What follows belongs to an exercise in optimizing a design on an open flow for small area and a short achievable clock period; a production flow would make more cautious choices. Where RTL was checked, it was by simulation tests only, not by an equivalence proof against the original. The series may have gaps, and a smaller design here may also do less where the tests do not look. Only the layout flow was run in runs 2 to 4; the RTL was not checked for function there. Power figures rest on the tool's default switching activity, not on a simulated workload.

**design/flow/constraint.sdc**
```tcl
create_clock -name core_clock -period 105.0 [get_ports {clock}]
set_input_delay 21.0000 -clock core_clock [delete_from_list [all_inputs] [get_ports {clock}]]
set_output_delay 21.0000 -clock core_clock [all_outputs]
set_load 0.01 [all_outputs]
```
**design/flow/config.mk**
```make
export PLATFORM = sky130hd
export DESIGN_NAME = ACC_CPU_32BITS
export DESIGN_NICKNAME = ACC_CPU_32BITS
export VERILOG_FILES = /design/flow/design.v
export SDC_FILE = /design/flow/constraint.sdc
export NUM_CORES = 4
export LEC_CHECK = 0
export CAP_MARGIN = 20
export CORE_MARGIN = 2
export CORE_UTILIZATION = 40
export SLEW_MARGIN = 20
```
**design/flow/design.v**
```verilog
module ACC_CPU_32BITS(
	input button_clock_in,
	input [16:0] Input,
	output wire [0:27] Output7Segments,
	input clock,
	output wire WaitingInput,
	input reset_in,
	output wire Negative,
	output wire [0:20] OutputPC,
	output wire [14:0] mem_addr,
	output wire [31:0] mem_wdata,
	output wire mem_we,
	input [31:0] mem_rdata
	);
	localparam [63:0] M_DEF  = 64'h04ff01009efddff7;  
	localparam [63:0] M_MULC = 64'h00001e0000002008;  
	localparam [63:0] M_AY   = 64'h0051000000000001;  
	localparam [63:0] M_AX   = 64'h00a2000082000100;  
	localparam [63:0] M_ASP  = 64'h0000000004000000;  
	localparam [63:0] M_AAUX = 64'h0000000000010000;  
	localparam [63:0] M_ASR3 = 64'h0400000000000000;  
	localparam [63:0] M_AZ   = 64'h0000010018fc0000;  
	localparam [63:0] M_BM   = 64'h0000150018a894a5;  
	localparam [63:0] M_BI   = 64'h00000a0000546a5a;  
	localparam [63:0] M_BZ   = 64'h040f000006010100;  
	localparam [63:0] M_SUB  = 64'h00c0000080000607;
	localparam [63:0] M_AND  = 64'h0000000000000030;
	localparam [63:0] M_OR   = 64'h0000000000001800;
	localparam [63:0] M_XOR  = 64'h000000000000c000;
	localparam [63:0] M_FLAGS= 64'h0000000000000007;  
	localparam [63:0] M_DACC = 64'h0003000010c0def0;
	localparam [63:0] M_DX   = 64'h00a8000084310000;
	localparam [63:0] M_DY   = 64'h04540000000c0000;
	localparam [63:0] M_PUSH = 64'h0000000560000000;
	localparam [63:0] M_PULL = 64'h0000010218000000;
	localparam [63:0] M_TO4  = 64'h00000107f8000000;  
	localparam [63:0] M_WAIT = 64'h9000000000000000;  
	localparam [63:0] M_IMMX = 64'h0000000080fe0000;  
	localparam [15:0] SG6 = 16'h1083, SG5 = 16'h208e, SG4 = 16'h02ba, SG3 = 16'h8492,
	                  SG2 = 16'hd004, SG1 = 16'hd860, SG0 = 16'h2812;
	function [6:0] seg7(input [3:0] v);
		seg7 = {SG6[v], SG5[v], SG4[v], SG3[v], SG2[v], SG1[v], SG0[v]};
	endfunction
	function [31:0] rev32(input [31:0] v);
		integer i;
		for (i = 0; i < 32; i = i + 1) rev32[i] = v[31 - i];
	endfunction
	function [31:0] rca32(input [31:0] a, input [31:0] b, input ci);
		integer i;
		reg c;
		begin
			c = ci;
			for (i = 0; i < 32; i = i + 1) begin
				rca32[i] = a[i] ^ b[i] ^ c;
				c = (a[i] & b[i]) | (c & (a[i] ^ b[i]));
			end
		end
	endfunction
	wire rst = ~reset_in;
	wire [31:0] Mem = mem_rdata;
	reg [2:0] st;
	reg pend;             
	reg mact;             
	reg mshr;             
	reg [31:0] IR, Acc, X, Y, SP, SR, Aux, PC, sPC, MDR;
	reg [20:0] P;
	reg [14:0] Base;
	reg BaseHi;           
	reg [14:0] PM;        
	reg [16:0] InReg;     
	reg [15:0] OutR;
	reg selY, selSR, selSPC, selPC;
	reg NegR, WIR, WER;
	reg [14:0] RA;
	reg subiu, desceu, bprev;
	reg [5:0] cnt;
	reg pre;
	wire [5:0] op = IR[31:26];
	wire [31:0] Imm = {6'd0, IR[25:0]};
	wire S0 = (st == 3'd0);
	wire S1 = (st == 3'd1);
	wire S2 = (st == 3'd2);
	wire S3 = (st == 3'd3);
	wire S4 = (st == 3'd4);
	wire S5 = (st == 3'd5);
	wire cDEF = M_DEF[op], cMULC = M_MULC[op], cAY = M_AY[op], cAX = M_AX[op];
	wire cASP = M_ASP[op], cAAUX = M_AAUX[op], cASR3 = M_ASR3[op], cAZ = M_AZ[op];
	wire cBM = M_BM[op], cBI = M_BI[op], cBZ = M_BZ[op], cSUB = M_SUB[op], cAND = M_AND[op];
	wire cOR = M_OR[op], cXOR = M_XOR[op], cFLAGS = M_FLAGS[op];
	wire cDACC = M_DACC[op], cDX = M_DX[op], cDY = M_DY[op];
	wire cPUSH = M_PUSH[op], cPULL = M_PULL[op], cTO4 = M_TO4[op];
	wire cWAIT = M_WAIT[op], cIMMX = M_IMMX[op];
	wire cBR = (op[5:2] == 4'b1001);    
	wire brTaken = (op[1:0] == 2'd0) ? (~SR[0] & ~SR[1]) :
	               (op[1:0] == 2'd1) ? ~SR[1] :
	               (op[1:0] == 2'd2) ? SR[0] : SR[1];
	wire IO0 = (op == 6'd60) & (S3 | S4);
	wire BRK = (op == 6'd63) & (S3 | S4);
	reg [2:0] nst;
	always @(*) begin
		case (st)
			3'd0: nst = 3'd1;
			3'd1: nst = 3'd2;
			3'd2: nst = 3'd3;
			3'd3: nst = cTO4 ? 3'd4 : (cWAIT ? ((subiu == desceu) ? 3'd3 : 3'd4) : 3'd0);
			3'd4: nst = (op == 6'd34) ? 3'd5 : (cWAIT ? ((subiu != desceu) ? 3'd4 : 3'd0) : 3'd0);
			default: nst = 3'd0;
		endcase
	end
	wire exe = S0 & pend;
	reg [31:0] defA, defB;
	always @(*) begin
		if (cAZ) defA = 32'd0;
		else if (cAY) defA = Y;
		else if (cAX) defA = X;
		else if (cASP) defA = SP;
		else if (cAAUX) defA = Aux;
		else if (cASR3) defA = {31'd0, SR[3]};
		else defA = Acc;
		if (cBZ) defB = 32'd0;
		else if (cBM) defB = MDR;
		else if (cBI) defB = Imm;
		else defB = 32'd1;
	end
	wire [31:0] addA = S0 ? defA : ((S1 | (S3 & cBR)) ? PC : SP);
	wire [31:0] addB = S0 ? defB : ((S3 & cBR) ? Imm : 32'd1);
	wire addSub = S0 ? cSUB : (S3 & ~cBR);
	wire [31:0] sum = rca32(addA, addB ^ {32{addSub}}, addSub);
	reg [31:0] R;
	always @(*) begin
		if (cAND) R = Acc & defB;
		else if (cOR) R = Acc | defB;
		else if (cXOR) R = Acc ^ defB;
		else R = sum;
	end
	wire [31:0] shOne = (IR[25:5] == 21'd0) ? (32'd1 << IR[4:0]) : 32'd0;
	wire [31:0] mulB = (op == 6'd3 || op == 6'd13) ? shOne : Imm;
	wire [10:0] chunk = S0 ? {1'b0, MDR[31:22]} : (S1 ? MDR[21:11] : MDR[10:0]);
	wire [31:0] mulA = mshr ? rev32(Acc) : Acc;
	wire [31:0] T = {P, 11'd0} + mulA * chunk;
	wire [31:0] Tfin = mshr ? rev32(T) : T;
	wire mfin = mact & S2;
	reg [31:0] Acc_n, X_n, Y_n, SP_n, SR_n, Aux_n, PCo_n, sPC_n;
	reg [14:0] Base_n;
	reg BaseHi_n;
	always @(*) begin
		Acc_n = Acc; X_n = X; Y_n = Y; SP_n = SP; SR_n = SR; Aux_n = Aux;
		PCo_n = PC; sPC_n = sPC; Base_n = Base; BaseHi_n = BaseHi;
		if (exe) begin
			if (cDACC) Acc_n = R;
			if (cDX) X_n = R;
			if (cDY) Y_n = R;
			if (cFLAGS) SR_n[2:0] = {1'b0, (R == 32'd0), R[31]};
			if (op == 6'd25) SP_n = R;
			if (op == 6'd8) Aux_n = R;
			if (op == 6'd27) SR_n = R;
			if (op == 6'd40) sPC_n = R;
		end
		if (mfin) Acc_n = Tfin;
		if (S1) begin
			PCo_n = pre ? 32'd198 : sum;
			if (pre) begin
				sPC_n = PC;
				Base_n = 15'd0;
				BaseHi_n = 1'b0;
			end
		end
		if (S3) begin
			case (op)
				6'd24, 6'd56: begin Base_n = Aux[14:0]; BaseHi_n = |Aux[31:15]; end
				6'd35: PCo_n = Imm;
				6'd57: SR_n[3] = 1'b1;
				default: ;
			endcase
			if (cPUSH) SP_n = sum;
			if (cBR & brTaken) PCo_n = sum;
			if (op == 6'd56) PCo_n = sPC;
		end
		if (S4) begin
			if (op == 6'd60) Y_n = {InReg[16], 15'd0, InReg[15:0]};
			if (cPULL) SP_n = sum;
		end
		if (S5) PCo_n = Imm;
	end
	wire rts = S4 & (op == 6'd33);
	wire [31:0] PC_n = rts ? Mem : PCo_n;
	wire [31:0] IR_n = S1 ? (pre ? 32'hF8000000 : Mem) : IR;
	wire pre_n = S0 & (BaseHi | (|Base)) & (cnt == 6'd63);
	wire [14:0] PM_n = (Base_n & {15{~(S0 & pre_n)}}) + (X_n[14:0] & {15{~S3}});
	wire fastSel = (S1 & ~pre) | rts;
	wire [14:0] fastSum = PM + Mem[14:0];
	reg [14:0] slP, slQ;
	always @(*) begin
		if (S1 | (S2 & cIMMX)) begin
			slP = PM;
			slQ = S1 ? 15'd0 : IR[14:0];
		end else begin
			slP = Base_n;
			slQ = (nst == 3'd0 || nst == 3'd1) ? PCo_n[14:0] : SP_n[14:0];
		end
	end
	wire [14:0] slowSum = slP + slQ;
	wire [14:0] RA_n = fastSel ? fastSum : slowSum;
	wire [31:0] MDR_n = (mact & (S0 | S1)) ? MDR : ((S3 & cMULC & ~cBM) ? mulB : Mem);
	wire selY_n = (op == 6'd31), selSR_n = (op == 6'd29), selSPC_n = (op == 6'd32), selPC_n = (op == 6'd34);
	wire WE_n = ((nst == 3'd3) & ((op == 6'd17) | (op == 6'd31))) |
	            ((nst == 3'd4) & cPUSH);
	wire WI_n = (nst == 3'd3) & (op == 6'd60);
	wire [15:0] outv = Y[31] ? (16'd0 - Y[15:0]) : Y[15:0];
	always @(posedge clock) begin
		MDR <= MDR_n;
		P <= S3 ? 21'd0 : T[20:0];
		PM <= PM_n;
		IR <= IR_n;       
		selY <= selY_n;
		selSR <= selSR_n;
		selSPC <= selSPC_n;
		selPC <= selPC_n;
	end
	always @(posedge clock) begin
		if (rst) begin
			st <= 3'd0;
			pend <= 1'b0;
			mact <= 1'b0;
			mshr <= 1'b0;
			Acc <= 32'd0;
			X <= 32'd0;
			Y <= 32'd0;
			SP <= 32'd9497;
			SR <= 32'd0;
			Aux <= 32'd0;
			Base <= 15'd0;
			BaseHi <= 1'b0;
			PC <= 32'd0;
			sPC <= 32'd0;
			RA <= 15'd0;
			WER <= 1'b0;
			WIR <= 1'b0;
		end else begin
			st <= nst;
			pend <= (S3 | S4) & cDEF;
			mact <= S3 ? cMULC : (S2 ? 1'b0 : mact);
			if (S3) mshr <= (op == 6'd13);
			Acc <= Acc_n;
			X <= X_n;
			Y <= Y_n;
			SP <= SP_n;
			SR <= SR_n;
			Aux <= Aux_n;
			Base <= Base_n;
			BaseHi <= BaseHi_n;
			PC <= PC_n;
			sPC <= sPC_n;
			RA <= RA_n;
			WER <= WE_n;
			WIR <= WI_n;
		end
	end
	wire countSig = S0 & (BaseHi | (|Base));
	always @(posedge clock) begin
		if (rst) begin
			cnt <= 6'd0;
			pre <= 1'b0;
		end else begin
			pre <= pre_n;
			if (countSig) cnt <= cnt + 6'd1;
		end
	end
	wire bclk = ~button_clock_in;
	wire brise = bclk & ~bprev;
	wire bfall = ~bclk & bprev;
	always @(posedge clock) begin
		if (rst) begin
			bprev <= 1'b0;
			InReg <= 17'd0;
			subiu <= 1'b0;
			desceu <= 1'b0;
			OutR <= 16'd0;
			NegR <= 1'b0;
		end else begin
			bprev <= bclk;
			if (brise & IO0) InReg <= Input;
			if (brise & (IO0 | BRK)) subiu <= ~subiu;
			if (bfall & (IO0 | BRK) & (subiu != desceu)) desceu <= ~desceu;
			if (S3 & (op == 6'd59)) begin
				NegR <= Y[31];
				OutR <= outv;
			end
		end
	end
	assign Output7Segments = {seg7(OutR[3:0]), seg7(OutR[7:4]), seg7(OutR[11:8]), seg7(OutR[15:12])};
	assign OutputPC = {seg7(PC[3:0]), seg7(PC[7:4]), seg7(PC[11:8])};
	assign Negative = NegR;
	assign WaitingInput = WIR;
	assign mem_addr = RA;
	assign mem_we = WER;
	assign mem_wdata = selY ? Y : (selSR ? SR : (selSPC ? sPC : (selPC ? PC : Acc)));
endmodule
```
**design/flow/run.sh**
```bash
#!/bin/bash
# synth_recipe.tcl (not shown) runs the flow's synth.tcl, then flattens the netlist and writes it again
# the make line also repeats each setting of config.mk as NAME=value (left out here)
make -C /OpenROAD-flow-scripts/flow DESIGN_CONFIG=/design/flow/config.mk WORK_HOME=/design/flow/orfs CLKGATE_MAP_FILE= SYNTH_SCRIPT=/design/flow/synth_recipe.tcl finish
```
Run 1, power grid:
Pins as bars on the die edge.
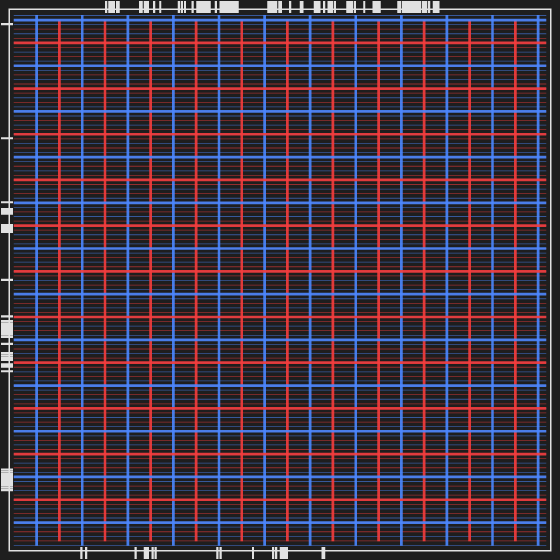
| color | net |
|---|---|
| blue | VSS |
| red | VDD |
met1 rails: 117
met5 straps: 23

Run 1, local utilization:
The die is cut into 32 by 32 equal tiles; black is low, pale yellow is high, 0 to 100% covered.
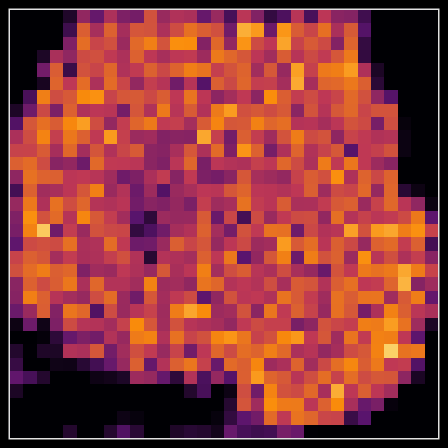
emptiest ninth of the die: lower left
tiles over 75% full: 3.5%
nearly empty tiles: 15%
fullest tile: 90%

Run 1, clock wires, drivers and flops:
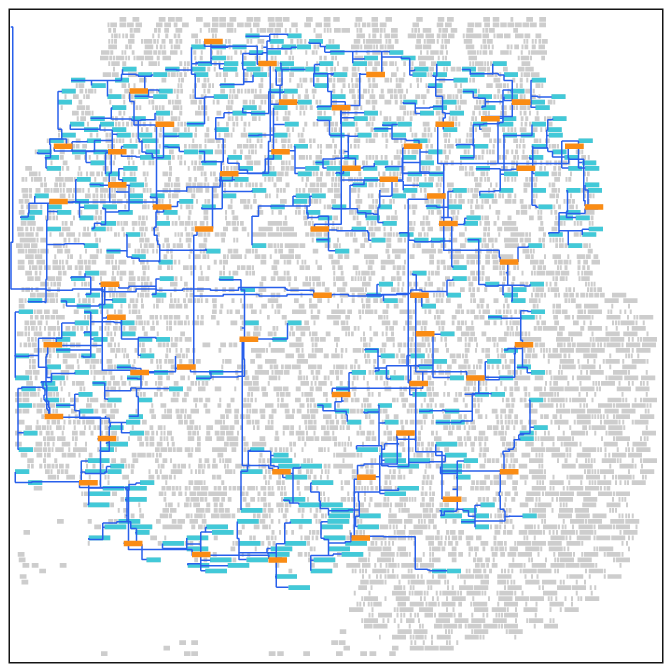
[orange] clock-net drivers | count: 53
[cyan] flip-flops | count: 443
[blue] clock wires | length: 7010 um
flops lie: all over the die

Run 1, cells by drive strength:
The bar under the picture is 100 um long.
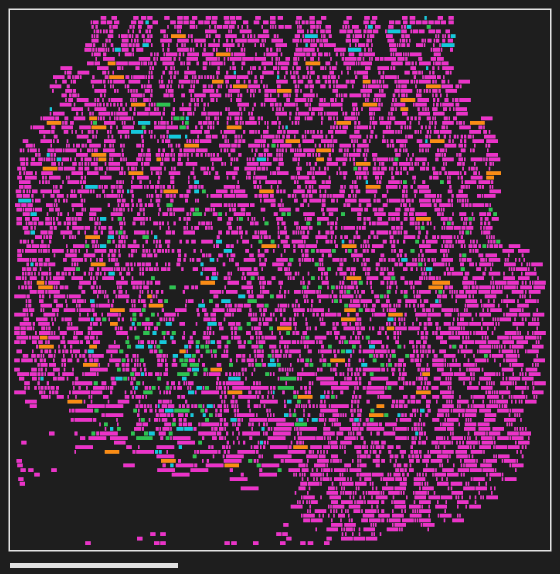
| color | size | cells | share |
|---|---|---|---|
| magenta | x1 and smaller | 5008 | 93% |
| green | x3 and x4 | 181 | 3.4% |
| orange | x6 and larger | 74 | 1.4% |
| cyan | x2 | 110 | 2.0% |

==> run 1: final timing paths <==
kind / from / cells past startpoint / to
max: selPC / 7 / mem_wdata[1]
min: InReg[3] / 2 / Y[3]
min reg2reg: InReg[3] / 2 / Y[3]
max reg2reg: IR[27] / 48 / SR[1]
==> run 1: cells by family after synthesis <==
logic type,after synthesis
compound gates,1412
xor+xnor,129
fa+ha+maj,484
buf+inv,748
flops,443
mux,124
simple gates,2005
==> run 1: per-layer routing <==
layer,GRT usage,vias to the layer above,part of all wire
met5,0.0009456,-,0.00065
met4,0.2395,18,0.087
met3,0.05489,590,0.088
met2,0.5111,2171,0.43
met1,0.4271,19441,0.39
li1,-,18174,-
==> run 1: flip-flops by register name (all words and copies together) (netlist names), 3 cells and up <==
register,flops
X,32
PM,15
IR,32
sPC,32
Base,15
RA,15
InReg,17
P,21
OutR,16
cnt,6
Aux,32
st,3
PC,32
SP,32
Y,32
SR,32
MDR,32
Acc,32
==> run 1: worst max-delay path, cell delays in order, from the launching register on <==
cell             delay (ns)
dfxtp_2                1.08
mux2i_1                0.28
nor2_1                 0.06
a21oi_1                0.16
nor2_1                 0.07
a211oi_1               0.30
a21oi_1                0.11
clkdlybuf4s50_1        0.52
==> run 1: cell usage in the layout (no fill, tap or decap), drive strengths merged, types with 67 or more instances in the layout <==
cell / n
buf: 162
mux2i: 105
nor2: 735
o21ai: 292
a21oi: 530
xnor2: 67
clkdlybuf4s50: 149
ha: 212
nand2: 808
nor3: 78
inv: 369
clkbuf: 80
fa: 272
a211oi: 143
dfxtp: 379
a22oi: 78
nand3: 95
==> run 1: per-stage QoR <==
step | power [uW] | cell area (um2) | setup slack (ns) | instances
global placement | 310.6 | 43410 | 80.73 | 6572
detailed placement | 311.2 | 43440 | 80.70 | 6573
finish | 499.8 | 45160 | 80.78 | 6671
global route | 512.2 | 45160 | 80.64 | 6671
floorplan | 252.2 | 40320 | 81.84 | 5345
CTS | 495.6 | 45150 | 80.79 | 6671
==> run 1: final cells by class <==
cell class,instances,area (um2)
Sequential cell,443,9519
Tap cell,1298,1624
Clock buffer,80,1568
Timing Repair Buffer,311,2730
Fill cell,10041,54840
Clock inverter,18,142.6
Multi-Input combinational cell,4154,28190
Inverter,367,1385
==> run 1: power by group <==
part / switching (uW) / internal [uW] / leakage [uW]
sequential: 7.07 / 176 / 0.00370
combinational: 88.0 / 41.3 / 0.0129
clock: 81.6 / 105 / 0.000849
total: 177 / 323 / 0.0175
==> notes.md, run 1 <==
- **status** complete, no violations
- **summed negative setup slack over all endpoints** 0 ns
- **sum of net half-perimeters after detailed placement** 131400 um
- **Primary FF master, synth** dfxtp_1
- **measured slew at the worst slew-check pin** 1.196 ns
- **Fin. Hold Viols** 0
- **post-cts hold buffer count** 0
- **Post-CTS Setup Repair Bufs** 0
- **number of clock sinks** 443
- **asr flop ratio synth** 0
- **vias per std cell** 6.055
- **number of warnings printed during yosys synthesis** 1
- **areal power density over the cells** 11.07 nW/um2
- **floorplan die height** 321.5 um
- **vias in the first global route** 38.00k
- **Clock Latency Late Sink** 0.64 ns
- **final period demand of the worst path** 24.22 ns
- **Wirelength per Cell** 26.45 um
- **flop-to-flop setup slack** 85.94 ns
- **count of flip-flops with a built-in enable after synthesis** 64
- **number of top-level pins** 151
- **total DRC errors in the routed layout** 0
- **synthesized cell area** 40320 um2
- **clock input transition at the sequential cells of the worst setup and hold paths** 0.06 ns
- **flip-flop and latch count after synthesis** 443
- **worst slew slack as a fraction of its limit** 0.1956
- **number of gates resized after cts** 0
- **die footprint** 103400 um2
- **synthesized netlist net count** 5881
- **tightest hold margin** 0.4553 ns
- **endpoint arrival time on the critical path** 3.22 ns
- **GR Overflow Total** 0
- **initial core utilization** 0.4032
- **starting DRC count in detailed routing** 5031
- **initial antenna violation count** 11
- **largest family of logic cells by synthesized area** compound AO/OA/AOI/OAI gates
- **critical-path maximum fanout** 32
- **adder-cell area share of the yosys netlist** 0.2008
- **via total after detailed routing** 40.39k
- **Commonest cells post-synth** nand2_1 (807), nor2_1 (733), a21oi_1 (526)
- **number of clock buffers inserted by TritonCTS** 53
- **Synth Instances** 5345
- **simple-gate share of the synthesized area** 0.2141
- **Routed Wire Length** 176400 um
- **static power due to leakage** 0.01746 uW
- **number of nets in the final layout** 5866
- **Pre-antenna DRT Iters** 6
- **library cell with the largest summed area after synthesis** dfxtp_1
- **top area cells in the synthesized netlist** dfxtp_1 (19%), fa_1 (14%), nand2_1 (7.5%)
- **maximum vdd ir drop** 0.01174 mV
- **fraction of synthesized area in multiplexers** 0.03277
- **H-tree depth** 2
- **syn_area_per_cell** 7.544 um2
- **sort of element at the start of the critical path** flip-flop
- **die width** 321.5 um
- **Seq/Total Area, Yosys** 0.2358
- **Worst Clk Skew** 0.02586 ns
- **number of cell rows** 116
- **maximum number of pins on one net before global-route repair** 132
- **antenna diode count** 0
- **share of the synthesized area in compound gates (AO/OA/AOI/OAI)** 0.2172
- **post-route clock period utilization** 0.2306
- **xor and xnor fraction of the mapped netlist area** 0.02836
- **area share of the largest cell type after synthesis** 0.1882
- **final max-slew violation count** 0
Run 1, clock wiring as the flow saved it:
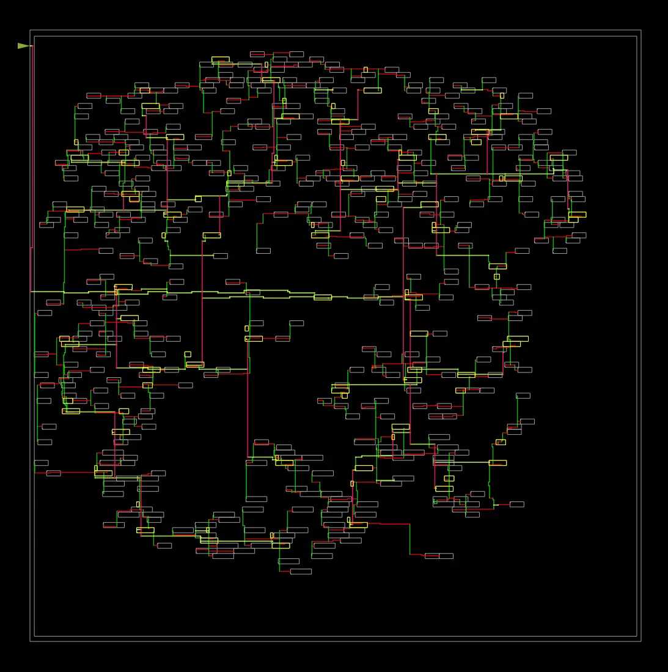

--- run 2 (diff from run 1) ---
--- a/design/flow/design.v
+++ b/design/flow/design.v
@@ -68,6 +68,6 @@
 	reg BaseHi;           
-	reg [14:0] PM;        
 	reg [16:0] InReg;     
-	reg [15:0] OutR;
-	reg selY, selSR, selSPC, selPC;
+	reg [0:27] segR;
+	reg [0:20] pcsegR;
+	reg [31:0] WD;
 	reg NegR, WIR, WER;
@@ -188,5 +188,7 @@
 	wire pre_n = S0 & (BaseHi | (|Base)) & (cnt == 6'd63);
-	wire [14:0] PM_n = (Base_n & {15{~(S0 & pre_n)}}) + (X_n[14:0] & {15{~S3}});
+	wire [14:0] BX = Base + X[14:0];
+	wire [14:0] PM = S4 ? Base : (pre ? X[14:0] : BX);
 	wire fastSel = (S1 & ~pre) | rts;
-	wire [14:0] fastSum = PM + Mem[14:0];
+	wire [14:0] fastSum;
+	FastAdd15 fadd(PM, Mem[14:0], fastSum);
 	reg [14:0] slP, slQ;
@@ -194,3 +196,3 @@
 		if (S1 | (S2 & cIMMX)) begin
-			slP = PM;
+			slP = S1 ? X[14:0] : BX;
 			slQ = S1 ? 15'd0 : IR[14:0];
@@ -204,3 +206,6 @@
 	wire [31:0] MDR_n = (mact & (S0 | S1)) ? MDR : ((S3 & cMULC & ~cBM) ? mulB : Mem);
-	wire selY_n = (op == 6'd31), selSR_n = (op == 6'd29), selSPC_n = (op == 6'd32), selPC_n = (op == 6'd34);
+	wire [31:0] WD_n = (op == 6'd31) ? Y :
+	                   (op == 6'd29) ? SR :
+	                   (op == 6'd32) ? sPC :
+	                   (op == 6'd34) ? PC : (mfin ? Tfin : Acc);
 	wire WE_n = ((nst == 3'd3) & ((op == 6'd17) | (op == 6'd31))) |
@@ -212,8 +217,4 @@
 		P <= S3 ? 21'd0 : T[20:0];
-		PM <= PM_n;
 		IR <= IR_n;       
-		selY <= selY_n;
-		selSR <= selSR_n;
-		selSPC <= selSPC_n;
-		selPC <= selPC_n;
+		WD <= WD_n;
 	end
@@ -236,2 +237,3 @@
 			RA <= 15'd0;
+			pcsegR <= {seg7(4'd0), seg7(4'd0), seg7(4'd0)};
 			WER <= 1'b0;
@@ -254,2 +256,3 @@
 			RA <= RA_n;
+			pcsegR <= {seg7(PC_n[3:0]), seg7(PC_n[7:4]), seg7(PC_n[11:8])};
 			WER <= WE_n;
@@ -277,3 +280,3 @@
 			desceu <= 1'b0;
-			OutR <= 16'd0;
+			segR <= {seg7(4'd0), seg7(4'd0), seg7(4'd0), seg7(4'd0)};
 			NegR <= 1'b0;
@@ -286,3 +289,3 @@
 				NegR <= Y[31];
-				OutR <= outv;
+				segR <= {seg7(outv[3:0]), seg7(outv[7:4]), seg7(outv[11:8]), seg7(outv[15:12])};
 			end
@@ -290,4 +293,4 @@
 	end
-	assign Output7Segments = {seg7(OutR[3:0]), seg7(OutR[7:4]), seg7(OutR[11:8]), seg7(OutR[15:12])};
-	assign OutputPC = {seg7(PC[3:0]), seg7(PC[7:4]), seg7(PC[11:8])};
+	assign Output7Segments = segR;
+	assign OutputPC = pcsegR;
 	assign Negative = NegR;
@@ -296,3 +299,6 @@
 	assign mem_we = WER;
-	assign mem_wdata = selY ? Y : (selSR ? SR : (selSPC ? sPC : (selPC ? PC : Acc)));
+	assign mem_wdata = WD;
+endmodule
+module FastAdd15(input [14:0] a, input [14:0] b, output [14:0] s);
+	assign s = a + b;
 endmodule
--- a/design/flow/config.mk
+++ b/design/flow/config.mk
@@ -11 +11,3 @@
 export SLEW_MARGIN = 20
+export SYNTH_HIERARCHICAL = 1
+export SYNTH_MINIMUM_KEEP_SIZE = 0
Run 2, clock wiring as the flow saved it:
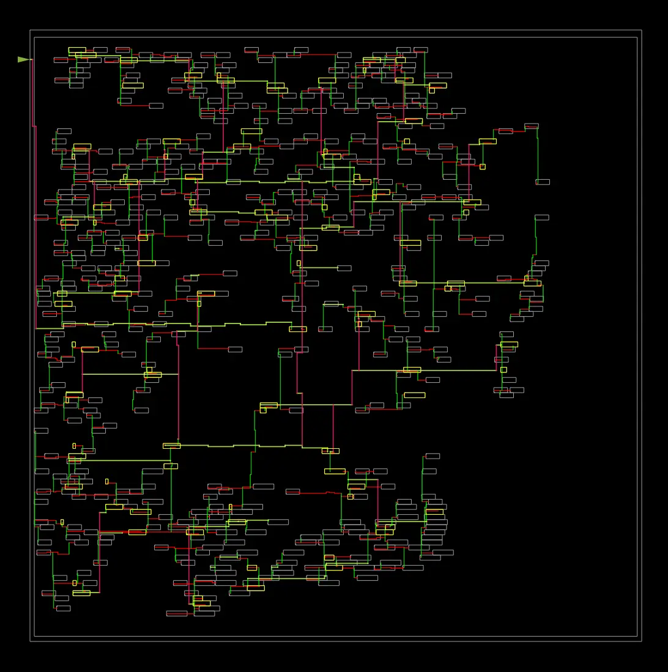
FF+latch count: 489
Worst Clk Skew: 0.04325 ns
number of clock sinks: 489

Run 2, clock wires, drivers and flops:
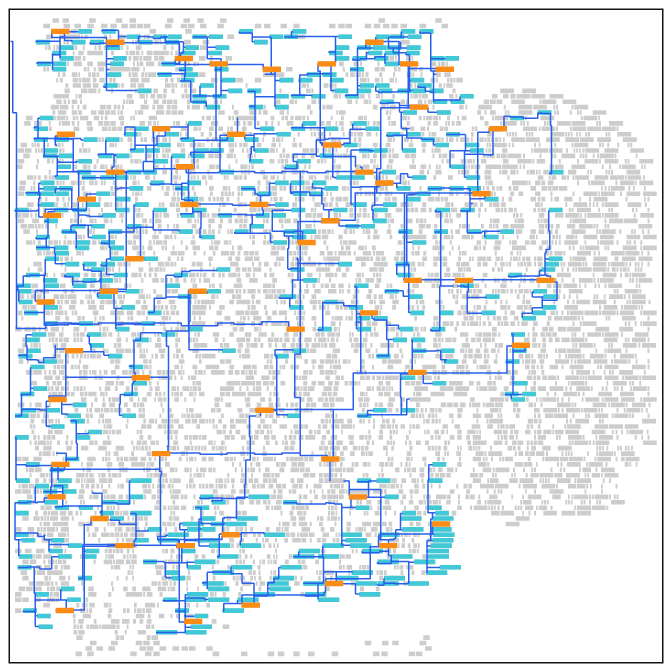
[orange] clock-net drivers | count: 56
[blue] clock wires | length: 7570 um
[cyan] flip-flops | count: 489
routed clock nets: 57

==> run 2 against run 1 <==
  * Worst setup slack better by 1.3 ns
  * Register-to-register slack worse by 0.91 ns
  * First-iteration DRC count is 6.6% higher
  * Total power is 14% higher
  * Sequential share of layout area is 1.1 points higher
  * Sequential cell count is 46 higher
  * Non-clock buffer count is 10 lower
  * Clock skew is 0.017 ns higher
  * Fmax is 5.5% higher
  * Wire length is 7.5% higher
  * Critical path depth is 3 higher
  * Highest routed layer unchanged
==> notes.md, run 2 <==
- **root buffer cell** clkbuf_16
- **global-route wire length before repair** 274300 um
- **die width** 327.6 um
- **areal power density over the cells** 12.15 nW/um2
- **post-cts hold buffer count** 0
- **syn_area_per_cell** 7.847 um2
- **maximum achievable frequency** 43.59 MHz
- **post-detailed-route count of antenna-violating nets** 0
- **Crit. End Element** flip-flop
- **vias per std cell** 6.240
- **maximum buffer depth of the clock tree** 3
- **status** complete, no violations
- **fill cell instance count of the final layout** 10.43k
- **synthesized netlist net count** 5873
- **dominant cell by count in the synthesized netlist** nor2_1
- **met1 demand-to-capacity share in global routing** 0.4217
- **adder-cell area share of the yosys netlist** 0.1930
- **count of flip-flops with a built-in enable after synthesis** 64
- **Synth Instances** 5338
- **GR Overflow Total** 0
- **commonest non-fill, non-tap cell in the layout** nor2_1
- **distinct cell type count after synthesis** 108
- **largest family of logic cells by synthesized area** compound AO/OA/AOI/OAI gates
- **number of gates resized after cts** 0
- **total setup violations reported at the end of the flow** 0
- **number of clock buffers inserted by TritonCTS** 56
- **Core Footprint** 103600 um2
- **busiest layer in global routing** met2
- **Clock Latency Late Sink** 0.68 ns
- **number of nets in the final layout** 5843
- **maximum number of pins on one net before global-route repair** 164
- **measured slew at the worst slew-check pin** 1.197 ns
- **met3 Usage GRT** 0.08116
- **Wirelength per Cell** 28.15 um
- **worst hold path class** flip-flop to flip-flop
- **asr flop ratio synth** 0
- **initial antenna violation count** 12
- **cells traversed along the worst timing path** clkdlybuf4s50_1, ha_1, o21ai_1, o21ai_1, a21oi_1, o21bai_1, or4b_1, nand3_1, nand2_1, a21oi_1
- **number of max-cap violations** 0
- **static power due to leakage** 0.01802 uW
- **met2 Resource Use GR** 0.5255
- **Seq/Total Area, Yosys** 0.2490
- **number of top-level pins** 151
- **routability-driven placement congestion ratio** 1.049
- **final period demand of the worst path** 22.94 ns
- **worst slew slack as a fraction of its limit** 0.2020
- **CTS tree** built
- **fraction of final layout cells sized beyond drive strength 1** 0.06648
- **Final Util** 0.4530
- **critical-path maximum fanout** 5
- **top area cells in the synthesized netlist** dfxtp_1 (20%), fa_1 (13%), nor2_1 (6.9%)
- **starting DRC count in detailed routing** 5363
- **signed area change from the synthesized netlist to the final layout** 12.09%
- **floorplan die height** 327.6 um
- **die footprint** 107300 um2
- **clock input transition at the sequential cells of the worst setup and hold paths** 0.06 ns
- **fraction of synthesized area in multiplexers** 0.03184
- **Routed Wire Length** 189700 um
- **xor and xnor fraction of the mapped netlist area** 0.02963
- **worst path bufs/invs** 1
- **unrepaired setup endpoints after global routing** false
- **overall routing resource usage** 0.3453
- **number of cell rows** 118
- **library cell with the largest summed area after synthesis** dfxtp_1
- **flip-flop and latch count after synthesis** 489
- **worst endpoint required time** 105.60 ns
- **initial core utilization** 0.4042
- **final max-slew violation count** 0
- **slowest stage cell on the critical path** clkdlybuf4s50_1
- **Crit path max-delay family** compound AO/OA/AOI/OAI gates
- **post-route clock period utilization** 0.2185
- **sort of element at the start of the critical path** primary input
- **share of the synthesized area in compound gates (AO/OA/AOI/OAI)** 0.2391
- **endpoint arrival time on the critical path** 23.54 ns
- **synthesized cell area** 41890 um2
- **count of input and output buffers** 150
- **Post-CTS Setup Repair Bufs** 0
- **vias in the first global route** 39.92k
- **tightest hold margin** 0.4578 ns
- **kind of critical path** primary input to flip-flop
- **H-tree depth** 2
- **area share of the largest cell type after synthesis** 0.2031
- **Pre-antenna DRT Iters** 7
- **sum of net half-perimeters after detailed placement** 139300 um
- **Fin. Hold Viols** 0
- **Pwr Total** 570.6 uW
- **number of warnings printed during yosys synthesis** 7
- **Commonest cells post-synth** nor2_1 (766), nand2_1 (601), dfxtp_1 (425)
- **most frequent cells in the layout** nor2_1 (756), nand2_1 (599), dfxtp_1 (423), a21oi_1 (399), inv_1 (357)
- **summed negative setup slack over all endpoints** 0 ns
- **via total after detailed routing** 42.05k
- **simple-gate share of the synthesized area** 0.1888
- **total DRC errors in the routed layout** 0
- **delay contributed by the slowest stage of the critical path** 0.70 ns
- **maximum vdd ir drop** 0.01357 mV
- **Primary FF master, synth** dfxtp_1
Run 2, local utilization:
The die is cut into 33 by 33 equal tiles; black is low, pale yellow is high, 0 to 100% covered.
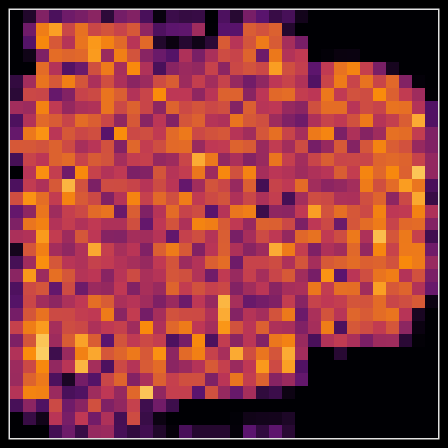
emptiest ninth of the die: lower right
tiles over 75% full: 3.6%
densest ninth of the die: middle right
nearly empty tiles: 14%

## run 2: cell count changes in the layout (fill, tap and decap cells not counted), sizes merged, moves of 32 or more
cell | previous run | this run
a211oi | 143 | 287
a21oi | 530 | 405
dfxtp | 379 | 425
nand2 | 808 | 601
nand3 | 95 | 50
nor2 | 735 | 767
o22ai | 47 | 81
## run 2: power by group
part,switching [uW],total [uW],internal (uW)
logic,101,149,48.8
clock network,91.8,216,124
registers,9.23,206,196
## run 2: metal layers
metal / vias up / share of wire
met5: - / 0.00021
met4: 6 / 0.094
met3: 744 / 0.11
met2: 2670 / 0.43
met1: 20108 / 0.37
li1: 18523 / -
## run 2: final cells by class
class,count,area [um2],area share
multi-input cells,4099,28800,0.6134
flip-flops and latches,489,10440,0.2222
repair buffers,301,2630,0.05601
well taps,1380,1727,0.03677
inverters,361,1368,0.02913
clock buffers,70,1534,0.03267
diodes,4,10.01,0.0002132
clock inverters,35,447.9,0.009540
## run 2: worst paths after layout
path / endpoint / cells past startpoint / slack (ns) / from
max: RA[9] / 10 / 82.06 / mem_rdata[2]
min reg2reg: InReg[0] / 2 / 0.46 / InReg[0]
max reg2reg: SR[1] / 57 / 85.03 / IR[27]
min: InReg[0] / 2 / 0.46 / InReg[0]
## run 2: kinds of logic (layout without fill, tap and decap cells)
logic type / after synthesis / count (layout)
muxes: 126 / 126
xor gates and xnor gates: 137 / 137
other: 0 / 4
buffers and inverters: 750 / 767
DFF: 489 / 489
and+or+nand+nor: 1811 / 1811
AOI/OAI and AO/OA: 1542 / 1542
adders and majority gates: 483 / 483
## run 2: worst min-delay path, delay by kind of cell (launching register included)
family / cells / cell delay, ns
flops: 1 / 0.31
simple gates: 1 / 0.05
compound gates: 1 / 0.05
## run 2: Yosys stat by module, one instance, submodules excluded
module | cells inside | cell area, um2 | times used
ACC_CPU_32BITS | 5249 | 41170 | 1
FastAdd15 | 89 | 714.4 | 1
## run 2: per-stage QoR
step	setup slack [ns]	instance area (um2)	cells
final	82.06	46950	6739
after floorplan	82.28	41890	5338
after CTS	82.06	46940	6735
after detailed placement	81.37	44960	6630
after global routing	81.87	46940	6735
after global placement	81.43	44950	6630
Run 2, cells by drive strength:
The bar under the picture is 100 um long.
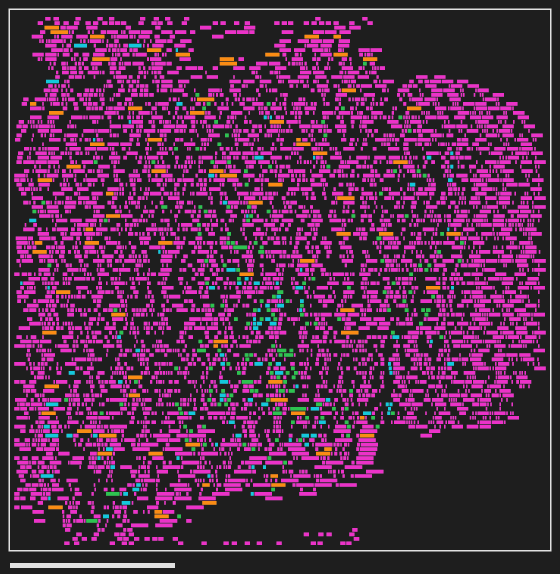

--- run 3 (diff from run 2) ---
--- a/design/flow/design.v
+++ b/design/flow/design.v
@@ -58,3 +58,9 @@
 	endfunction
-	wire rst = ~reset_in;
+	wire [20:0] rr;
+	genvar gi;
+	generate
+		for (gi = 0; gi < 21; gi = gi + 1) begin : rg
+			RstInv ri(.a(reset_in), .y(rr[gi]));
+		end
+	endgenerate
 	wire [31:0] Mem = mem_rdata;
@@ -221,3 +227,3 @@
 	always @(posedge clock) begin
-		if (rst) begin
+		if (rr[0]) begin
 			st <= 3'd0;
@@ -226,14 +232,2 @@
 			mshr <= 1'b0;
-			Acc <= 32'd0;
-			X <= 32'd0;
-			Y <= 32'd0;
-			SP <= 32'd9497;
-			SR <= 32'd0;
-			Aux <= 32'd0;
-			Base <= 15'd0;
-			BaseHi <= 1'b0;
-			PC <= 32'd0;
-			sPC <= 32'd0;
-			RA <= 15'd0;
-			pcsegR <= {seg7(4'd0), seg7(4'd0), seg7(4'd0)};
 			WER <= 1'b0;
@@ -245,21 +239,39 @@
 			if (S3) mshr <= (op == 6'd13);
-			Acc <= Acc_n;
-			X <= X_n;
-			Y <= Y_n;
-			SP <= SP_n;
-			SR <= SR_n;
-			Aux <= Aux_n;
+			WER <= WE_n;
+			WIR <= WI_n;
+		end
+	end
+	always @(posedge clock) if (rr[1]) Acc[15:0] <= 16'd0; else Acc[15:0] <= Acc_n[15:0];
+	always @(posedge clock) if (rr[2]) Acc[31:16] <= 16'd0; else Acc[31:16] <= Acc_n[31:16];
+	always @(posedge clock) if (rr[3]) X[15:0] <= 16'd0; else X[15:0] <= X_n[15:0];
+	always @(posedge clock) if (rr[4]) X[31:16] <= 16'd0; else X[31:16] <= X_n[31:16];
+	always @(posedge clock) if (rr[5]) Y[15:0] <= 16'd0; else Y[15:0] <= Y_n[15:0];
+	always @(posedge clock) if (rr[6]) Y[31:16] <= 16'd0; else Y[31:16] <= Y_n[31:16];
+	always @(posedge clock) if (rr[7]) SP[15:0] <= 16'd9497; else SP[15:0] <= SP_n[15:0];
+	always @(posedge clock) if (rr[8]) SP[31:16] <= 16'd0; else SP[31:16] <= SP_n[31:16];
+	always @(posedge clock) if (rr[9]) SR[15:0] <= 16'd0; else SR[15:0] <= SR_n[15:0];
+	always @(posedge clock) if (rr[10]) SR[31:16] <= 16'd0; else SR[31:16] <= SR_n[31:16];
+	always @(posedge clock) if (rr[11]) Aux[15:0] <= 16'd0; else Aux[15:0] <= Aux_n[15:0];
+	always @(posedge clock) if (rr[12]) Aux[31:16] <= 16'd0; else Aux[31:16] <= Aux_n[31:16];
+	always @(posedge clock) if (rr[13]) PC[15:0] <= 16'd0; else PC[15:0] <= PC_n[15:0];
+	always @(posedge clock) if (rr[14]) PC[31:16] <= 16'd0; else PC[31:16] <= PC_n[31:16];
+	always @(posedge clock) if (rr[15]) sPC[15:0] <= 16'd0; else sPC[15:0] <= sPC_n[15:0];
+	always @(posedge clock) if (rr[16]) sPC[31:16] <= 16'd0; else sPC[31:16] <= sPC_n[31:16];
+	always @(posedge clock) begin
+		if (rr[17]) begin
+			Base <= 15'd0;
+			BaseHi <= 1'b0;
+			RA <= 15'd0;
+		end else begin
 			Base <= Base_n;
 			BaseHi <= BaseHi_n;
-			PC <= PC_n;
-			sPC <= sPC_n;
 			RA <= RA_n;
-			pcsegR <= {seg7(PC_n[3:0]), seg7(PC_n[7:4]), seg7(PC_n[11:8])};
-			WER <= WE_n;
-			WIR <= WI_n;
 		end
 	end
+	always @(posedge clock)
+		if (rr[18]) pcsegR <= {seg7(4'd0), seg7(4'd0), seg7(4'd0)};
+		else pcsegR <= {seg7(PC_n[3:0]), seg7(PC_n[7:4]), seg7(PC_n[11:8])};
 	wire countSig = S0 & (BaseHi | (|Base));
 	always @(posedge clock) begin
-		if (rst) begin
+		if (rr[0]) begin
 			cnt <= 6'd0;
@@ -275,3 +287,3 @@
 	always @(posedge clock) begin
-		if (rst) begin
+		if (rr[20]) begin
 			bprev <= 1'b0;
@@ -280,4 +292,2 @@
 			desceu <= 1'b0;
-			segR <= {seg7(4'd0), seg7(4'd0), seg7(4'd0), seg7(4'd0)};
-			NegR <= 1'b0;
 		end else begin
@@ -287,6 +297,11 @@
 			if (bfall & (IO0 | BRK) & (subiu != desceu)) desceu <= ~desceu;
-			if (S3 & (op == 6'd59)) begin
-				NegR <= Y[31];
-				segR <= {seg7(outv[3:0]), seg7(outv[7:4]), seg7(outv[11:8]), seg7(outv[15:12])};
-			end
+		end
+	end
+	always @(posedge clock) begin
+		if (rr[19]) begin
+			segR <= {seg7(4'd0), seg7(4'd0), seg7(4'd0), seg7(4'd0)};
+			NegR <= 1'b0;
+		end else if (S3 & (op == 6'd59)) begin
+			NegR <= Y[31];
+			segR <= {seg7(outv[3:0]), seg7(outv[7:4]), seg7(outv[11:8]), seg7(outv[15:12])};
 		end
@@ -304 +319,4 @@
 endmodule
+module RstInv(input a, output y);
+	assign y = ~a;
+endmodule
Run 3, cells by drive strength:
The bar under the picture is 100 um long.
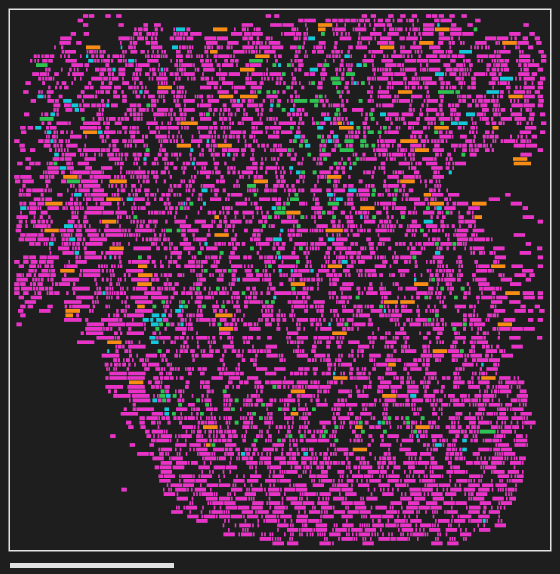
| color | size | cells | share |
|---|---|---|---|
| magenta | x1 and smaller | 5026 | 93% |
| green | x3 and x4 | 184 | 3.4% |
| orange | x6 and larger | 79 | 1.5% |
| cyan | x2 | 116 | 2.1% |

Run 3, power grid:
Pins as bars on the die edge.
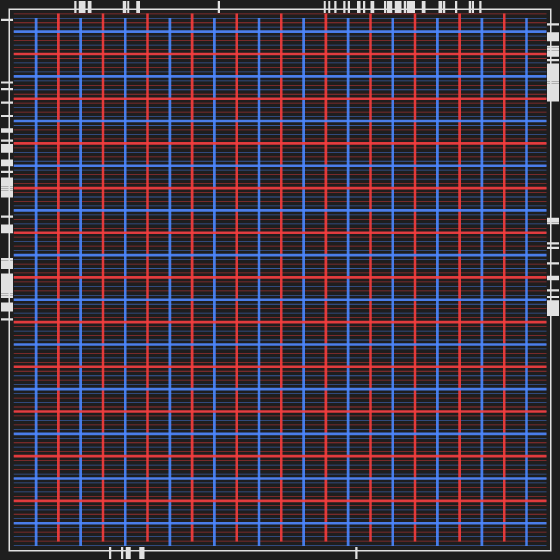
| color | net |
|---|---|
| blue | VSS |
| red | VDD |
met4 straps: 23
met1 rails: 120

Run 3, local utilization:
The die is cut into 33 by 33 equal tiles; black is low, pale yellow is high, 0 to 100% covered.
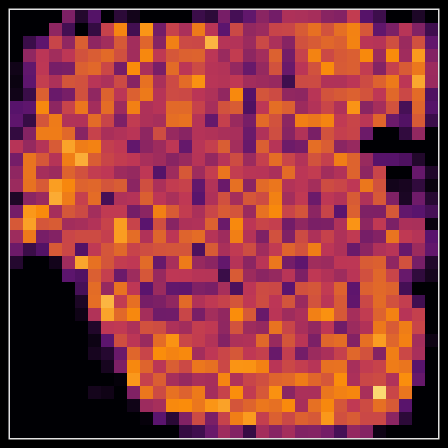
nearly empty tiles: 13%
tiles over 75% full: 3.3%
fullest tile: 92%
mean over tiles: 42%
emptiest ninth of the die: lower left

==> run 3 against run 2 <==
  * Sequential power barely moved
  * Sequential cell count did not move
  * Sequential share of layout area fell by 0.093 points
  * Clock power barely moved
  * Wire length rose by 0.46%
  * Via count rose by 0.37%
  * Die area rose by 0.68%
  * Combinational power fell by 4%
==> notes.md, run 3 <==
- **GR Overflow Total** 0
- **measured slew at the worst slew-check pin** 1.254 ns
- **H-tree depth** 2
- **status** complete, no violations
- **final max-slew violation count** 0
- **Routed Wire Length** 190600 um
- **Pre-antenna DRT Iters** 7
- **Core Footprint** 105000 um2
- **sum of net half-perimeters after detailed placement** 142100 um
- **asr flop ratio synth** 0
- **clock input transition at the sequential cells of the worst setup and hold paths** 0.06 ns
- **top area cells in the synthesized netlist** dfxtp_1 (20%), fa_1 (13%), nor2_1 (6.5%)
- **worst hold path class** flip-flop to flip-flop
- **overall routing resource usage** 0.3438
- **Hold Crit Start** InReg[0]
- **static power due to leakage** 0.01793 uW
- **library cell with the largest summed area after synthesis** dfxtp_1
- **worst endpoint required time** 105.55 ns
- **commonest non-fill, non-tap cell in the layout** nor2_1
- **Pwr Total** 563.0 uW
- **flip-flop and latch count after synthesis** 489
- **via total after detailed routing** 42.21k
- **endpoint arrival time on the critical path** 23.56 ns
- **number of gates resized after cts** 0
- **CTS tree** built
- **met3 Usage GRT** 0.09841
- **sort of element at the start of the critical path** primary input
- **final period demand of the worst path** 23.01 ns
- **crit path launch** mem_rdata[0]
- **number of top-level pins** 151
- **dominant cell by count in the synthesized netlist** nor2_1
- **number of warnings printed during yosys synthesis** 7
- **total DRC errors in the routed layout** 0
- **kind of critical path** primary input to flip-flop
- **number of clock sinks** 489
- **Clock Latency Late Sink** 0.68 ns
- **Wirelength per Cell** 28.05 um
- **number of cell rows** 119
- **worst slew slack as a fraction of its limit** 0.1586
- **count of placed standard cells in the final layout, fillers left out** 6796
- **synthesized netlist net count** 5918
- **Commonest cells post-synth** nor2_1 (726), nand2_1 (671), a21oi_1 (444)
==> run 3: layer usage <==
metal	vias to the layer above	routed length, um
li1	18668	-
met1	20218	76830
met2	2785	77000
met3	527	25130
met4	10	11510
met5	-	124
==> run 3: path summary, 6_finish.rpt <==
kind	to	slack [ns]	cells past startpoint
worst max register to register	Acc[31]	85.24	56
worst min register to register	InReg[0]	0.46	2
worst min-delay path	InReg[0]	0.46	2
worst max-delay path	RA[14]	81.99	11
==> run 3: stage by stage <==
| step | hold slack (ns) | setup WS, ns |
|---|---|---|
| after floorplan | 0.4259 | 82.17 |
| after global placement | 0.4435 | 81.37 |
| after detailed placement | 0.4418 | 81.32 |
| after CTS | 0.4570 | 81.98 |
| after global routing | 0.4776 | 81.80 |
| final | 0.4563 | 81.99 |
==> run 3: worst max-delay path, cell delays in order <==
cell and delay (ns):
clkdlybuf4s50_1 0.53, ha_1 0.31, fa_1 0.43, a21oi_2 0.20, nor2_2 0.08, nor4b_4 0.22, o21ai_2 0.12, o31ai_2 0.23
xnor2_1 0.16, nor2_1 0.07, a211oi_1 0.22
==> run 3: logic make-up after synthesis <==
family / after synthesis / synth area share
buf+inv: 771 / 0.07185
simple gates: 1859 / 0.1926
compound gates: 1541 / 0.2413
mux: 102 / 0.02587
flops: 489 / 0.2473
fa+ha+maj: 483 / 0.1917
xor+xnor: 138 / 0.02934
==> run 3: per-module statistics from Yosys, one instance, submodules excluded <==
module / cell area (um2) / flip-flops and latches / cells / times used
RstInv: 3.754 / 0 / 1 / 21
FastAdd15: 714.4 / 0 / 89 / 1
ACC_CPU_32BITS: 41380 / 489 / 5273 / 1
==> run 3: final cells by class <==
| class | instances | area [um2] | area share |
|---|---|---|---|
| Clock inverter | 30 | 380.4 | 0.008065 |
| Inverter | 381 | 1430 | 0.03032 |
| Tap cell | 1391 | 1740 | 0.03690 |
| Timing Repair Buffer | 308 | 2691 | 0.05707 |
| Clock buffer | 74 | 1580 | 0.03351 |
| Multi-Input combinational cell | 4123 | 28900 | 0.6128 |
| Sequential cell | 489 | 10440 | 0.2213 |
==> run 3: report_power, final <==
group | switching (uW) | internal [uW]
clock network | 91.7 | 124
logic | 97.6 | 45.2
registers | 9.15 | 196
Run 3, clock wiring as the flow saved it:
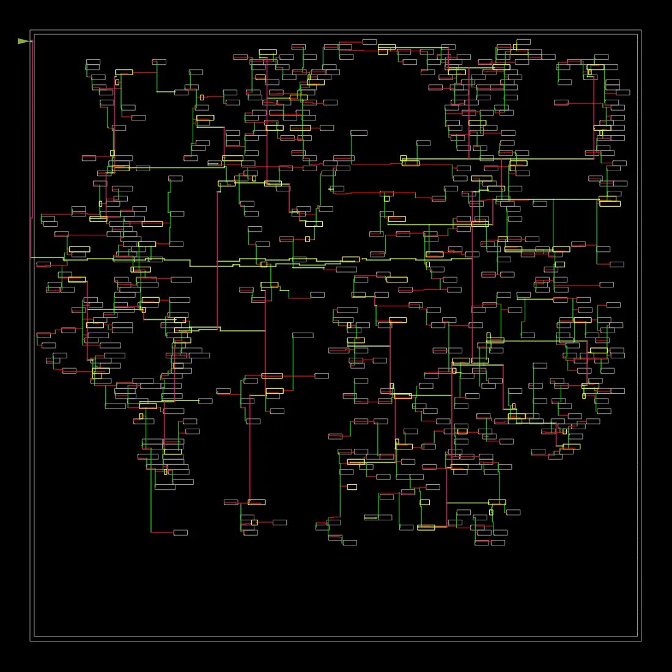

--- run 4 (diff from run 3) ---
--- a/design/flow/design.v
+++ b/design/flow/design.v
@@ -58,6 +58,6 @@
 	endfunction
-	wire [20:0] rr;
+	wire [21:0] rr;
 	genvar gi;
 	generate
-		for (gi = 0; gi < 21; gi = gi + 1) begin : rg
+		for (gi = 0; gi < 22; gi = gi + 1) begin : rg
 			RstInv ri(.a(reset_in), .y(rr[gi]));
@@ -130,5 +130,18 @@
 	end
-	wire [31:0] addA = S0 ? defA : ((S1 | (S3 & cBR)) ? PC : SP);
-	wire [31:0] addB = S0 ? defB : ((S3 & cBR) ? Imm : 32'd1);
-	wire addSub = S0 ? cSUB : (S3 & ~cBR);
+	wire jmp = S3 & (op == 6'd35);
+	wire rti = S3 & (op == 6'd56);
+	wire wdY = (op == 6'd31), wdSR = (op == 6'd29), wdSPC = (op == 6'd32), wdPC = (op == 6'd34);
+	wire wdAcc = ~(wdY | wdSR | wdSPC | wdPC);
+	wire aPC  = (S1 & ~pre) | (S3 & cBR) | (S2 & wdPC);
+	wire aSP  = (S3 & ~cBR & ~jmp & ~rti) | S4;
+	wire aSPC = rti | (S2 & wdSPC);
+	wire aSR  = S2 & wdSR;
+	wire aY   = S2 & wdY;
+	wire aAcc = S2 & wdAcc;
+	wire [31:0] addA = S0 ? defA :
+		(({32{aPC}} & PC) | ({32{aSP}} & SP) | ({32{aSPC}} & sPC) |
+		 ({32{aSR}} & SR) | ({32{aY}} & Y) | ({32{aAcc}} & Acc));
+	wire [31:0] addB = S0 ? defB : (((S3 & (cBR | jmp)) | S5) ? Imm :
+		((S1 & pre) ? 32'd198 : ((S2 | rti) ? 32'd0 : 32'd1)));
+	wire addSub = S0 ? cSUB : aSP & S3;
 	wire [31:0] sum = rca32(addA, addB ^ {32{addSub}}, addSub);
@@ -156,9 +169,9 @@
 			if (cDACC) Acc_n = R;
-			if (cDX) X_n = R;
-			if (cDY) Y_n = R;
-			if (cFLAGS) SR_n[2:0] = {1'b0, (R == 32'd0), R[31]};
-			if (op == 6'd25) SP_n = R;
-			if (op == 6'd8) Aux_n = R;
-			if (op == 6'd27) SR_n = R;
-			if (op == 6'd40) sPC_n = R;
+			if (cDX) X_n = sum;
+			if (cDY) Y_n = sum;
+			if (cFLAGS) SR_n[2:0] = {1'b0, (sum == 32'd0), sum[31]};
+			if (op == 6'd25) SP_n = sum;
+			if (op == 6'd8) Aux_n = sum;
+			if (op == 6'd27) SR_n = sum;
+			if (op == 6'd40) sPC_n = sum;
 		end
@@ -166,3 +179,3 @@
 		if (S1) begin
-			PCo_n = pre ? 32'd198 : sum;
+			PCo_n = sum;
 			if (pre) begin
@@ -176,3 +189,3 @@
 				6'd24, 6'd56: begin Base_n = Aux[14:0]; BaseHi_n = |Aux[31:15]; end
-				6'd35: PCo_n = Imm;
+				6'd35: PCo_n = sum;
 				6'd57: SR_n[3] = 1'b1;
@@ -182,3 +195,3 @@
 			if (cBR & brTaken) PCo_n = sum;
-			if (op == 6'd56) PCo_n = sPC;
+			if (op == 6'd56) PCo_n = sum;
 		end
@@ -188,3 +201,3 @@
 		end
-		if (S5) PCo_n = Imm;
+		if (S5) PCo_n = sum;
 	end
@@ -197,4 +210,2 @@
 	wire fastSel = (S1 & ~pre) | rts;
-	wire [14:0] fastSum;
-	FastAdd15 fadd(PM, Mem[14:0], fastSum);
 	reg [14:0] slP, slQ;
@@ -210,8 +221,6 @@
 	wire [14:0] slowSum = slP + slQ;
-	wire [14:0] RA_n = fastSel ? fastSum : slowSum;
+	wire [14:0] RA_d;
+	RaNext ran(.pm(PM), .mem(Mem[14:0]), .slow(slowSum), .fast(fastSel), .rst(rr[21]), .d(RA_d));
 	wire [31:0] MDR_n = (mact & (S0 | S1)) ? MDR : ((S3 & cMULC & ~cBM) ? mulB : Mem);
-	wire [31:0] WD_n = (op == 6'd31) ? Y :
-	                   (op == 6'd29) ? SR :
-	                   (op == 6'd32) ? sPC :
-	                   (op == 6'd34) ? PC : (mfin ? Tfin : Acc);
+	wire [31:0] WD_n = S2 ? ((mfin & wdAcc) ? Tfin : sum) : WD;
 	wire WE_n = ((nst == 3'd3) & ((op == 6'd17) | (op == 6'd31))) |
@@ -263,3 +272,2 @@
 			BaseHi <= 1'b0;
-			RA <= 15'd0;
 		end else begin
@@ -267,5 +275,5 @@
 			BaseHi <= BaseHi_n;
-			RA <= RA_n;
 		end
 	end
+	always @(posedge clock) RA <= RA_d;    
 	always @(posedge clock)
@@ -316,4 +324,6 @@
 endmodule
-module FastAdd15(input [14:0] a, input [14:0] b, output [14:0] s);
-	assign s = a + b;
+module RaNext(input [14:0] pm, input [14:0] mem, input [14:0] slow, input fast,
+	input rst, output [14:0] d);
+	wire [14:0] s = pm + mem;
+	assign d = rst ? 15'd0 : (fast ? s : slow);
 endmodule
Run 4, clock wiring as the flow saved it:
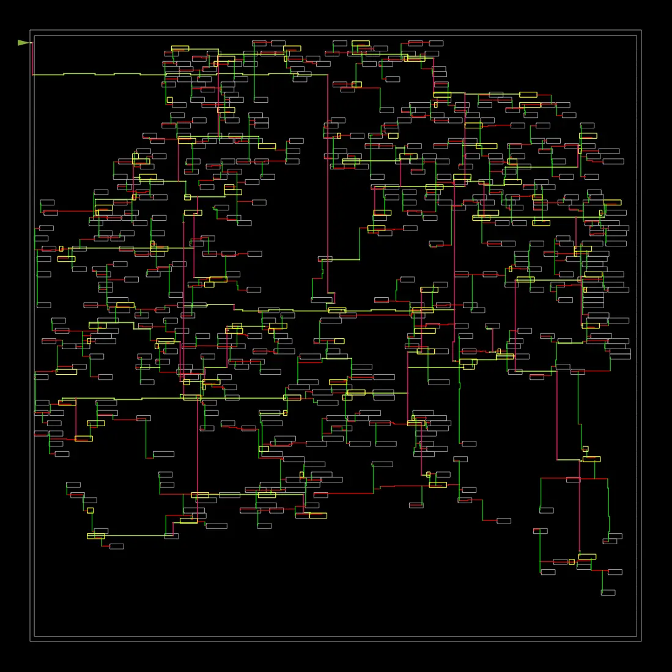
number of clock buffers inserted by TritonCTS: 58
clock buffer count in the final layout: 79
power drawn by the clock network: 219 uW

Run 4, clock wires, drivers and flops:
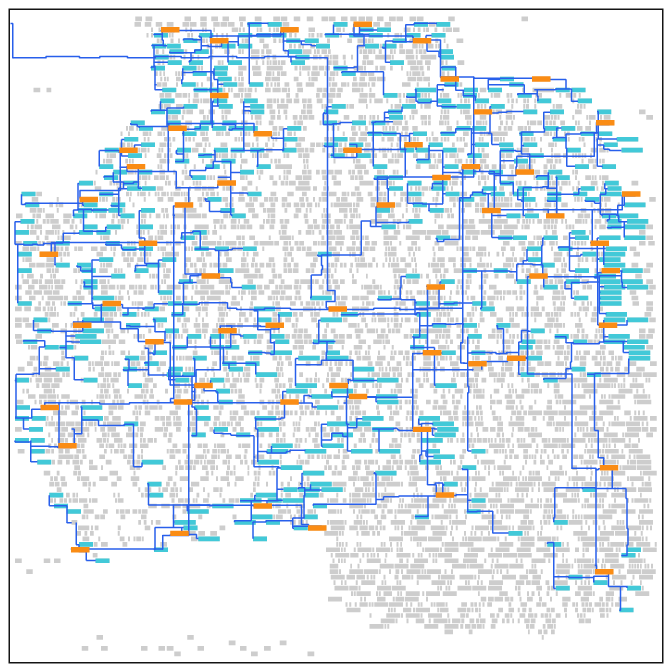
[orange] clock-net drivers | count: 58
[cyan] flip-flops | count: 489
[blue] clock wires | length: 7850 um
routed clock nets: 59

Run 4, local utilization:
The die is cut into 32 by 32 equal tiles; black is low, pale yellow is high, 0 to 100% covered.
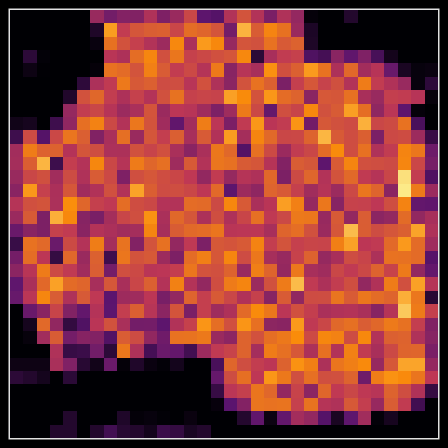
tiles over 75% full: 3.8%
mean over tiles: 42%
fullest tile: 95%

==> run 4 against run 3 <==
  * Critical endpoint is now RA[14]
  * Die area fell by 2.9%
  * Sequential share of layout area rose by 1.4 points
  * Critical path depth fell by 2
  * Clock skew fell by 0.0096 ns
  * First-iteration DRC count fell by 23%
  * Via count fell by 8.0%
  * Sequential cell count did not move
  * Register-to-register slack improved by 1.4 ns
  * Largest power group is now combinational logic
  * Hold slack got worse by 0.0033 ns
  * Synthesized cell count fell by 6.1%
  * Non-clock buffer count fell by 41
  * Still clean on timing, DRC and antenna
==> notes.md, run 4 <==
- **Synth Instances** 5053
- **delay contributed by the slowest stage of the critical path** 0.61 ns
- **xor and xnor fraction of the mapped netlist area** 0.02933
- **status** complete, no violations
- **count of flip-flops with a built-in enable after synthesis** 96
- **share of the synthesized area in compound gates (AO/OA/AOI/OAI)** 0.1973
- **syn_area_per_cell** 8.105 um2
- **clock input transition at the sequential cells of the worst setup and hold paths** 0.06 ns
- **number of nets in the final layout** 5551
- **initial core utilization** 0.4031
- **final period demand of the worst path** 22.75 ns
- **maximum buffer depth of the clock tree** 3
- **part of the power in registers** 0.317
- **worst hold path class** flip-flop to flip-flop
- **slowest stage cell on the critical path** clkdlybuf4s50_1
- **fraction of final layout cells sized beyond drive strength 1** 0.06755
- **vias per std cell** 6.040
- **fraction of synthesized area in multiplexers** 0.05453
- **number of warnings printed during yosys synthesis** 7
- **total DRC errors in the routed layout** 0
- **measured slew at the worst slew-check pin** 1.217 ns
- **post-cts hold buffer count** 0
- **Commonest cells post-synth** nand2_1 (719), nor2_1 (620), dfxtp_1 (393)
- **worst slew slack as a fraction of its limit** 0.1870
- **via total after detailed routing** 38.85k
- **flip-flop and latch count after synthesis** 489
- **global-route wire length before repair** 247000 um
- **met3 Usage GRT** 0.07723
- **most frequent cells in the layout** nand2_1 (716), nor2_1 (617), dfxtp_1 (391), a21oi_1 (377), inv_1 (375)
- **busiest layer in global routing** met2
- **die footprint** 105000 um2
- **Routed Wire Length** 169900 um
- **Crit path max-delay family** compound AO/OA/AOI/OAI gates
- **starting DRC count in detailed routing** 4866
- **routability-driven placement congestion ratio** 0.9821
- **GR Overflow Total** 0
- **Worst Clk Skew** 0.03556 ns
- **Core Footprint** 101600 um2
- **Sw Pwr** 273.6 uW
- **Wirelength per Cell** 26.41 um
- **floorplan die height** 324.0 um
- **static power due to leakage** 0.01826 uW
- **post-detailed-route count of antenna-violating nets** 0
- **maximum achievable frequency** 43.97 MHz
- **die width** 324.0 um
- **library cell with the largest summed area after synthesis** dfxtp_1
- **overall routing resource usage** 0.3170
run 4: cell types whose count changed after synthesis, moves of 37 or more:
cell,before,now
a221oi_1,28,65
nand2_1,671,719
a21oi_1,444,378
nor2_1,726,620
mux2i_1,84,164
o211ai_1,90,52
a22oi_1,129,66
a211oi_1,250,86
run 4: per-stage QoR:
stage | util | power, uW | cell area, um2 | setup WS [ns] | instances
6_report | 0.4507 | 685.9 | 45790 | 82.25 | 6432
5_1_grt | 0.4507 | 704.5 | 45790 | 82.17 | 6431
4_1_cts | 0.4506 | 678.0 | 45780 | 82.21 | 6431
3_5_place_dp | 0.4307 | 459.9 | 43760 | 81.59 | 6323
3_3_place_gp | 0.4305 | 459.9 | 43740 | 81.59 | 6322
2_1_floorplan | - | 351.8 | 40960 | 82.44 | 5053
run 4: worst min-delay path: cells and delay by family (launching register included):
kind            cells  cell delay (ns)
compound gates      1             0.05
flops               1             0.31
simple gates        1             0.05
run 4: final timing paths:
| path | to | depth (start not counted) |
|---|---|---|
| min | InReg[5] | 2 |
| max | RA[14] | 9 |
| max reg2reg | SR[0] | 52 |
| min reg2reg | InReg[5] | 2 |
run 4: modules after synthesis, one instance, submodules excluded:
module / flip-flops and latches / cells / area [um2]
ACC_CPU_32BITS: 489 / 4895 / 39880
RaNext: 0 / 136 / 998.5
RstInv: 0 / 1 / 3.754
run 4: layer usage:
layer | share of wire | vias to the layer above
met3 | 0.11 | 536
li1 | - | 17273
met2 | 0.43 | 2402
met4 | 0.068 | 4
met5 | 0.00015 | -
met1 | 0.39 | 18635
run 4: layout make-up:
class,instances,area (um2)
antenna,1,2.502
clock buffer,79,1694
clock inverter,29,327.8
fill,10139,55800
inverter,378,1419
multi-input combinational,3821,27490
sequential,489,10760
tap,1368,1712
timing repair buffer,267,2392
run 4: kinds of logic after synthesis:
logic type / after synthesis
muxes: 212
adders and majority gates: 484
xor gates and xnor gates: 134
buffers and inverters: 743
DFF: 489
AOI/OAI and AO/OA: 1225
and+or+nand+nor: 1766
run 4: power by group through the flow:
stage | Sequential (uW) | Combinational, uW | Clock (uW)
3_5_place_dp | 221 | 239 | 0
5_1_grt | 218 | 259 | 227
4_1_cts | 217 | 240 | 221
2_1_floorplan | 218 | 134 | 0
3_3_place_gp | 221 | 238 | 0
6_report | 217 | 250 | 219
Run 4, power grid:
Pins as bars on the die edge.
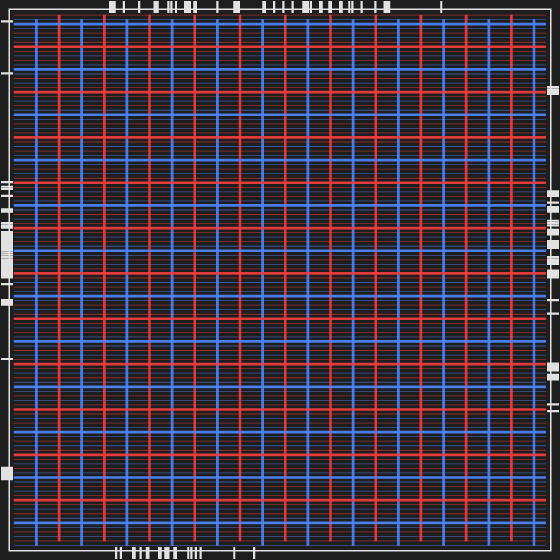

--- run 5 (diff from run 4) ---
--- a/design/flow/design.v
+++ b/design/flow/design.v
@@ -135,6 +135,7 @@
 	wire aPC  = (S1 & ~pre) | (S3 & cBR) | (S2 & wdPC);
-	wire aSP  = (S3 & ~cBR & ~jmp & ~rti) | S4;
+	wire oup  = S3 & (op == 6'd59);
+	wire aSP  = (S3 & ~cBR & ~jmp & ~rti & ~oup) | S4;
 	wire aSPC = rti | (S2 & wdSPC);
 	wire aSR  = S2 & wdSR;
-	wire aY   = S2 & wdY;
+	wire aY   = (S2 & wdY) | oup;
 	wire aAcc = S2 & wdAcc;
@@ -145,3 +146,3 @@
 		((S1 & pre) ? 32'd198 : ((S2 | rti) ? 32'd0 : 32'd1)));
-	wire addSub = S0 ? cSUB : aSP & S3;
+	wire addSub = S0 ? cSUB : (aSP & S3) | oup;     
 	wire [31:0] sum = rca32(addA, addB ^ {32{addSub}}, addSub);
@@ -158,3 +159,15 @@
 	wire [31:0] mulA = mshr ? rev32(Acc) : Acc;
-	wire [31:0] T = {P, 11'd0} + mulA * chunk;
+	reg [31:0] T, ms, mc, mr, mn;
+	integer mi;
+	always @(*) begin
+		ms = {P, 11'd0};
+		mc = 32'd0;
+		for (mi = 0; mi < 11; mi = mi + 1) begin
+			mr = chunk[mi] ? (mulA << mi) : 32'd0;
+			mn = ms ^ mc ^ mr;
+			mc = ((ms & mc) | (ms & mr) | (mc & mr)) << 1;
+			ms = mn;
+		end
+		T = ms + mc;
+	end
 	wire [31:0] Tfin = mshr ? rev32(T) : T;
@@ -228,3 +241,3 @@
 	wire WI_n = (nst == 3'd3) & (op == 6'd60);
-	wire [15:0] outv = Y[31] ? (16'd0 - Y[15:0]) : Y[15:0];
+	wire [15:0] outv = Y[31] ? ~sum[15:0] : Y[15:0];
 	always @(posedge clock) begin
--- a/design/flow/config.mk
+++ b/design/flow/config.mk
@@ -10,2 +10,4 @@
 export CORE_UTILIZATION = 40
+export CTS_CLUSTER_DIAMETER = 100
+export CTS_CLUSTER_SIZE = 18
 export SLEW_MARGIN = 20
Run 5, power grid:
Pins as bars on the die edge.
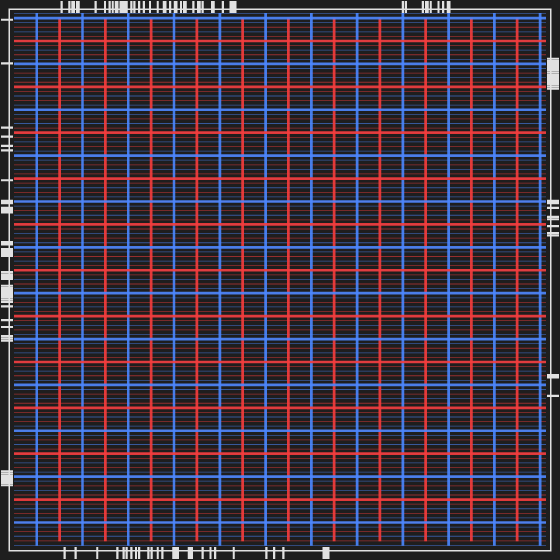
| color | net |
|---|---|
| blue | VSS |
| red | VDD |
rows: 116
met4 straps: 23
met5 straps: 23
signal pins: 151

Run 5, clock wiring as the flow saved it:
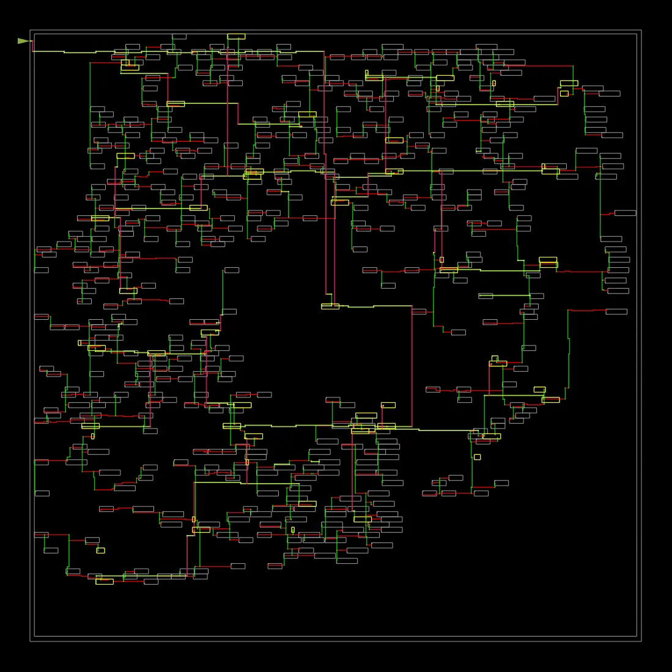
Worst Clk Skew: 0.05223 ns
clock buffer count in the final layout: 47

==> run 5 against run 4 <==
  * Die area decreased by 2.3%
  * Final cell count decreased by 4.6%
  * Non-clock buffer count decreased by 2
  * Hold slack got worse by 0.0013 ns
  * Synthesized area decreased by 2.3%
  * Combinational power increased by 28%
  * Global-route usage decreased by 0.59 points
  * Sequential share of layout area increased by 1.0 points
  * Worst setup slack got worse by 0.21 ns
  * Critical path type unchanged
  * Largest power group unchanged
==> notes.md, run 5 <==
- **synthesized netlist net count** 5422
- **fraction of final layout cells sized beyond drive strength 1** 0.05521
- **count of input and output buffers** 150
- **post-cts hold buffer count** 0
- **initial antenna violation count** 7
- **maximum buffer depth of the clock tree** 3
- **worst endpoint required time** 105.50 ns
- **slowest stage cell on the critical path** o21ai_0
- **Register-to-Register Path Depth** 49
- **maximum vdd ir drop** 0.01340 mV
- **routability-driven placement congestion ratio** 1.020
- **GR Overflow Total** 0
- **met3 Usage GRT** 0.06207
- **commonest non-fill, non-tap cell in the layout** nand2_1
- **Primary FF master, synth** dfxtp_1
- **Pre-antenna DRT Iters** 8
- **worst hold path class** flip-flop to flip-flop
- **final period demand of the worst path** 22.96 ns
- **status** complete, no violations
- **clock input transition at the sequential cells of the worst setup and hold paths** 0.09 ns
- **Fin. Hold Viols** 0
- **total setup violations reported at the end of the flow** 0
- **Wirelength per Cell** 26.52 um
- **met2 Resource Use GR** 0.4967
- **vias in the first global route** 36.30k
- **measured slew at the worst slew-check pin** 1.137 ns
- **via total after detailed routing** 37.56k
- **static power due to leakage** 0.01658 uW
- **area share of the largest cell type after synthesis** 0.1966
- **total DRC errors in the routed layout** 0
- **number of top-level pins** 151
- **die footprint** 102600 um2
- **maximum achievable frequency** 43.56 MHz
- **Post-CTS Setup Repair Bufs** 0
- **distinct cell type count after synthesis** 99
- **post-detailed-route count of antenna-violating nets** 0
- **number of max-cap violations** 0
- **top area cells in the synthesized netlist** dfxtp_1 (20%), fa_1 (14%), edfxtp_1 (7.2%)
- **floorplan die height** 320.3 um
- **critical-path maximum fanout** 7
- **worst slew slack as a fraction of its limit** 0.2373
- **number of nets in the final layout** 5362
- **total stage count of the critical path** 6
- **kind of critical path** primary input to flip-flop
- **post-route clock period utilization** 0.2187
- **sort of element at the start of the critical path** primary input
- **endpoint arrival time on the critical path** 23.46 ns
- **global-route wire length before repair** 238800 um
- **Inst Count DP** 6077
- **die width** 320.3 um
- **library cell with the largest summed area after synthesis** dfxtp_1
- **unrepaired setup endpoints after global routing** false
- **number of warnings printed during yosys synthesis** 7
- **met1 demand-to-capacity share in global routing** 0.3816
- **flip-flop and latch count after synthesis** 489
- **number of clock buffers inserted by TritonCTS** 36
- **setup slack at placement** 81.36 ns
- **Routed Wire Length** 162700 um
- **worst path bufs/invs** 2
- **count of placed standard cells in the final layout, fillers left out** 6135
- **number of clock sinks** 489
- **Seq/Total Area, Yosys** 0.2686
- **synthesized cell area** 40020 um2
- **dominant cell by count in the synthesized netlist** nand2_1
- **CTS tree** built
- **maximum number of pins on one net before global-route repair** 67
- **initial core utilization** 0.4019
- **Crit. End Element** flip-flop
- **most frequent cells in the layout** nand2_1 (647), nor2_1 (628), dfxtp_1 (391), a21oi_1 (351), inv_1 (296)
- **asr flop ratio synth** 0
- **Core Footprint** 99570 um2
- **Clock Latency Late Sink** 0.63 ns
- **hold depth** 2
- **Commonest cells post-synth** nand2_1 (651), nor2_1 (632), dfxtp_1 (393)
- **vias per std cell** 6.122
- **signed area change from the synthesized netlist to the final layout** 9.565%
- **summed negative setup slack over all endpoints** 0 ns
- **overall routing resource usage** 0.3111
- **root buffer cell** clkbuf_16
- **Crit path max-delay family** buffers and inverters
- **busiest layer in global routing** met2
- **number of gates resized after cts** 0
- **sum of net half-perimeters after detailed placement** 122900 um
- **number of cell rows** 116
- **tightest hold margin** 0.4517 ns
- **count of flip-flops with a built-in enable after synthesis** 96
- **syn_area_per_cell** 8.204 um2
- **starting DRC count in detailed routing** 4060
- **final max-slew violation count** 0
- **areal power density over the cells** 15.78 nW/um2
- **H-tree depth** 2
- **delay contributed by the slowest stage of the critical path** 0.75 ns
- **final setup margin** 82.04 ns
- **cells traversed along the worst timing path** clkdlybuf4s50_1, o21ai_0, inv_1, ha_1, mux4_2, nor2b_1
- **Synth Instances** 4878
Run 5, cells by drive strength:
The bar under the picture is 100 um long.
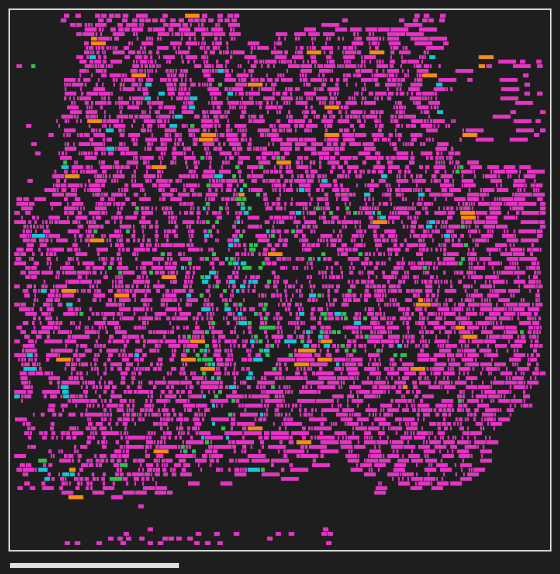
| color | size | cells | share |
|---|---|---|---|
| magenta | x1 and smaller | 4569 | 94% |
| green | x3 and x4 | 124 | 2.6% |
| cyan | x2 | 96 | 2.0% |
| orange | x6 and larger | 47 | 0.97% |

[run 5: logic make-up after synthesis]
kind of cell / after synthesis / synth area share
AO/OA/AOI/OAI: 1262 / 0.2082
XOR/XNOR: 98 / 0.02282
adder cells (fa/ha/maj): 492 / 0.2060
buffers and inverters: 660 / 0.06394
flip-flops: 489 / 0.2686
multiplexers: 183 / 0.04734
AND/OR/NAND/NOR: 1694 / 0.1831
[run 5: routing by layer]
| metal | vias up | wire length, um |
|---|---|---|
| li1 | 16786 | - |
| met1 | 18333 | 61980 |
| met2 | 1924 | 72950 |
| met3 | 507 | 14840 |
| met4 | 6 | 12850 |
| met5 | - | 55 |
[run 5: final cells by class]
| cell class | instances | area (um2) |
|---|---|---|
| Fill cell | 10095 | 55720 |
| Clock inverter | 9 | 122.6 |
| Antenna cell | 1 | 2.502 |
| Tap cell | 1298 | 1624 |
| Inverter | 297 | 1115 |
| Clock buffer | 47 | 984.7 |
| Timing Repair Buffer | 265 | 2369 |
| Sequential cell | 489 | 10750 |
| Multi-Input combinational cell | 3729 | 26870 |
[run 5: path summary, 6_finish.rpt]
check | startpoint | endpoint | slack (ns)
worst max-delay path | mem_rdata[5] | pcsegR[10] | 82.04
worst max register to register | IR[27] | SR[1] | 88.43
worst min register to register | segR[12] | segR[12] | 0.45
worst min-delay path | segR[12] | segR[12] | 0.45
[run 5: metrics by stage]
stage | instance area (um2) | power, uW | utilization
global placement | 42700 | 532.1 | 0.4289
floorplan | 40020 | 391.1 | -
CTS | 43810 | 681.3 | 0.4400
finish | 43840 | 691.9 | 0.4404
global route | 43840 | 714.8 | 0.4403
detailed placement | 42700 | 532.8 | 0.4289
[run 5: report_power, final]
part / switching [uW] / internal [uW] / total, uW
logic: 222 / 99.6 / 321
registers: 12.5 / 208 / 221
clock network: 79.2 / 70.4 / 150
total: 314 / 378 / 692
[run 5: worst min-delay path: cells and delay by family, from the launching register on]
family / cells / cell delay (ns)
flops: 1 / 0.31
simple gates: 1 / 0.05
compound gates: 1 / 0.05
[run 5: modules after synthesis, one instance, submodules excluded]
module	flops+latches	area, um2
RaNext	0	998.5
ACC_CPU_32BITS	489	38940
RstInv	0	3.754
Run 5, local utilization:
The die is cut into 32 by 32 equal tiles; black is low, pale yellow is high, 0 to 100% covered.
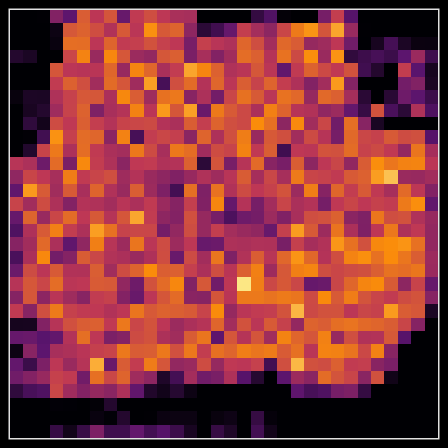

--- run 6 (diff from run 5) ---
--- a/design/flow/config.mk
+++ b/design/flow/config.mk
@@ -10,4 +10,2 @@
 export CORE_UTILIZATION = 40
-export CTS_CLUSTER_DIAMETER = 100
-export CTS_CLUSTER_SIZE = 18
 export SLEW_MARGIN = 20
Run 6, local utilization:
The die is cut into 32 by 32 equal tiles; black is low, pale yellow is high, 0 to 100% covered.
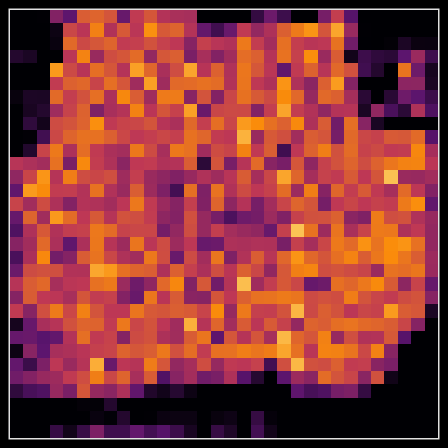
tiles over 75% full: 3.5%
densest ninth of the die: middle right
nearly empty tiles: 15%
fullest tile: 87%

Run 6, cells by drive strength:
The bar under the picture is 100 um long.
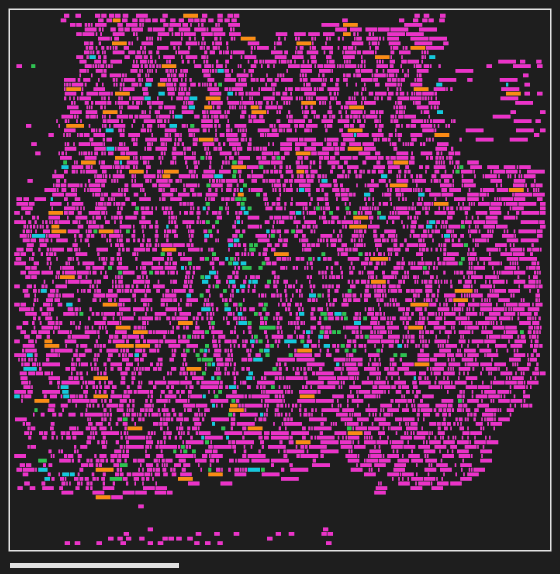
| color | size | cells | share |
|---|---|---|---|
| cyan | x2 | 101 | 2.1% |
| green | x3 and x4 | 130 | 2.7% |
| magenta | x1 and smaller | 4577 | 94% |
| orange | x6 and larger | 80 | 1.6% |

Run 6, clock wires, drivers and flops:
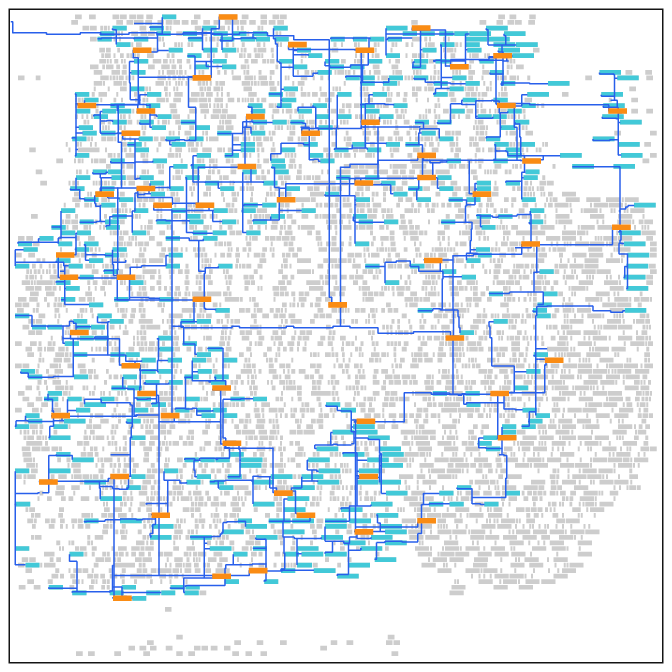
[orange] clock-net drivers | count: 58
[cyan] flip-flops | count: 489
[blue] clock wires | length: 7810 um
flops lie: all over the die
routed clock nets: 59

==> run 6 against run 5 <==
  * Still clean on timing, DRC and antenna
  * Synthesized area did not move
  * Hold slack got worse by 0.0039 ns
  * Worst setup slack got worse by 0.039 ns
  * Clock skew fell by 0.025 ns
  * Global-route usage rose by 0.11 points
  * Final cell count rose by 0.86%
  * Core utilization rose by 0.94 points
  * Register-to-register slack improved by 0.03 ns
  * Final area rose by 2.1%
  * Wire length rose by 0.33%
  * Synthesized cell count did not move
  * Sequential power barely moved
  * Largest cell class unchanged
  * Largest power group unchanged
==> notes.md, run 6 <==
- **status** complete, no violations
- **routability-driven placement congestion ratio** 1.020
- **count of placed standard cells in the final layout, fillers left out** 6188
- **Core Footprint** 99570 um2
- **global-route wire length before repair** 239600 um
- **area share of the largest cell type after synthesis** 0.1966
- **final max-slew violation count** 0
- **number of top-level pins** 151
- **GR Overflow Total** 0
- **sequential cell area in the final layout** 10750 um2
- **Hold Crit Start** cnt[5]
- **areal power density over the cells** 17.04 nW/um2
- **die footprint** 102600 um2
- **number of clock buffers inserted by TritonCTS** 58
- **dominant cell by count in the synthesized netlist** nand2_1
- **vias in the first global route** 36.54k
- **asr flop ratio synth** 0
- **unrepaired setup endpoints after global routing** false
- **Fin. Hold Viols** 0
- **Synth Instances** 4878
- **starting DRC count in detailed routing** 3814
- **Commonest cells post-synth** nand2_1 (651), nor2_1 (632), dfxtp_1 (393)
- **floorplan die height** 320.3 um
- **kind of critical path** primary input to flip-flop
- **synthesized netlist net count** 5422
- **met2 Resource Use GR** 0.4991
- **sort of element at the start of the critical path** primary input
- **post-cts hold buffer count** 0
- **number of gates resized after cts** 0
- **H-tree depth** 2
- **area of combinational cells with multiple inputs** 26870 um2
- **post-detailed-route count of antenna-violating nets** 0
- **Seq/Total Area, Yosys** 0.2686
- **maximum vdd ir drop** 0.01348 mV
- **Primary FF master, synth** dfxtp_1
- **startpoint of the worst register-to-register path** IR[27]
- **post-route clock period utilization** 0.2190
- **maximum buffer depth of the clock tree** 3
- **number of warnings printed during yosys synthesis** 7
- **synthesized cell area** 40020 um2
- **busiest layer in global routing** met2
- **root buffer cell** clkbuf_16
- **overall routing resource usage** 0.3123
- **Clock Latency Late Sink** 0.67 ns
- **vias per std cell** 6.092
- **static power due to leakage** 0.01704 uW
- **Pre-antenna DRT Iters** 8
- **Register-to-Register Path Depth** 49
- **CTS tree** built
- **Routed Wire Length** 163200 um
- **flop-to-flop setup slack** 88.46 ns
- **initial core utilization** 0.4019
- **die width** 320.3 um
- **number of clock sinks** 489
- **Inst Count DP** 6077
- **sum of net half-perimeters after detailed placement** 122900 um
- **distinct cell type count after synthesis** 99
- **fraction of final layout cells sized beyond drive strength 1** 0.06363
- **count of input and output buffers** 150
- **Crit. End Element** flip-flop
- **worst endpoint required time** 105.52 ns
- **fill cell instance count of the final layout** 10.04k
- **count of flip-flops with a built-in enable after synthesis** 96
- **syn_area_per_cell** 8.204 um2
- **number of max-cap violations** 0
- **number of cell rows** 116
- **critical-path maximum fanout** 7
- **summed negative setup slack over all endpoints** 0 ns
- **maximum achievable frequency** 43.48 MHz
- **worst slew slack as a fraction of its limit** 0.2307
- **met3 Usage GRT** 0.06630
- **Post-CTS Setup Repair Bufs** 0
- **library cell with the largest summed area after synthesis** dfxtp_1
- **endpoint arrival time on the critical path** 23.52 ns
- **via total after detailed routing** 37.70k
- **worst reg2reg path endpoint** SR[1]
- **worst hold path class** flip-flop to flip-flop
- **final period demand of the worst path** 23.00 ns
- **measured slew at the worst slew-check pin** 1.145 ns
- **initial antenna violation count** 6
- **top area cells in the synthesized netlist** dfxtp_1 (20%), fa_1 (14%), edfxtp_1 (7.2%)
- **commonest non-fill, non-tap cell in the layout** nand2_1
- **met1 demand-to-capacity share in global routing** 0.3788
- **Worst Clk Skew** 0.02712 ns
- **terminating pin of the worst hold path** pre
- **total setup violations reported at the end of the flow** 0
- **clock input transition at the sequential cells of the worst setup and hold paths** 0.06 ns
- **signed area change from the synthesized netlist to the final layout** 11.91%
- **flip-flop and latch count after synthesis** 489
- **maximum number of pins on one net before global-route repair** 67
- **hold depth** 2
- **Wirelength per Cell** 26.38 um
- **number of nets in the final layout** 5384
- **total DRC errors in the routed layout** 0
- **most frequent cells in the layout** nand2_1 (647), nor2_1 (628), dfxtp_1 (391), a21oi_1 (351), inv_1 (296)
==> run 6: how the worst max path moves through the flow <==
stage | from | depth (start not counted) | end | slack (ns)
after floorplan | mem_rdata[5] | 5 | pcsegR[10] | 82.37
after global routing | mem_rdata[5] | 6 | pcsegR[10] | 81.89
after global placement | mem_rdata[5] | 6 | pcsegR[10] | 81.41
final | mem_rdata[5] | 6 | pcsegR[10] | 82.00
after detailed placement | mem_rdata[5] | 6 | pcsegR[10] | 81.36
after CTS | mem_rdata[5] | 6 | pcsegR[10] | 82.05
==> run 6: metrics by stage <==
stage / setup slack [ns] / util / instance area [um2] / power [uW] / hold slack [ns]
finish: 82.00 / 0.4498 / 44780 / 763.0 / 0.4477
global route: 81.89 / 0.4497 / 44780 / 787.9 / 0.4730
CTS: 82.05 / 0.4494 / 44740 / 752.2 / 0.4474
detailed placement: 81.36 / 0.4289 / 42700 / 532.8 / 0.4373
global placement: 81.41 / 0.4289 / 42700 / 532.1 / 0.4398
floorplan: 82.37 / - / 40020 / 391.1 / 0.4287
==> run 6: power breakdown <==
group	internal [uW]	total [uW]	switching [uW]
Combinational	99.6	322	222
Sequential	209	221	12.5
Clock	130	220	89.8
==> run 6: per-layer routing <==
layer	vias up	wire (um)
li1	16862	-
met1	18367	62210
met2	1948	73760
met3	520	14620
met4	2	12600
met5	-	13
==> run 6: modules after synthesis, one instance, submodules excluded <==
module	cell area, um2	flip-flops and latches	copies in the design	cells
RstInv	3.754	0	22	1
RaNext	998.5	0	1	136
ACC_CPU_32BITS	38940	489	1	4720
==> run 6: kinds of logic (layout without fill, tap and decap cells) <==
logic type,after synthesis,count (layout),share of synthesized area
compound gates,1262,1262,0.2082
xor+xnor,98,98,0.02282
fa+ha+maj,492,492,0.2060
buf+inv,660,670,0.06394
flops,489,489,0.2686
mux,183,183,0.04734
other cells,0,2,0
simple gates,1694,1694,0.1831
==> run 6: cell type report <==
cell class,count,share of cell area
multi-input combinational,3729,0.6001
inverter,297,0.02489
antenna,2,0.0001118
clock inverter,23,0.007292
timing repair buffer,265,0.05289
sequential,489,0.2401
tap,1298,0.03627
clock buffer,85,0.03833
==> run 6: critical path, cell delays in order <==
cell	delay (ns)
clkdlybuf4s50_1	0.54
o21ai_0	0.81
inv_1	0.21
ha_1	0.35
mux4_2	0.47
nor2b_1	0.14
Run 6, clock wiring as the flow saved it:
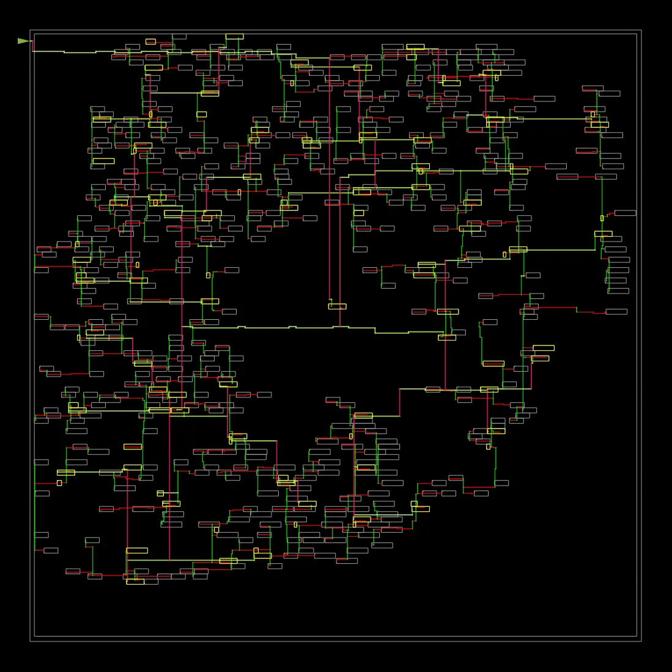

--- run 7 (diff from run 6) ---
==> design/flow/flow/run.sh (new file) <==
#!/bin/bash
# Layout flow: the standard flow (standard.sh: ORFS synthesis through
# finish), with the port buffers that ORFS inserts at global placement made
# sky130_fd_sc_hd__buf_2 cells instead of the cell buffer_ports picks by
# default.  Every port still gets its own buffer.  The ORFS logs stay under
# orfs/logs; the output of the make run goes to standard.log.
set -euo pipefail
cd "$(dirname "$0")/.."
bash standard.sh "BUFFER_PORTS_ARGS=-buffer_cell sky130_fd_sc_hd__buf_2" finish > standard.log 2>&1
==> design/flow/standard.sh (new file) <==
#!/bin/bash
# synth_recipe.tcl (not shown) runs the flow's synth.tcl, then flattens the netlist and writes it again
# the make line also repeats each setting of config.mk as NAME=value (left out here)
make -C /OpenROAD-flow-scripts/flow DESIGN_CONFIG=/design/flow/config.mk WORK_HOME=/design/flow/orfs CLKGATE_MAP_FILE= SYNTH_SCRIPT=/design/flow/synth_recipe.tcl "${@:-finish}"
removed: design/flow/run.sh
Run 7, clock wiring as the flow saved it:
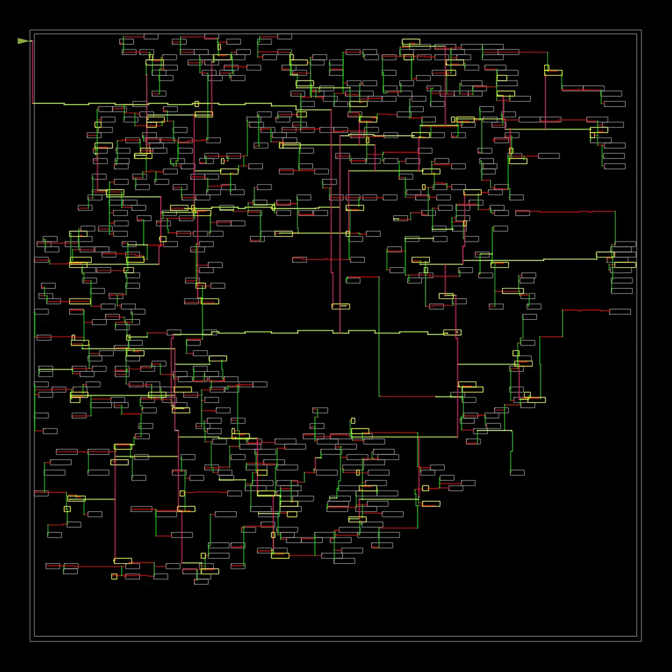
clock buffer count in the final layout: 80
Clock Latency Late Sink: 0.69 ns
Worst Clk Skew: 0.03845 ns

Run 7, cells by drive strength:
The bar under the picture is 100 um long.
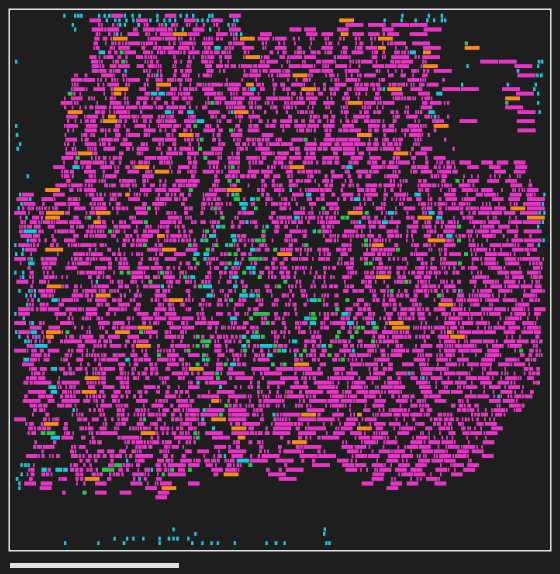
| color | size | cells | share |
|---|---|---|---|
| orange | x6 and larger | 80 | 1.6% |
| cyan | x2 | 253 | 5.2% |
| magenta | x1 and smaller | 4424 | 90% |
| green | x3 and x4 | 136 | 2.8% |

==> run 7 against run 6 <==
  * Still clean
  * Die area is the same
  * Clock skew grew 0.011 ns
  * Total power shrank 1.1%
  * Global-route usage is essentially flat
  * Via count shrank 0.19%
  * Clock power is essentially flat
  * Hold slack gained 0.0022 ns
  * Register-to-register slack lost 0.11 ns
  * Clock-buffer cell count shrank 5
  * Sequential cell count is the same
  * Worst setup slack gained 0.50 ns
  * Critical path type unchanged
  * Highest routed layer unchanged
==> notes.md, run 7 <==
- **signed area change from the synthesized netlist to the final layout** 9.946%
- **Comb power frac** 0.418
- **total DRC errors in the routed layout** 0
- **clock input transition at the sequential cells of the worst setup and hold paths** 0.06 ns
- **sort of element at the start of the critical path** primary input
- **number of nets in the final layout** 5388
- **asr flop ratio synth** 0
- **cells traversed along the worst timing path** buf_2, inv_1, nor2b_1, nand3b_1, or3_1, nand3_1
- **floorplan die height** 320.3 um
- **root buffer cell** clkbuf_16
- **number of cell rows** 116
- **library cell with the largest summed area after synthesis** dfxtp_1
- **sum of net half-perimeters after detailed placement** 122100 um
- **overall routing resource usage** 0.3121
- **Routed Wire Length** 163500 um
- **maximum number of pins on one net before global-route repair** 67
- **status** complete, no violations
- **setup slack at placement** 81.85 ns
- **synthesized netlist net count** 5422
- **share of power burned in the clock network** 0.290
- **most frequent cells in the layout** nand2_1 (647), nor2_1 (628), dfxtp_1 (391), a21oi_1 (351), inv_1 (296)
- **Wirelength per Cell** 26.41 um
- **number of max-cap violations** 0
- **final period demand of the worst path** 22.50 ns
- **Pre-antenna DRT Iters** 8
- **post-detailed-route count of antenna-violating nets** 0
- **worst endpoint required time** 105.62 ns
- **maximum achievable frequency** 44.45 MHz
- **switching part of the total** 0.4366
- **initial core utilization** 0.4019
- **dominant cell by count in the synthesized netlist** nand2_1
- **die width** 320.3 um
- **number of gates resized after cts** 0
- **final setup margin** 82.50 ns
- **area share of the largest cell type after synthesis** 0.1966
- **unrepaired setup endpoints after global routing** false
- **H-tree depth** 2
- **synthesized cell area** 40020 um2
- **syn_area_per_cell** 8.204 um2
- **global-route wire length before repair** 239700 um
- **via total after detailed routing** 37.63k
- **GR Overflow Total** 0
- **post-cts hold buffer count** 0
- **areal power density over the cells** 17.16 nW/um2
- **Fin. Hold Viols** 0
- **Crit. End Element** flip-flop
- **Core Footprint** 99570 um2
- **die footprint** 102600 um2
- **number of warnings printed during yosys synthesis** 7
- **worst hold path class** flip-flop to flip-flop
- **Primary FF master, synth** dfxtp_1
- **number of top-level pins** 151
- **maximum vdd ir drop** 0.01520 mV
- **starting DRC count in detailed routing** 4551
- **commonest non-fill, non-tap cell in the layout** nand2_1
- **endpoint arrival time on the critical path** 23.12 ns
- **vias per std cell** 6.077
- **final max-slew violation count** 0
- **flip-flop and latch count after synthesis** 489
- **total setup violations reported at the end of the flow** 0
- **kind of critical path** primary input to flip-flop
- **post-route clock period utilization** 0.2143
- **measured slew at the worst slew-check pin** 1.167 ns
- **Commonest cells post-synth** nand2_1 (651), nor2_1 (632), dfxtp_1 (393)
- **routability-driven placement congestion ratio** 1.013
- **part of the power in registers** 0.293
- **maximum buffer depth of the clock tree** 3
- **count of input and output buffers** 150
- **distinct cell type count after synthesis** 99
- **flop-to-flop setup slack** 88.35 ns
- **Sw Pwr** 329.6 uW
- **Internal Power** 425.2 uW
- **slowest stage cell on the critical path** buf_2
Run 7, local utilization:
The die is cut into 32 by 32 equal tiles; black is low, pale yellow is high, 0 to 100% covered.
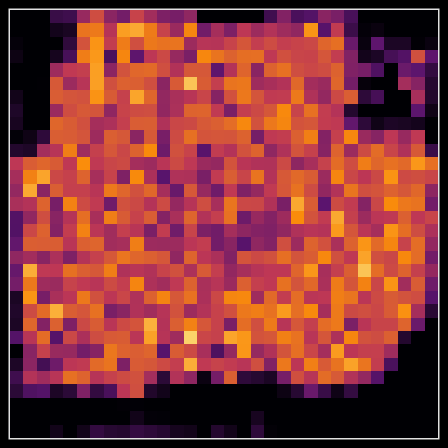
fullest tile: 90%
tiles over 75% full: 3.7%
nearly empty tiles: 16%
densest ninth of the die: middle right

==> run 7: cell counts after synthesis <==
No cell type changed its count.
==> run 7: layout make-up <==
class                      count  area, um2
fill                       10076      55570
multi-input combinational   3729      26860
sequential                   489      10750
clock buffer                  80       1687
timing repair buffer         269       1642
tap                         1298       1624
inverter                     297       1115
clock inverter                29      314.1
antenna                        1      2.502
==> run 7: cells by family (layout without fill, tap and decap cells) <==
| family | Yosys count | count (layout) | share of synthesized area |
|---|---|---|---|
| xor gates and xnor gates | 98 | 98 | 0.02282 |
| and+or+nand+nor | 1694 | 1694 | 0.1831 |
| buffers and inverters | 660 | 675 | 0.06394 |
| DFF | 489 | 489 | 0.2686 |
| adders and majority gates | 492 | 492 | 0.2060 |
| muxes | 183 | 183 | 0.04734 |
| other | 0 | 1 | 0 |
| AOI/OAI and AO/OA | 1262 | 1262 | 0.2082 |
==> run 7: path summary, 6_finish.rpt <==
check	cells past startpoint	from	to
worst max register to register	49	IR[27]	SR[1]
worst max-delay path	6	reset_in	RA[7]
worst min register to register	2	cnt[5]	pre
worst min-delay path	2	cnt[5]	pre
==> run 7: per-stage QoR <==
stage          instances  power (uW)    util  instance area, um2  hold slack (ns)
6_report            6192       754.8  0.4419               44000           0.4499
5_1_grt             6191       775.9  0.4419               43990           0.4708
4_1_cts             6188       742.1  0.4416               43970           0.4544
3_5_place_dp        6079       525.0  0.4215               41970           0.4426
3_3_place_gp        6079       524.1  0.4215               41960           0.4364
2_1_floorplan       4878       391.1       -               40020           0.4287
==> run 7: worst max-delay path, delay by kind of cell <==
family                 cells  cell delay, ns
and+or+nand+nor            4            1.00
buffers and inverters      2            1.09
==> run 7: metal layers <==
metal	vias up	wire [um]	track usage
met5	-	64	0
met4	8	12580	0.2011
met3	563	14350	0.05778
met2	1953	73950	0.4994
met1	18244	62600	0.3866
li1	16860	-	-
==> run 7: power groups by stage <==
stage          clock network, uW  registers, uW  logic, uW
2_1_floorplan                  0            222        169
3_3_place_gp                   0            225        299
4_1_cts                      220            221        302
5_1_grt                      227            222        327
3_5_place_dp                   0            225        300
6_report                     219            221        315
==> run 7: per-module statistics from Yosys, one instance, submodules excluded <==
| module | cell area, um2 | cells |
|---|---|---|
| RaNext | 998.5 | 136 |
| RstInv | 3.754 | 1 |
| ACC_CPU_32BITS | 38940 | 4720 |
Run 7, clock wires, drivers and flops:
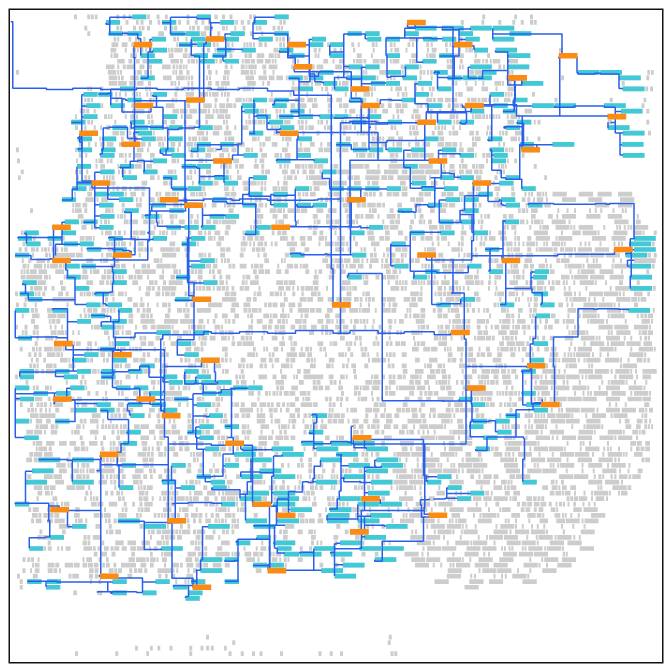

--- run 8 (diff from run 7) ---
--- a/design/flow/design.v
+++ b/design/flow/design.v
@@ -235,3 +235,3 @@
 	wire [14:0] RA_d;
-	RaNext ran(.pm(PM), .mem(Mem[14:0]), .slow(slowSum), .fast(fastSel), .rst(rr[21]), .d(RA_d));
+	RaNext ran(.pm(PM), .mem(Mem[14:0]), .slow(slowSum), .fast(fastSel), .d(RA_d));
 	wire [31:0] MDR_n = (mact & (S0 | S1)) ? MDR : ((S3 & cMULC & ~cBM) ? mulB : Mem);
@@ -290,6 +290,8 @@
 	end
-	always @(posedge clock) RA <= RA_d;    
+	always @(posedge clock) if (rr[21]) RA <= 15'd0; else RA <= RA_d;
+	wire [20:0] pcseg_d;
+	PcSegNext psn(.pco(PCo_n[11:0]), .mem(Mem[11:0]), .rts(rts), .seg(pcseg_d));
 	always @(posedge clock)
 		if (rr[18]) pcsegR <= {seg7(4'd0), seg7(4'd0), seg7(4'd0)};
-		else pcsegR <= {seg7(PC_n[3:0]), seg7(PC_n[7:4]), seg7(PC_n[11:8])};
+		else pcsegR <= pcseg_d;
 	wire countSig = S0 & (BaseHi | (|Base));
@@ -338,5 +340,14 @@
 module RaNext(input [14:0] pm, input [14:0] mem, input [14:0] slow, input fast,
-	input rst, output [14:0] d);
+	output [14:0] d);
 	wire [14:0] s = pm + mem;
-	assign d = rst ? 15'd0 : (fast ? s : slow);
+	assign d = fast ? s : slow;
+endmodule
+module PcSegNext(input [11:0] pco, input [11:0] mem, input rts, output [20:0] seg);
+	localparam [15:0] SG6 = 16'h1083, SG5 = 16'h208e, SG4 = 16'h02ba, SG3 = 16'h8492,
+	                  SG2 = 16'hd004, SG1 = 16'hd860, SG0 = 16'h2812;
+	function [6:0] seg7(input [3:0] v);
+		seg7 = {SG6[v], SG5[v], SG4[v], SG3[v], SG2[v], SG1[v], SG0[v]};
+	endfunction
+	wire [11:0] p = rts ? mem : pco;
+	assign seg = {seg7(p[3:0]), seg7(p[7:4]), seg7(p[11:8])};
 endmodule
--- a/design/flow/config.mk
+++ b/design/flow/config.mk
@@ -10,2 +10,5 @@
 export CORE_UTILIZATION = 40
+export CTS_CLUSTER_DIAMETER = 100
+export CTS_CLUSTER_SIZE = 18
+export GPL_TIMING_DRIVEN = 0
 export SLEW_MARGIN = 20
Run 8, clock wires, drivers and flops:
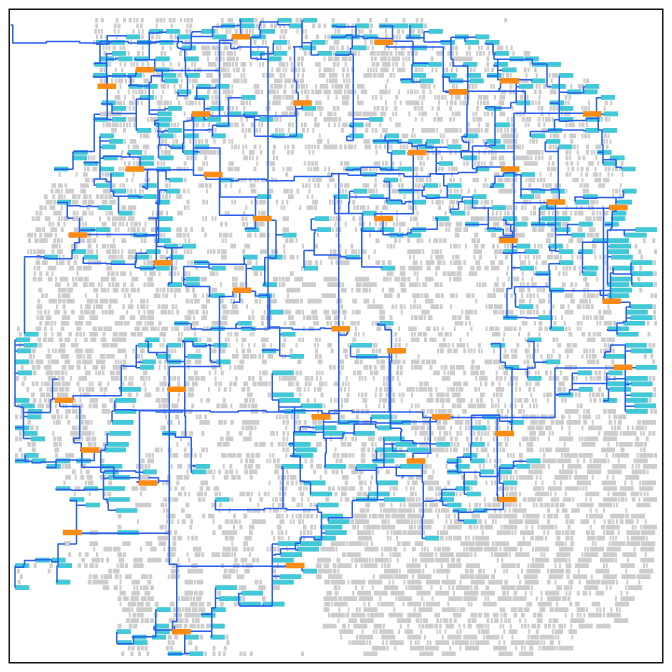
[cyan] flip-flops | count: 489
[orange] clock-net drivers | count: 37
[blue] clock wires | length: 7550 um
routed clock nets: 38
flops lie: all over the die

Run 8, power grid:
Pins as bars on the die edge.
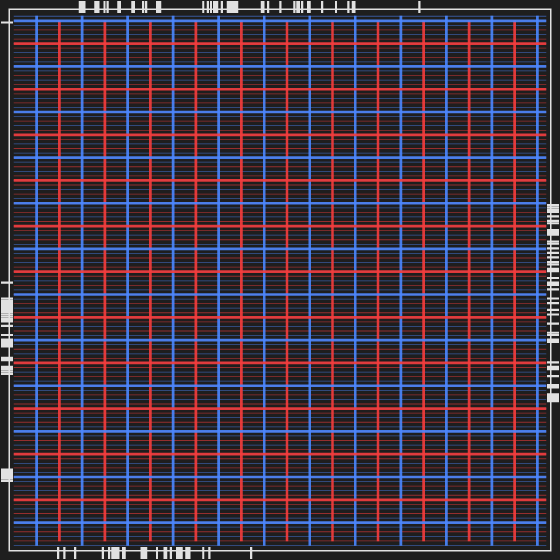
| color | net |
|---|---|
| blue | VSS |
| red | VDD |
met1 rails: 117
met4 straps: 23
signal pins: 151

==> run 8 against run 7 <==
  * Fmax shrank 1.9%
  * First-iteration DRC count grew 24%
  * Hold slack gained 0.0079 ns
  * Still clean on timing, DRC and antenna
  * Final area grew 0.38%
  * Sequential share of layout area shrank 0.097 points
  * Synthesized area grew 1.1%
  * Via count grew 6.2%
  * Clock-buffer cell count shrank 34
==> notes.md, run 8 <==
- **status** complete, no violations
- **count of input and output buffers** 150
- **dominant cell by count in the synthesized netlist** nand2_1
- **sort of element at the start of the critical path** primary input
- **Commonest cells post-synth** nand2_1 (824), nor2_1 (505), dfxtp_1 (393)
- **library cell with the largest summed area after synthesis** dfxtp_1
- **post-cts hold buffer count** 0
- **post-detailed-route count of antenna-violating nets** 0
- **Core Footprint** 100100 um2
- **die width** 322.0 um
- **vias per std cell** 6.165
- **tightest hold margin** 0.4578 ns
- **via total after detailed routing** 39.95k
- **final period demand of the worst path** 22.93 ns
- **worst hold path class** flip-flop to flip-flop
- **Seq/Total Area, Yosys** 0.2658
- **post-route clock period utilization** 0.2184
- **Wirelength per Cell** 29.27 um
- **top area cells in the synthesized netlist** dfxtp_1 (19%), fa_1 (14%), nand2_1 (7.6%)
- **Post-CTS Setup Repair Bufs** 0
- **Routed Wire Length** 189700 um
- **Crit. End Element** flip-flop
- **maximum number of pins on one net before global-route repair** 42
- **sum of net half-perimeters after detailed placement** 151600 um
- **initial antenna violation count** 13
- **Clock Latency Late Sink** 0.66 ns
- **commonest non-fill, non-tap cell in the layout** nand2_1
- **Crit path max-delay family** compound AO/OA/AOI/OAI gates
- **GR Overflow Total** 0
- **Primary FF master, synth** dfxtp_1
- **overall routing resource usage** 0.3575
- **number of clock sinks** 489
- **routability-driven placement congestion ratio** 1.077
- **synthesized netlist net count** 5503
- **worst slew slack as a fraction of its limit** 0.1323
- **slowest stage cell on the critical path** a2111oi_2
- **CTS tree** built
- **total setup violations reported at the end of the flow** 0
- **maximum achievable frequency** 43.61 MHz
- **measured slew at the worst slew-check pin** 1.302 ns
- **static power due to leakage** 0.01667 uW
- **worst path bufs/invs** 2
- **Pre-antenna DRT Iters** 7
- **maximum vdd ir drop** 0.01030 mV
- **kind of critical path** primary input to flip-flop
- **number of warnings printed during yosys synthesis** 8
- **floorplan die height** 322.0 um
- **total DRC errors in the routed layout** 0
- **area share of the largest cell type after synthesis** 0.1946
- **delay contributed by the slowest stage of the critical path** 0.46 ns
- **number of top-level pins** 151
- **fraction of final layout cells sized beyond drive strength 1** 0.06838
- **Final Cell Area** 44160 um2
- **summed negative setup slack over all endpoints** 0 ns
- **root buffer cell** clkbuf_16
- **asr flop ratio synth** 0
- **synthesized cell area** 40440 um2
- **Worst Clk Skew** 0.04050 ns
Run 8, local utilization:
The die is cut into 32 by 32 equal tiles; black is low, pale yellow is high, 0 to 100% covered.
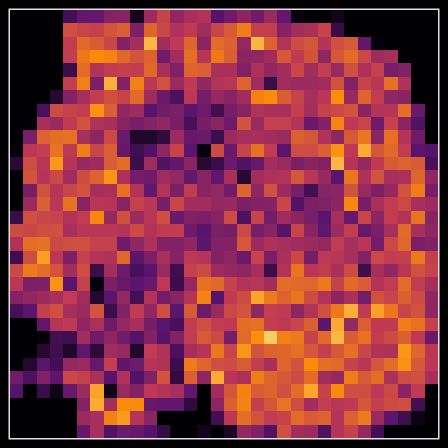
tiles over 75% full: 2.7%
mean over tiles: 41%
nearly empty tiles: 11%
emptiest ninth of the die: lower left
fullest tile: 89%

## run 8: cell types whose count changed after synthesis, sizes merged, moves of 14 or more
cell	previous run	this run
nand2	652	824
nor2	633	505
and2	19	86
a211oi	201	138
a22oi	102	48
a311oi	7	51
nand3	67	105
a222oi	1	31
o211ai	37	8
nor2b	79	100
o21ai	213	233
a21boi	22	5
clkbuf	284	300
a21oi	356	342
## run 8: cell type report
class	instances	area [um2]	share of cell area
multi-input cells	3793	27030	0.6121
flip-flops and latches	489	10750	0.2434
well taps	1298	1624	0.03677
plain buffers	382	1613	0.03652
inverters	296	1111	0.02516
clock buffers	46	992.2	0.02247
repair buffers	157	802.0	0.01816
clock inverters	14	226.5	0.005128
diodes	5	12.51	0.0002833
## run 8: per-module statistics from Yosys, one instance, submodules excluded
module          copies in the design  cells  flops+latches  cell area, um2
PcSegNext                          1     99              0           925.9
RstInv                            22      1              0           3.754
RaNext                             1    128              0           965.9
ACC_CPU_32BITS                     1   4711            489           38460
## run 8: cell families (layout without fill, tap and decap cells)
| group | Yosys count | count (layout) | synth area share |
|---|---|---|---|
| compound gates | 1152 | 1152 | 0.1894 |
| mux | 180 | 180 | 0.04697 |
| xor+xnor | 105 | 105 | 0.02342 |
| other cells | 0 | 5 | 0 |
| flops | 489 | 489 | 0.2658 |
| buf+inv | 678 | 895 | 0.06714 |
| simple gates | 1865 | 1865 | 0.2037 |
| fa+ha+maj | 491 | 491 | 0.2035 |
## run 8: final timing paths
| kind | cells after the start | start | endpoint | slack, ns |
|---|---|---|---|---|
| min | 2 | segR[24] | segR[24] | 0.46 |
| max | 10 | mem_rdata[0] | RA[14] | 82.07 |
| min reg2reg | 2 | segR[24] | segR[24] | 0.46 |
| max reg2reg | 49 | IR[27] | SR[1] | 85.31 |
## run 8: metal layers
layer  wire, um  vias to the layer above  track usage
met5         99                        -            0
met4      12380                       16       0.1974
met3      20390                      511      0.08281
met2      80830                     2433       0.5375
met1      75970                    19522       0.4730
li1           -                    17469            -
## run 8: per-stage QoR
step | worst slack (ns) | utilization
4_1_cts | 82.09 | 0.4408
3_5_place_dp | 81.43 | 0.4286
2_1_floorplan | 82.27 | -
6_report | 82.07 | 0.4410
3_3_place_gp | 81.43 | 0.4275
5_1_grt | 82.02 | 0.4409
## run 8: power breakdown
part	leakage, uW	internal (uW)	total (uW)	switching [uW]
combinational	0.0120	41.8	152	110
sequential	0.00411	199	206	6.95
clock	0.000593	76.7	159	82.6
## run 8: worst min-delay path, delay by kind of cell, from the launching register on
kind / cells / cell delay [ns]
DFF: 1 / 0.32
and+or+nand+nor: 1 / 0.05
AOI/OAI and AO/OA: 1 / 0.05
Run 8, clock wiring as the flow saved it:
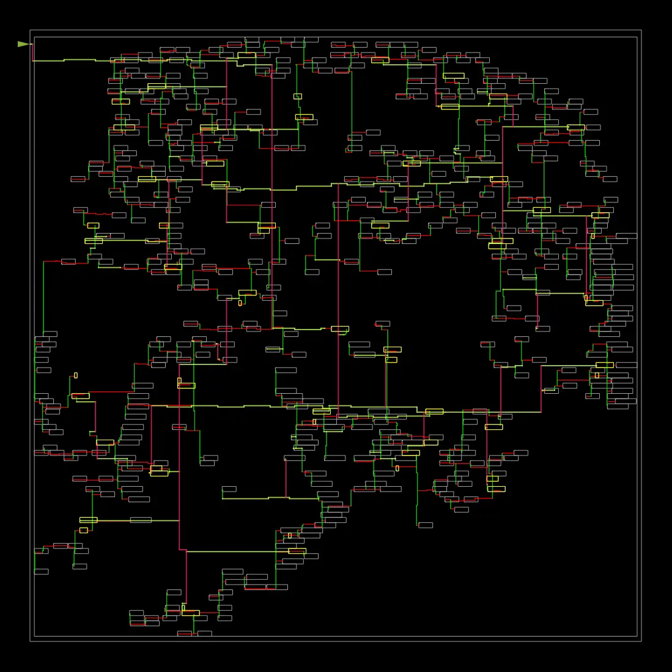

--- run 9 (diff from run 8) ---
--- a/design/flow/config.mk
+++ b/design/flow/config.mk
@@ -12,3 +12,2 @@
 export CTS_CLUSTER_SIZE = 18
-export GPL_TIMING_DRIVEN = 0
 export SLEW_MARGIN = 20
Run 9, clock wiring as the flow saved it:
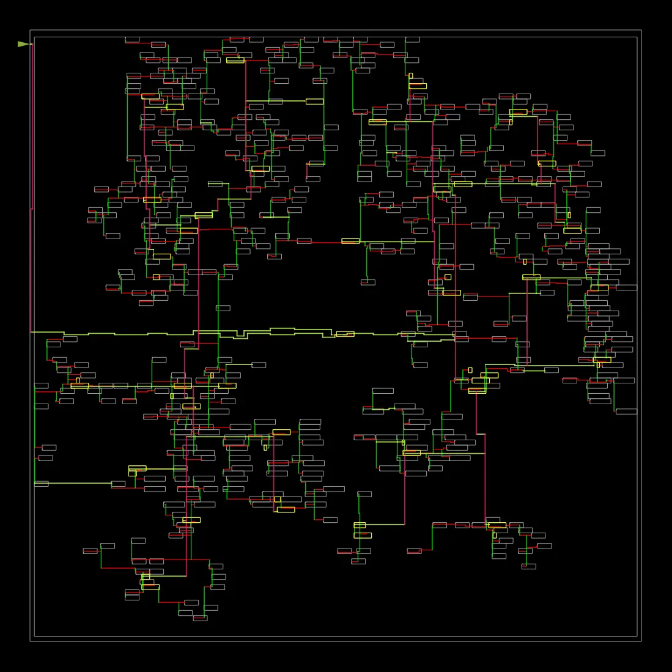
clock buffer count in the final layout: 44
Clock Latency Late Sink: 0.62 ns
number of clock buffers inserted by TritonCTS: 36

Run 9, local utilization:
The die is cut into 32 by 32 equal tiles; black is low, pale yellow is high, 0 to 100% covered.
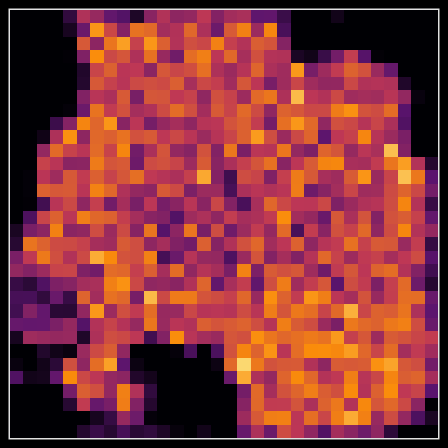
tiles over 75% full: 3.6%
mean over tiles: 40%
nearly empty tiles: 17%

==> run 9 against run 8 <==
  * Clock skew is 0.0056 ns lower
  * Combinational power decreased by 7%
  * Global-route usage down 4.5 points
  * Register-to-register slack gained 0.98 ns
  * Largest power group unchanged
  * Critical path depth unchanged
  * Wire length shrank 13%
  * Total power down 5.1%
  * Highest routed layer unchanged
  * Non-clock buffer count is 269 lower
==> notes.md, run 9 <==
- **status** complete, no violations
- **synthesized netlist net count** 5503
- **via total after detailed routing** 37.50k
- **Wirelength per Cell** 26.57 um
- **H-tree depth** 2
- **Register-to-Register Path Depth** 50
- **terminating pin of the worst hold path** segR[22]
- **overall routing resource usage** 0.3124
- **maximum vdd ir drop** 0.009984 mV
- **flop-to-flop setup slack** 86.29 ns
- **maximum achievable frequency** 44.29 MHz
- **syn_area_per_cell** 8.153 um2
- **Pre-antenna DRT Iters** 8
- **starting DRC count in detailed routing** 4732
- **Synth Instances** 4960
- **synthesized cell area** 40440 um2
- **critical-path maximum fanout** 5
- **worst slew slack as a fraction of its limit** 0.1365
- **post-detailed-route count of antenna-violating nets** 0
- **measured slew at the worst slew-check pin** 1.282 ns
- **number of cell rows** 116
- **Crit path max-delay family** compound AO/OA/AOI/OAI gates
- **sort of element at the start of the critical path** primary input
- **number of top-level pins** 151
- **GR Overflow Total** 0
- **total setup violations reported at the end of the flow** 0
- **slowest stage cell on the critical path** fa_1
- **static power due to leakage** 0.01657 uW
- **areal power density over the cells** 11.31 nW/um2
- **asr flop ratio synth** 0
- **antenna diode count** 0
- **worst reg2reg path endpoint** SR[1]
- **summed negative setup slack over all endpoints** 0 ns
- **die footprint** 103700 um2
- **total DRC errors in the routed layout** 0
- **endpoint arrival time on the critical path** 23.10 ns
- **startpoint of the worst register-to-register path** IR[26]
- **number of max-cap violations** 0
- **sum of net half-perimeters after detailed placement** 122300 um
- **worst endpoint required time** 105.52 ns
- **worst hold path class** flip-flop to flip-flop
- **floorplan die height** 322.0 um
- **initial antenna violation count** 8
- **cells traversed along the worst timing path** buf_2, ha_1, inv_1, fa_1, nor2b_4, o2111ai_2, a2111oi_2, o21ai_0, a31oi_1, nor2b_1
- **delay contributed by the slowest stage of the critical path** 0.43 ns
- **die width** 322.0 um
- **initial core utilization** 0.4038
- **distinct cell type count after synthesis** 110
- **setup slack at placement** 81.82 ns
- **Crit. End Element** flip-flop
- **unrepaired setup endpoints after global routing** false
- **Commonest cells post-synth** nand2_1 (824), nor2_1 (505), dfxtp_1 (393)
- **Fin. Hold Viols** 0
- **vias per std cell** 6.048
- **Seq/Total Area, Yosys** 0.2658
- **Post-CTS Setup Repair Bufs** 0
- **Hold Crit Start** segR[22]
- **hold depth** 2
- **final max-slew violation count** 0
- **Core Footprint** 100100 um2
- **Routed Wire Length** 164800 um
- **routability-driven placement congestion ratio** 1.014
- **worst path bufs/invs** 2
- **maximum buffer depth of the clock tree** 3
- **post-cts hold buffer count** 0
- **number of clock sinks** 489
- **top area cells in the synthesized netlist** dfxtp_1 (19%), fa_1 (14%), nand2_1 (7.6%)
- **area share of the largest cell type after synthesis** 0.1946
- **final period demand of the worst path** 22.58 ns
- **fraction of final layout cells sized beyond drive strength 1** 0.08913
- **number of nets in the final layout** 5429
Run 9, clock wires, drivers and flops:
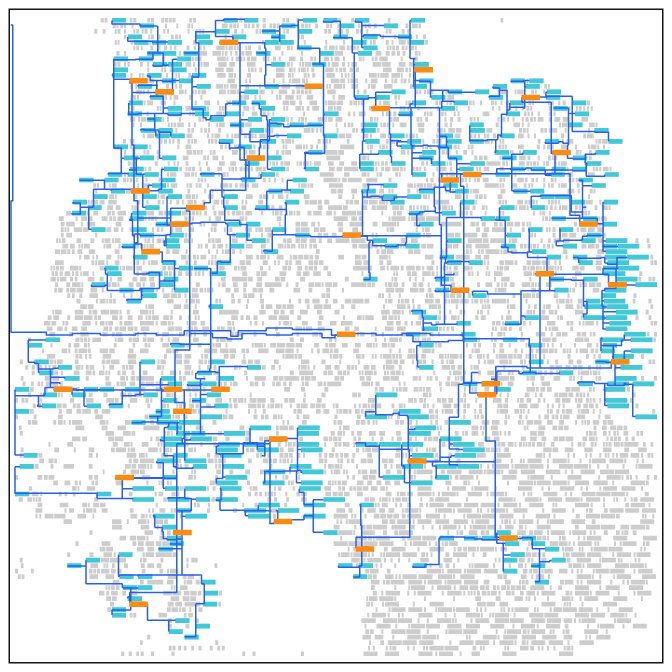
[cyan] flip-flops | count: 489
[blue] clock wires | length: 7170 um
[orange] clock-net drivers | count: 36
routed clock nets: 37
flops lie: all over the die

==> run 9: cell types whose count changed in the layout (fill, tap and decap cells not counted), moves of 7 or more <==
cell      delta
buf_6       -13
buf_2       -29
buf_1       -35
clkbuf_1   -291
clkbuf_2     -8
o21ai_0      -7
o21ai_2      +7
buf_4      +108
==> run 9: how the worst max path moves through the flow <==
stage | startpoint | endpoint | slack (ns) | depth (start not counted)
4_1_cts | mem_rdata[0] | RA[14] | 82.44 | 10
2_1_floorplan | mem_rdata[0] | RA[14] | 82.27 | 9
6_report | mem_rdata[0] | RA[14] | 82.42 | 10
3_3_place_gp | mem_rdata[0] | RA[14] | 81.75 | 10
5_1_grt | mem_rdata[0] | RA[14] | 82.30 | 10
3_5_place_dp | mem_rdata[0] | RA[14] | 81.82 | 10
==> run 9: final cells by class <==
class	count	share of cell area
clock buffers	44	0.02194
multi-input cells	3793	0.6268
flip-flops and latches	489	0.2478
clock inverters	11	0.002047
repair buffers	270	0.03835
well taps	1298	0.03742
inverters	296	0.02560
==> run 9: power breakdown <==
| group | switching [uW] | internal, uW | leakage (uW) | total (uW) |
|---|---|---|---|---|
| logic | 98.7 | 43.1 | 0.0119 | 142 |
| registers | 7.57 | 199 | 0.00411 | 207 |
| clock network | 76.7 | 65.6 | 0.000510 | 142 |
==> run 9: logic make-up after synthesis <==
group / Yosys count / synth area share
muxes: 180 / 0.04697
xor gates and xnor gates: 105 / 0.02342
AOI/OAI and AO/OA: 1152 / 0.1894
buffers and inverters: 678 / 0.06714
adders and majority gates: 491 / 0.2035
DFF: 489 / 0.2658
and+or+nand+nor: 1865 / 0.2037
==> run 9: per-module statistics from Yosys (local to each module, per instance) <==
| module | copies in the design | flops+latches | cell area (um2) |
|---|---|---|---|
| RstInv | 22 | 0 | 3.754 |
| PcSegNext | 1 | 0 | 925.9 |
| RaNext | 1 | 0 | 965.9 |
| ACC_CPU_32BITS | 1 | 489 | 38460 |
==> run 9: worst register-to-register path: cells and delay by family, from the launching register on <==
kind	cells	cell delay (ns)
buffers and inverters	6	0.74
xor gates and xnor gates	1	0.17
DFF	1	0.63
and+or+nand+nor	6	1.51
muxes	1	0.64
adders and majority gates	31	13.67
AOI/OAI and AO/OA	5	1.32
==> run 9: per-stage QoR <==
step | std cells | power, uW | area (um2) | utilization | hold slack [ns]
3_5_place_dp | 6145 | 346.8 | 42320 | 0.4226 | 0.4435
3_3_place_gp | 6145 | 346.0 | 42320 | 0.4226 | 0.4404
6_report | 6201 | 490.9 | 43400 | 0.4333 | 0.4561
4_1_cts | 6200 | 486.6 | 43360 | 0.4330 | 0.4574
2_1_floorplan | 4960 | 286.9 | 40440 | - | 0.4319
5_1_grt | 6201 | 504.7 | 43400 | 0.4333 | 0.4769
==> run 9: metal layers <==
metal	wire length [um]	GRT usage	part of all wire
met1	65950	0.4135	0.40
met2	70410	0.4723	0.43
met3	17290	0.06451	0.10
met4	11070	0.1795	0.067
met5	37	0	0.00022

[port drivers added, routing unchanged]
No port has a modelled driver above. Below, the same layouts with a new extraction and two added sets of constraints. Step 1 assumes that a clkbuf_16 drives the clock port and a buf_2 every other input. Step 2 adds t to the input delays and takes it off the output delays; t is the mean of the earliest and latest rising clock arrival at the registers after step 1. Input paths then give back, and output paths get back, about the clock's delay inside the block. a / b / c = ideal / step 1 / step 2; a / b = the first two.
run	t (ns)	setup slack, ns	worst setup path after step 2
run 1	0.693	80.784 / 80.716 / 80.480	input to register
run 2	0.730	82.057 / 82.109 / 81.379	input to register
run 3	0.726	81.989 / 82.027 / 81.302	input to register
run 4	0.727	82.255 / 82.186 / 81.578	input to register
run 5	0.677	82.041 / 82.093 / 81.416	input to register
run 6	0.732	82.002 / 82.054 / 81.323	input to register
run 7	0.742	82.501 / 82.550 / 81.808	input to register
run 8	0.720	82.067 / 82.124 / 81.404	input to register
run 9	0.669	82.422 / 82.467 / 81.798	input to register
After both steps setup and hold are still met in every run listed. The setup slack of run 7, which loses most, moves by +0.049 ns with the drivers and by -0.693 ns with both steps.
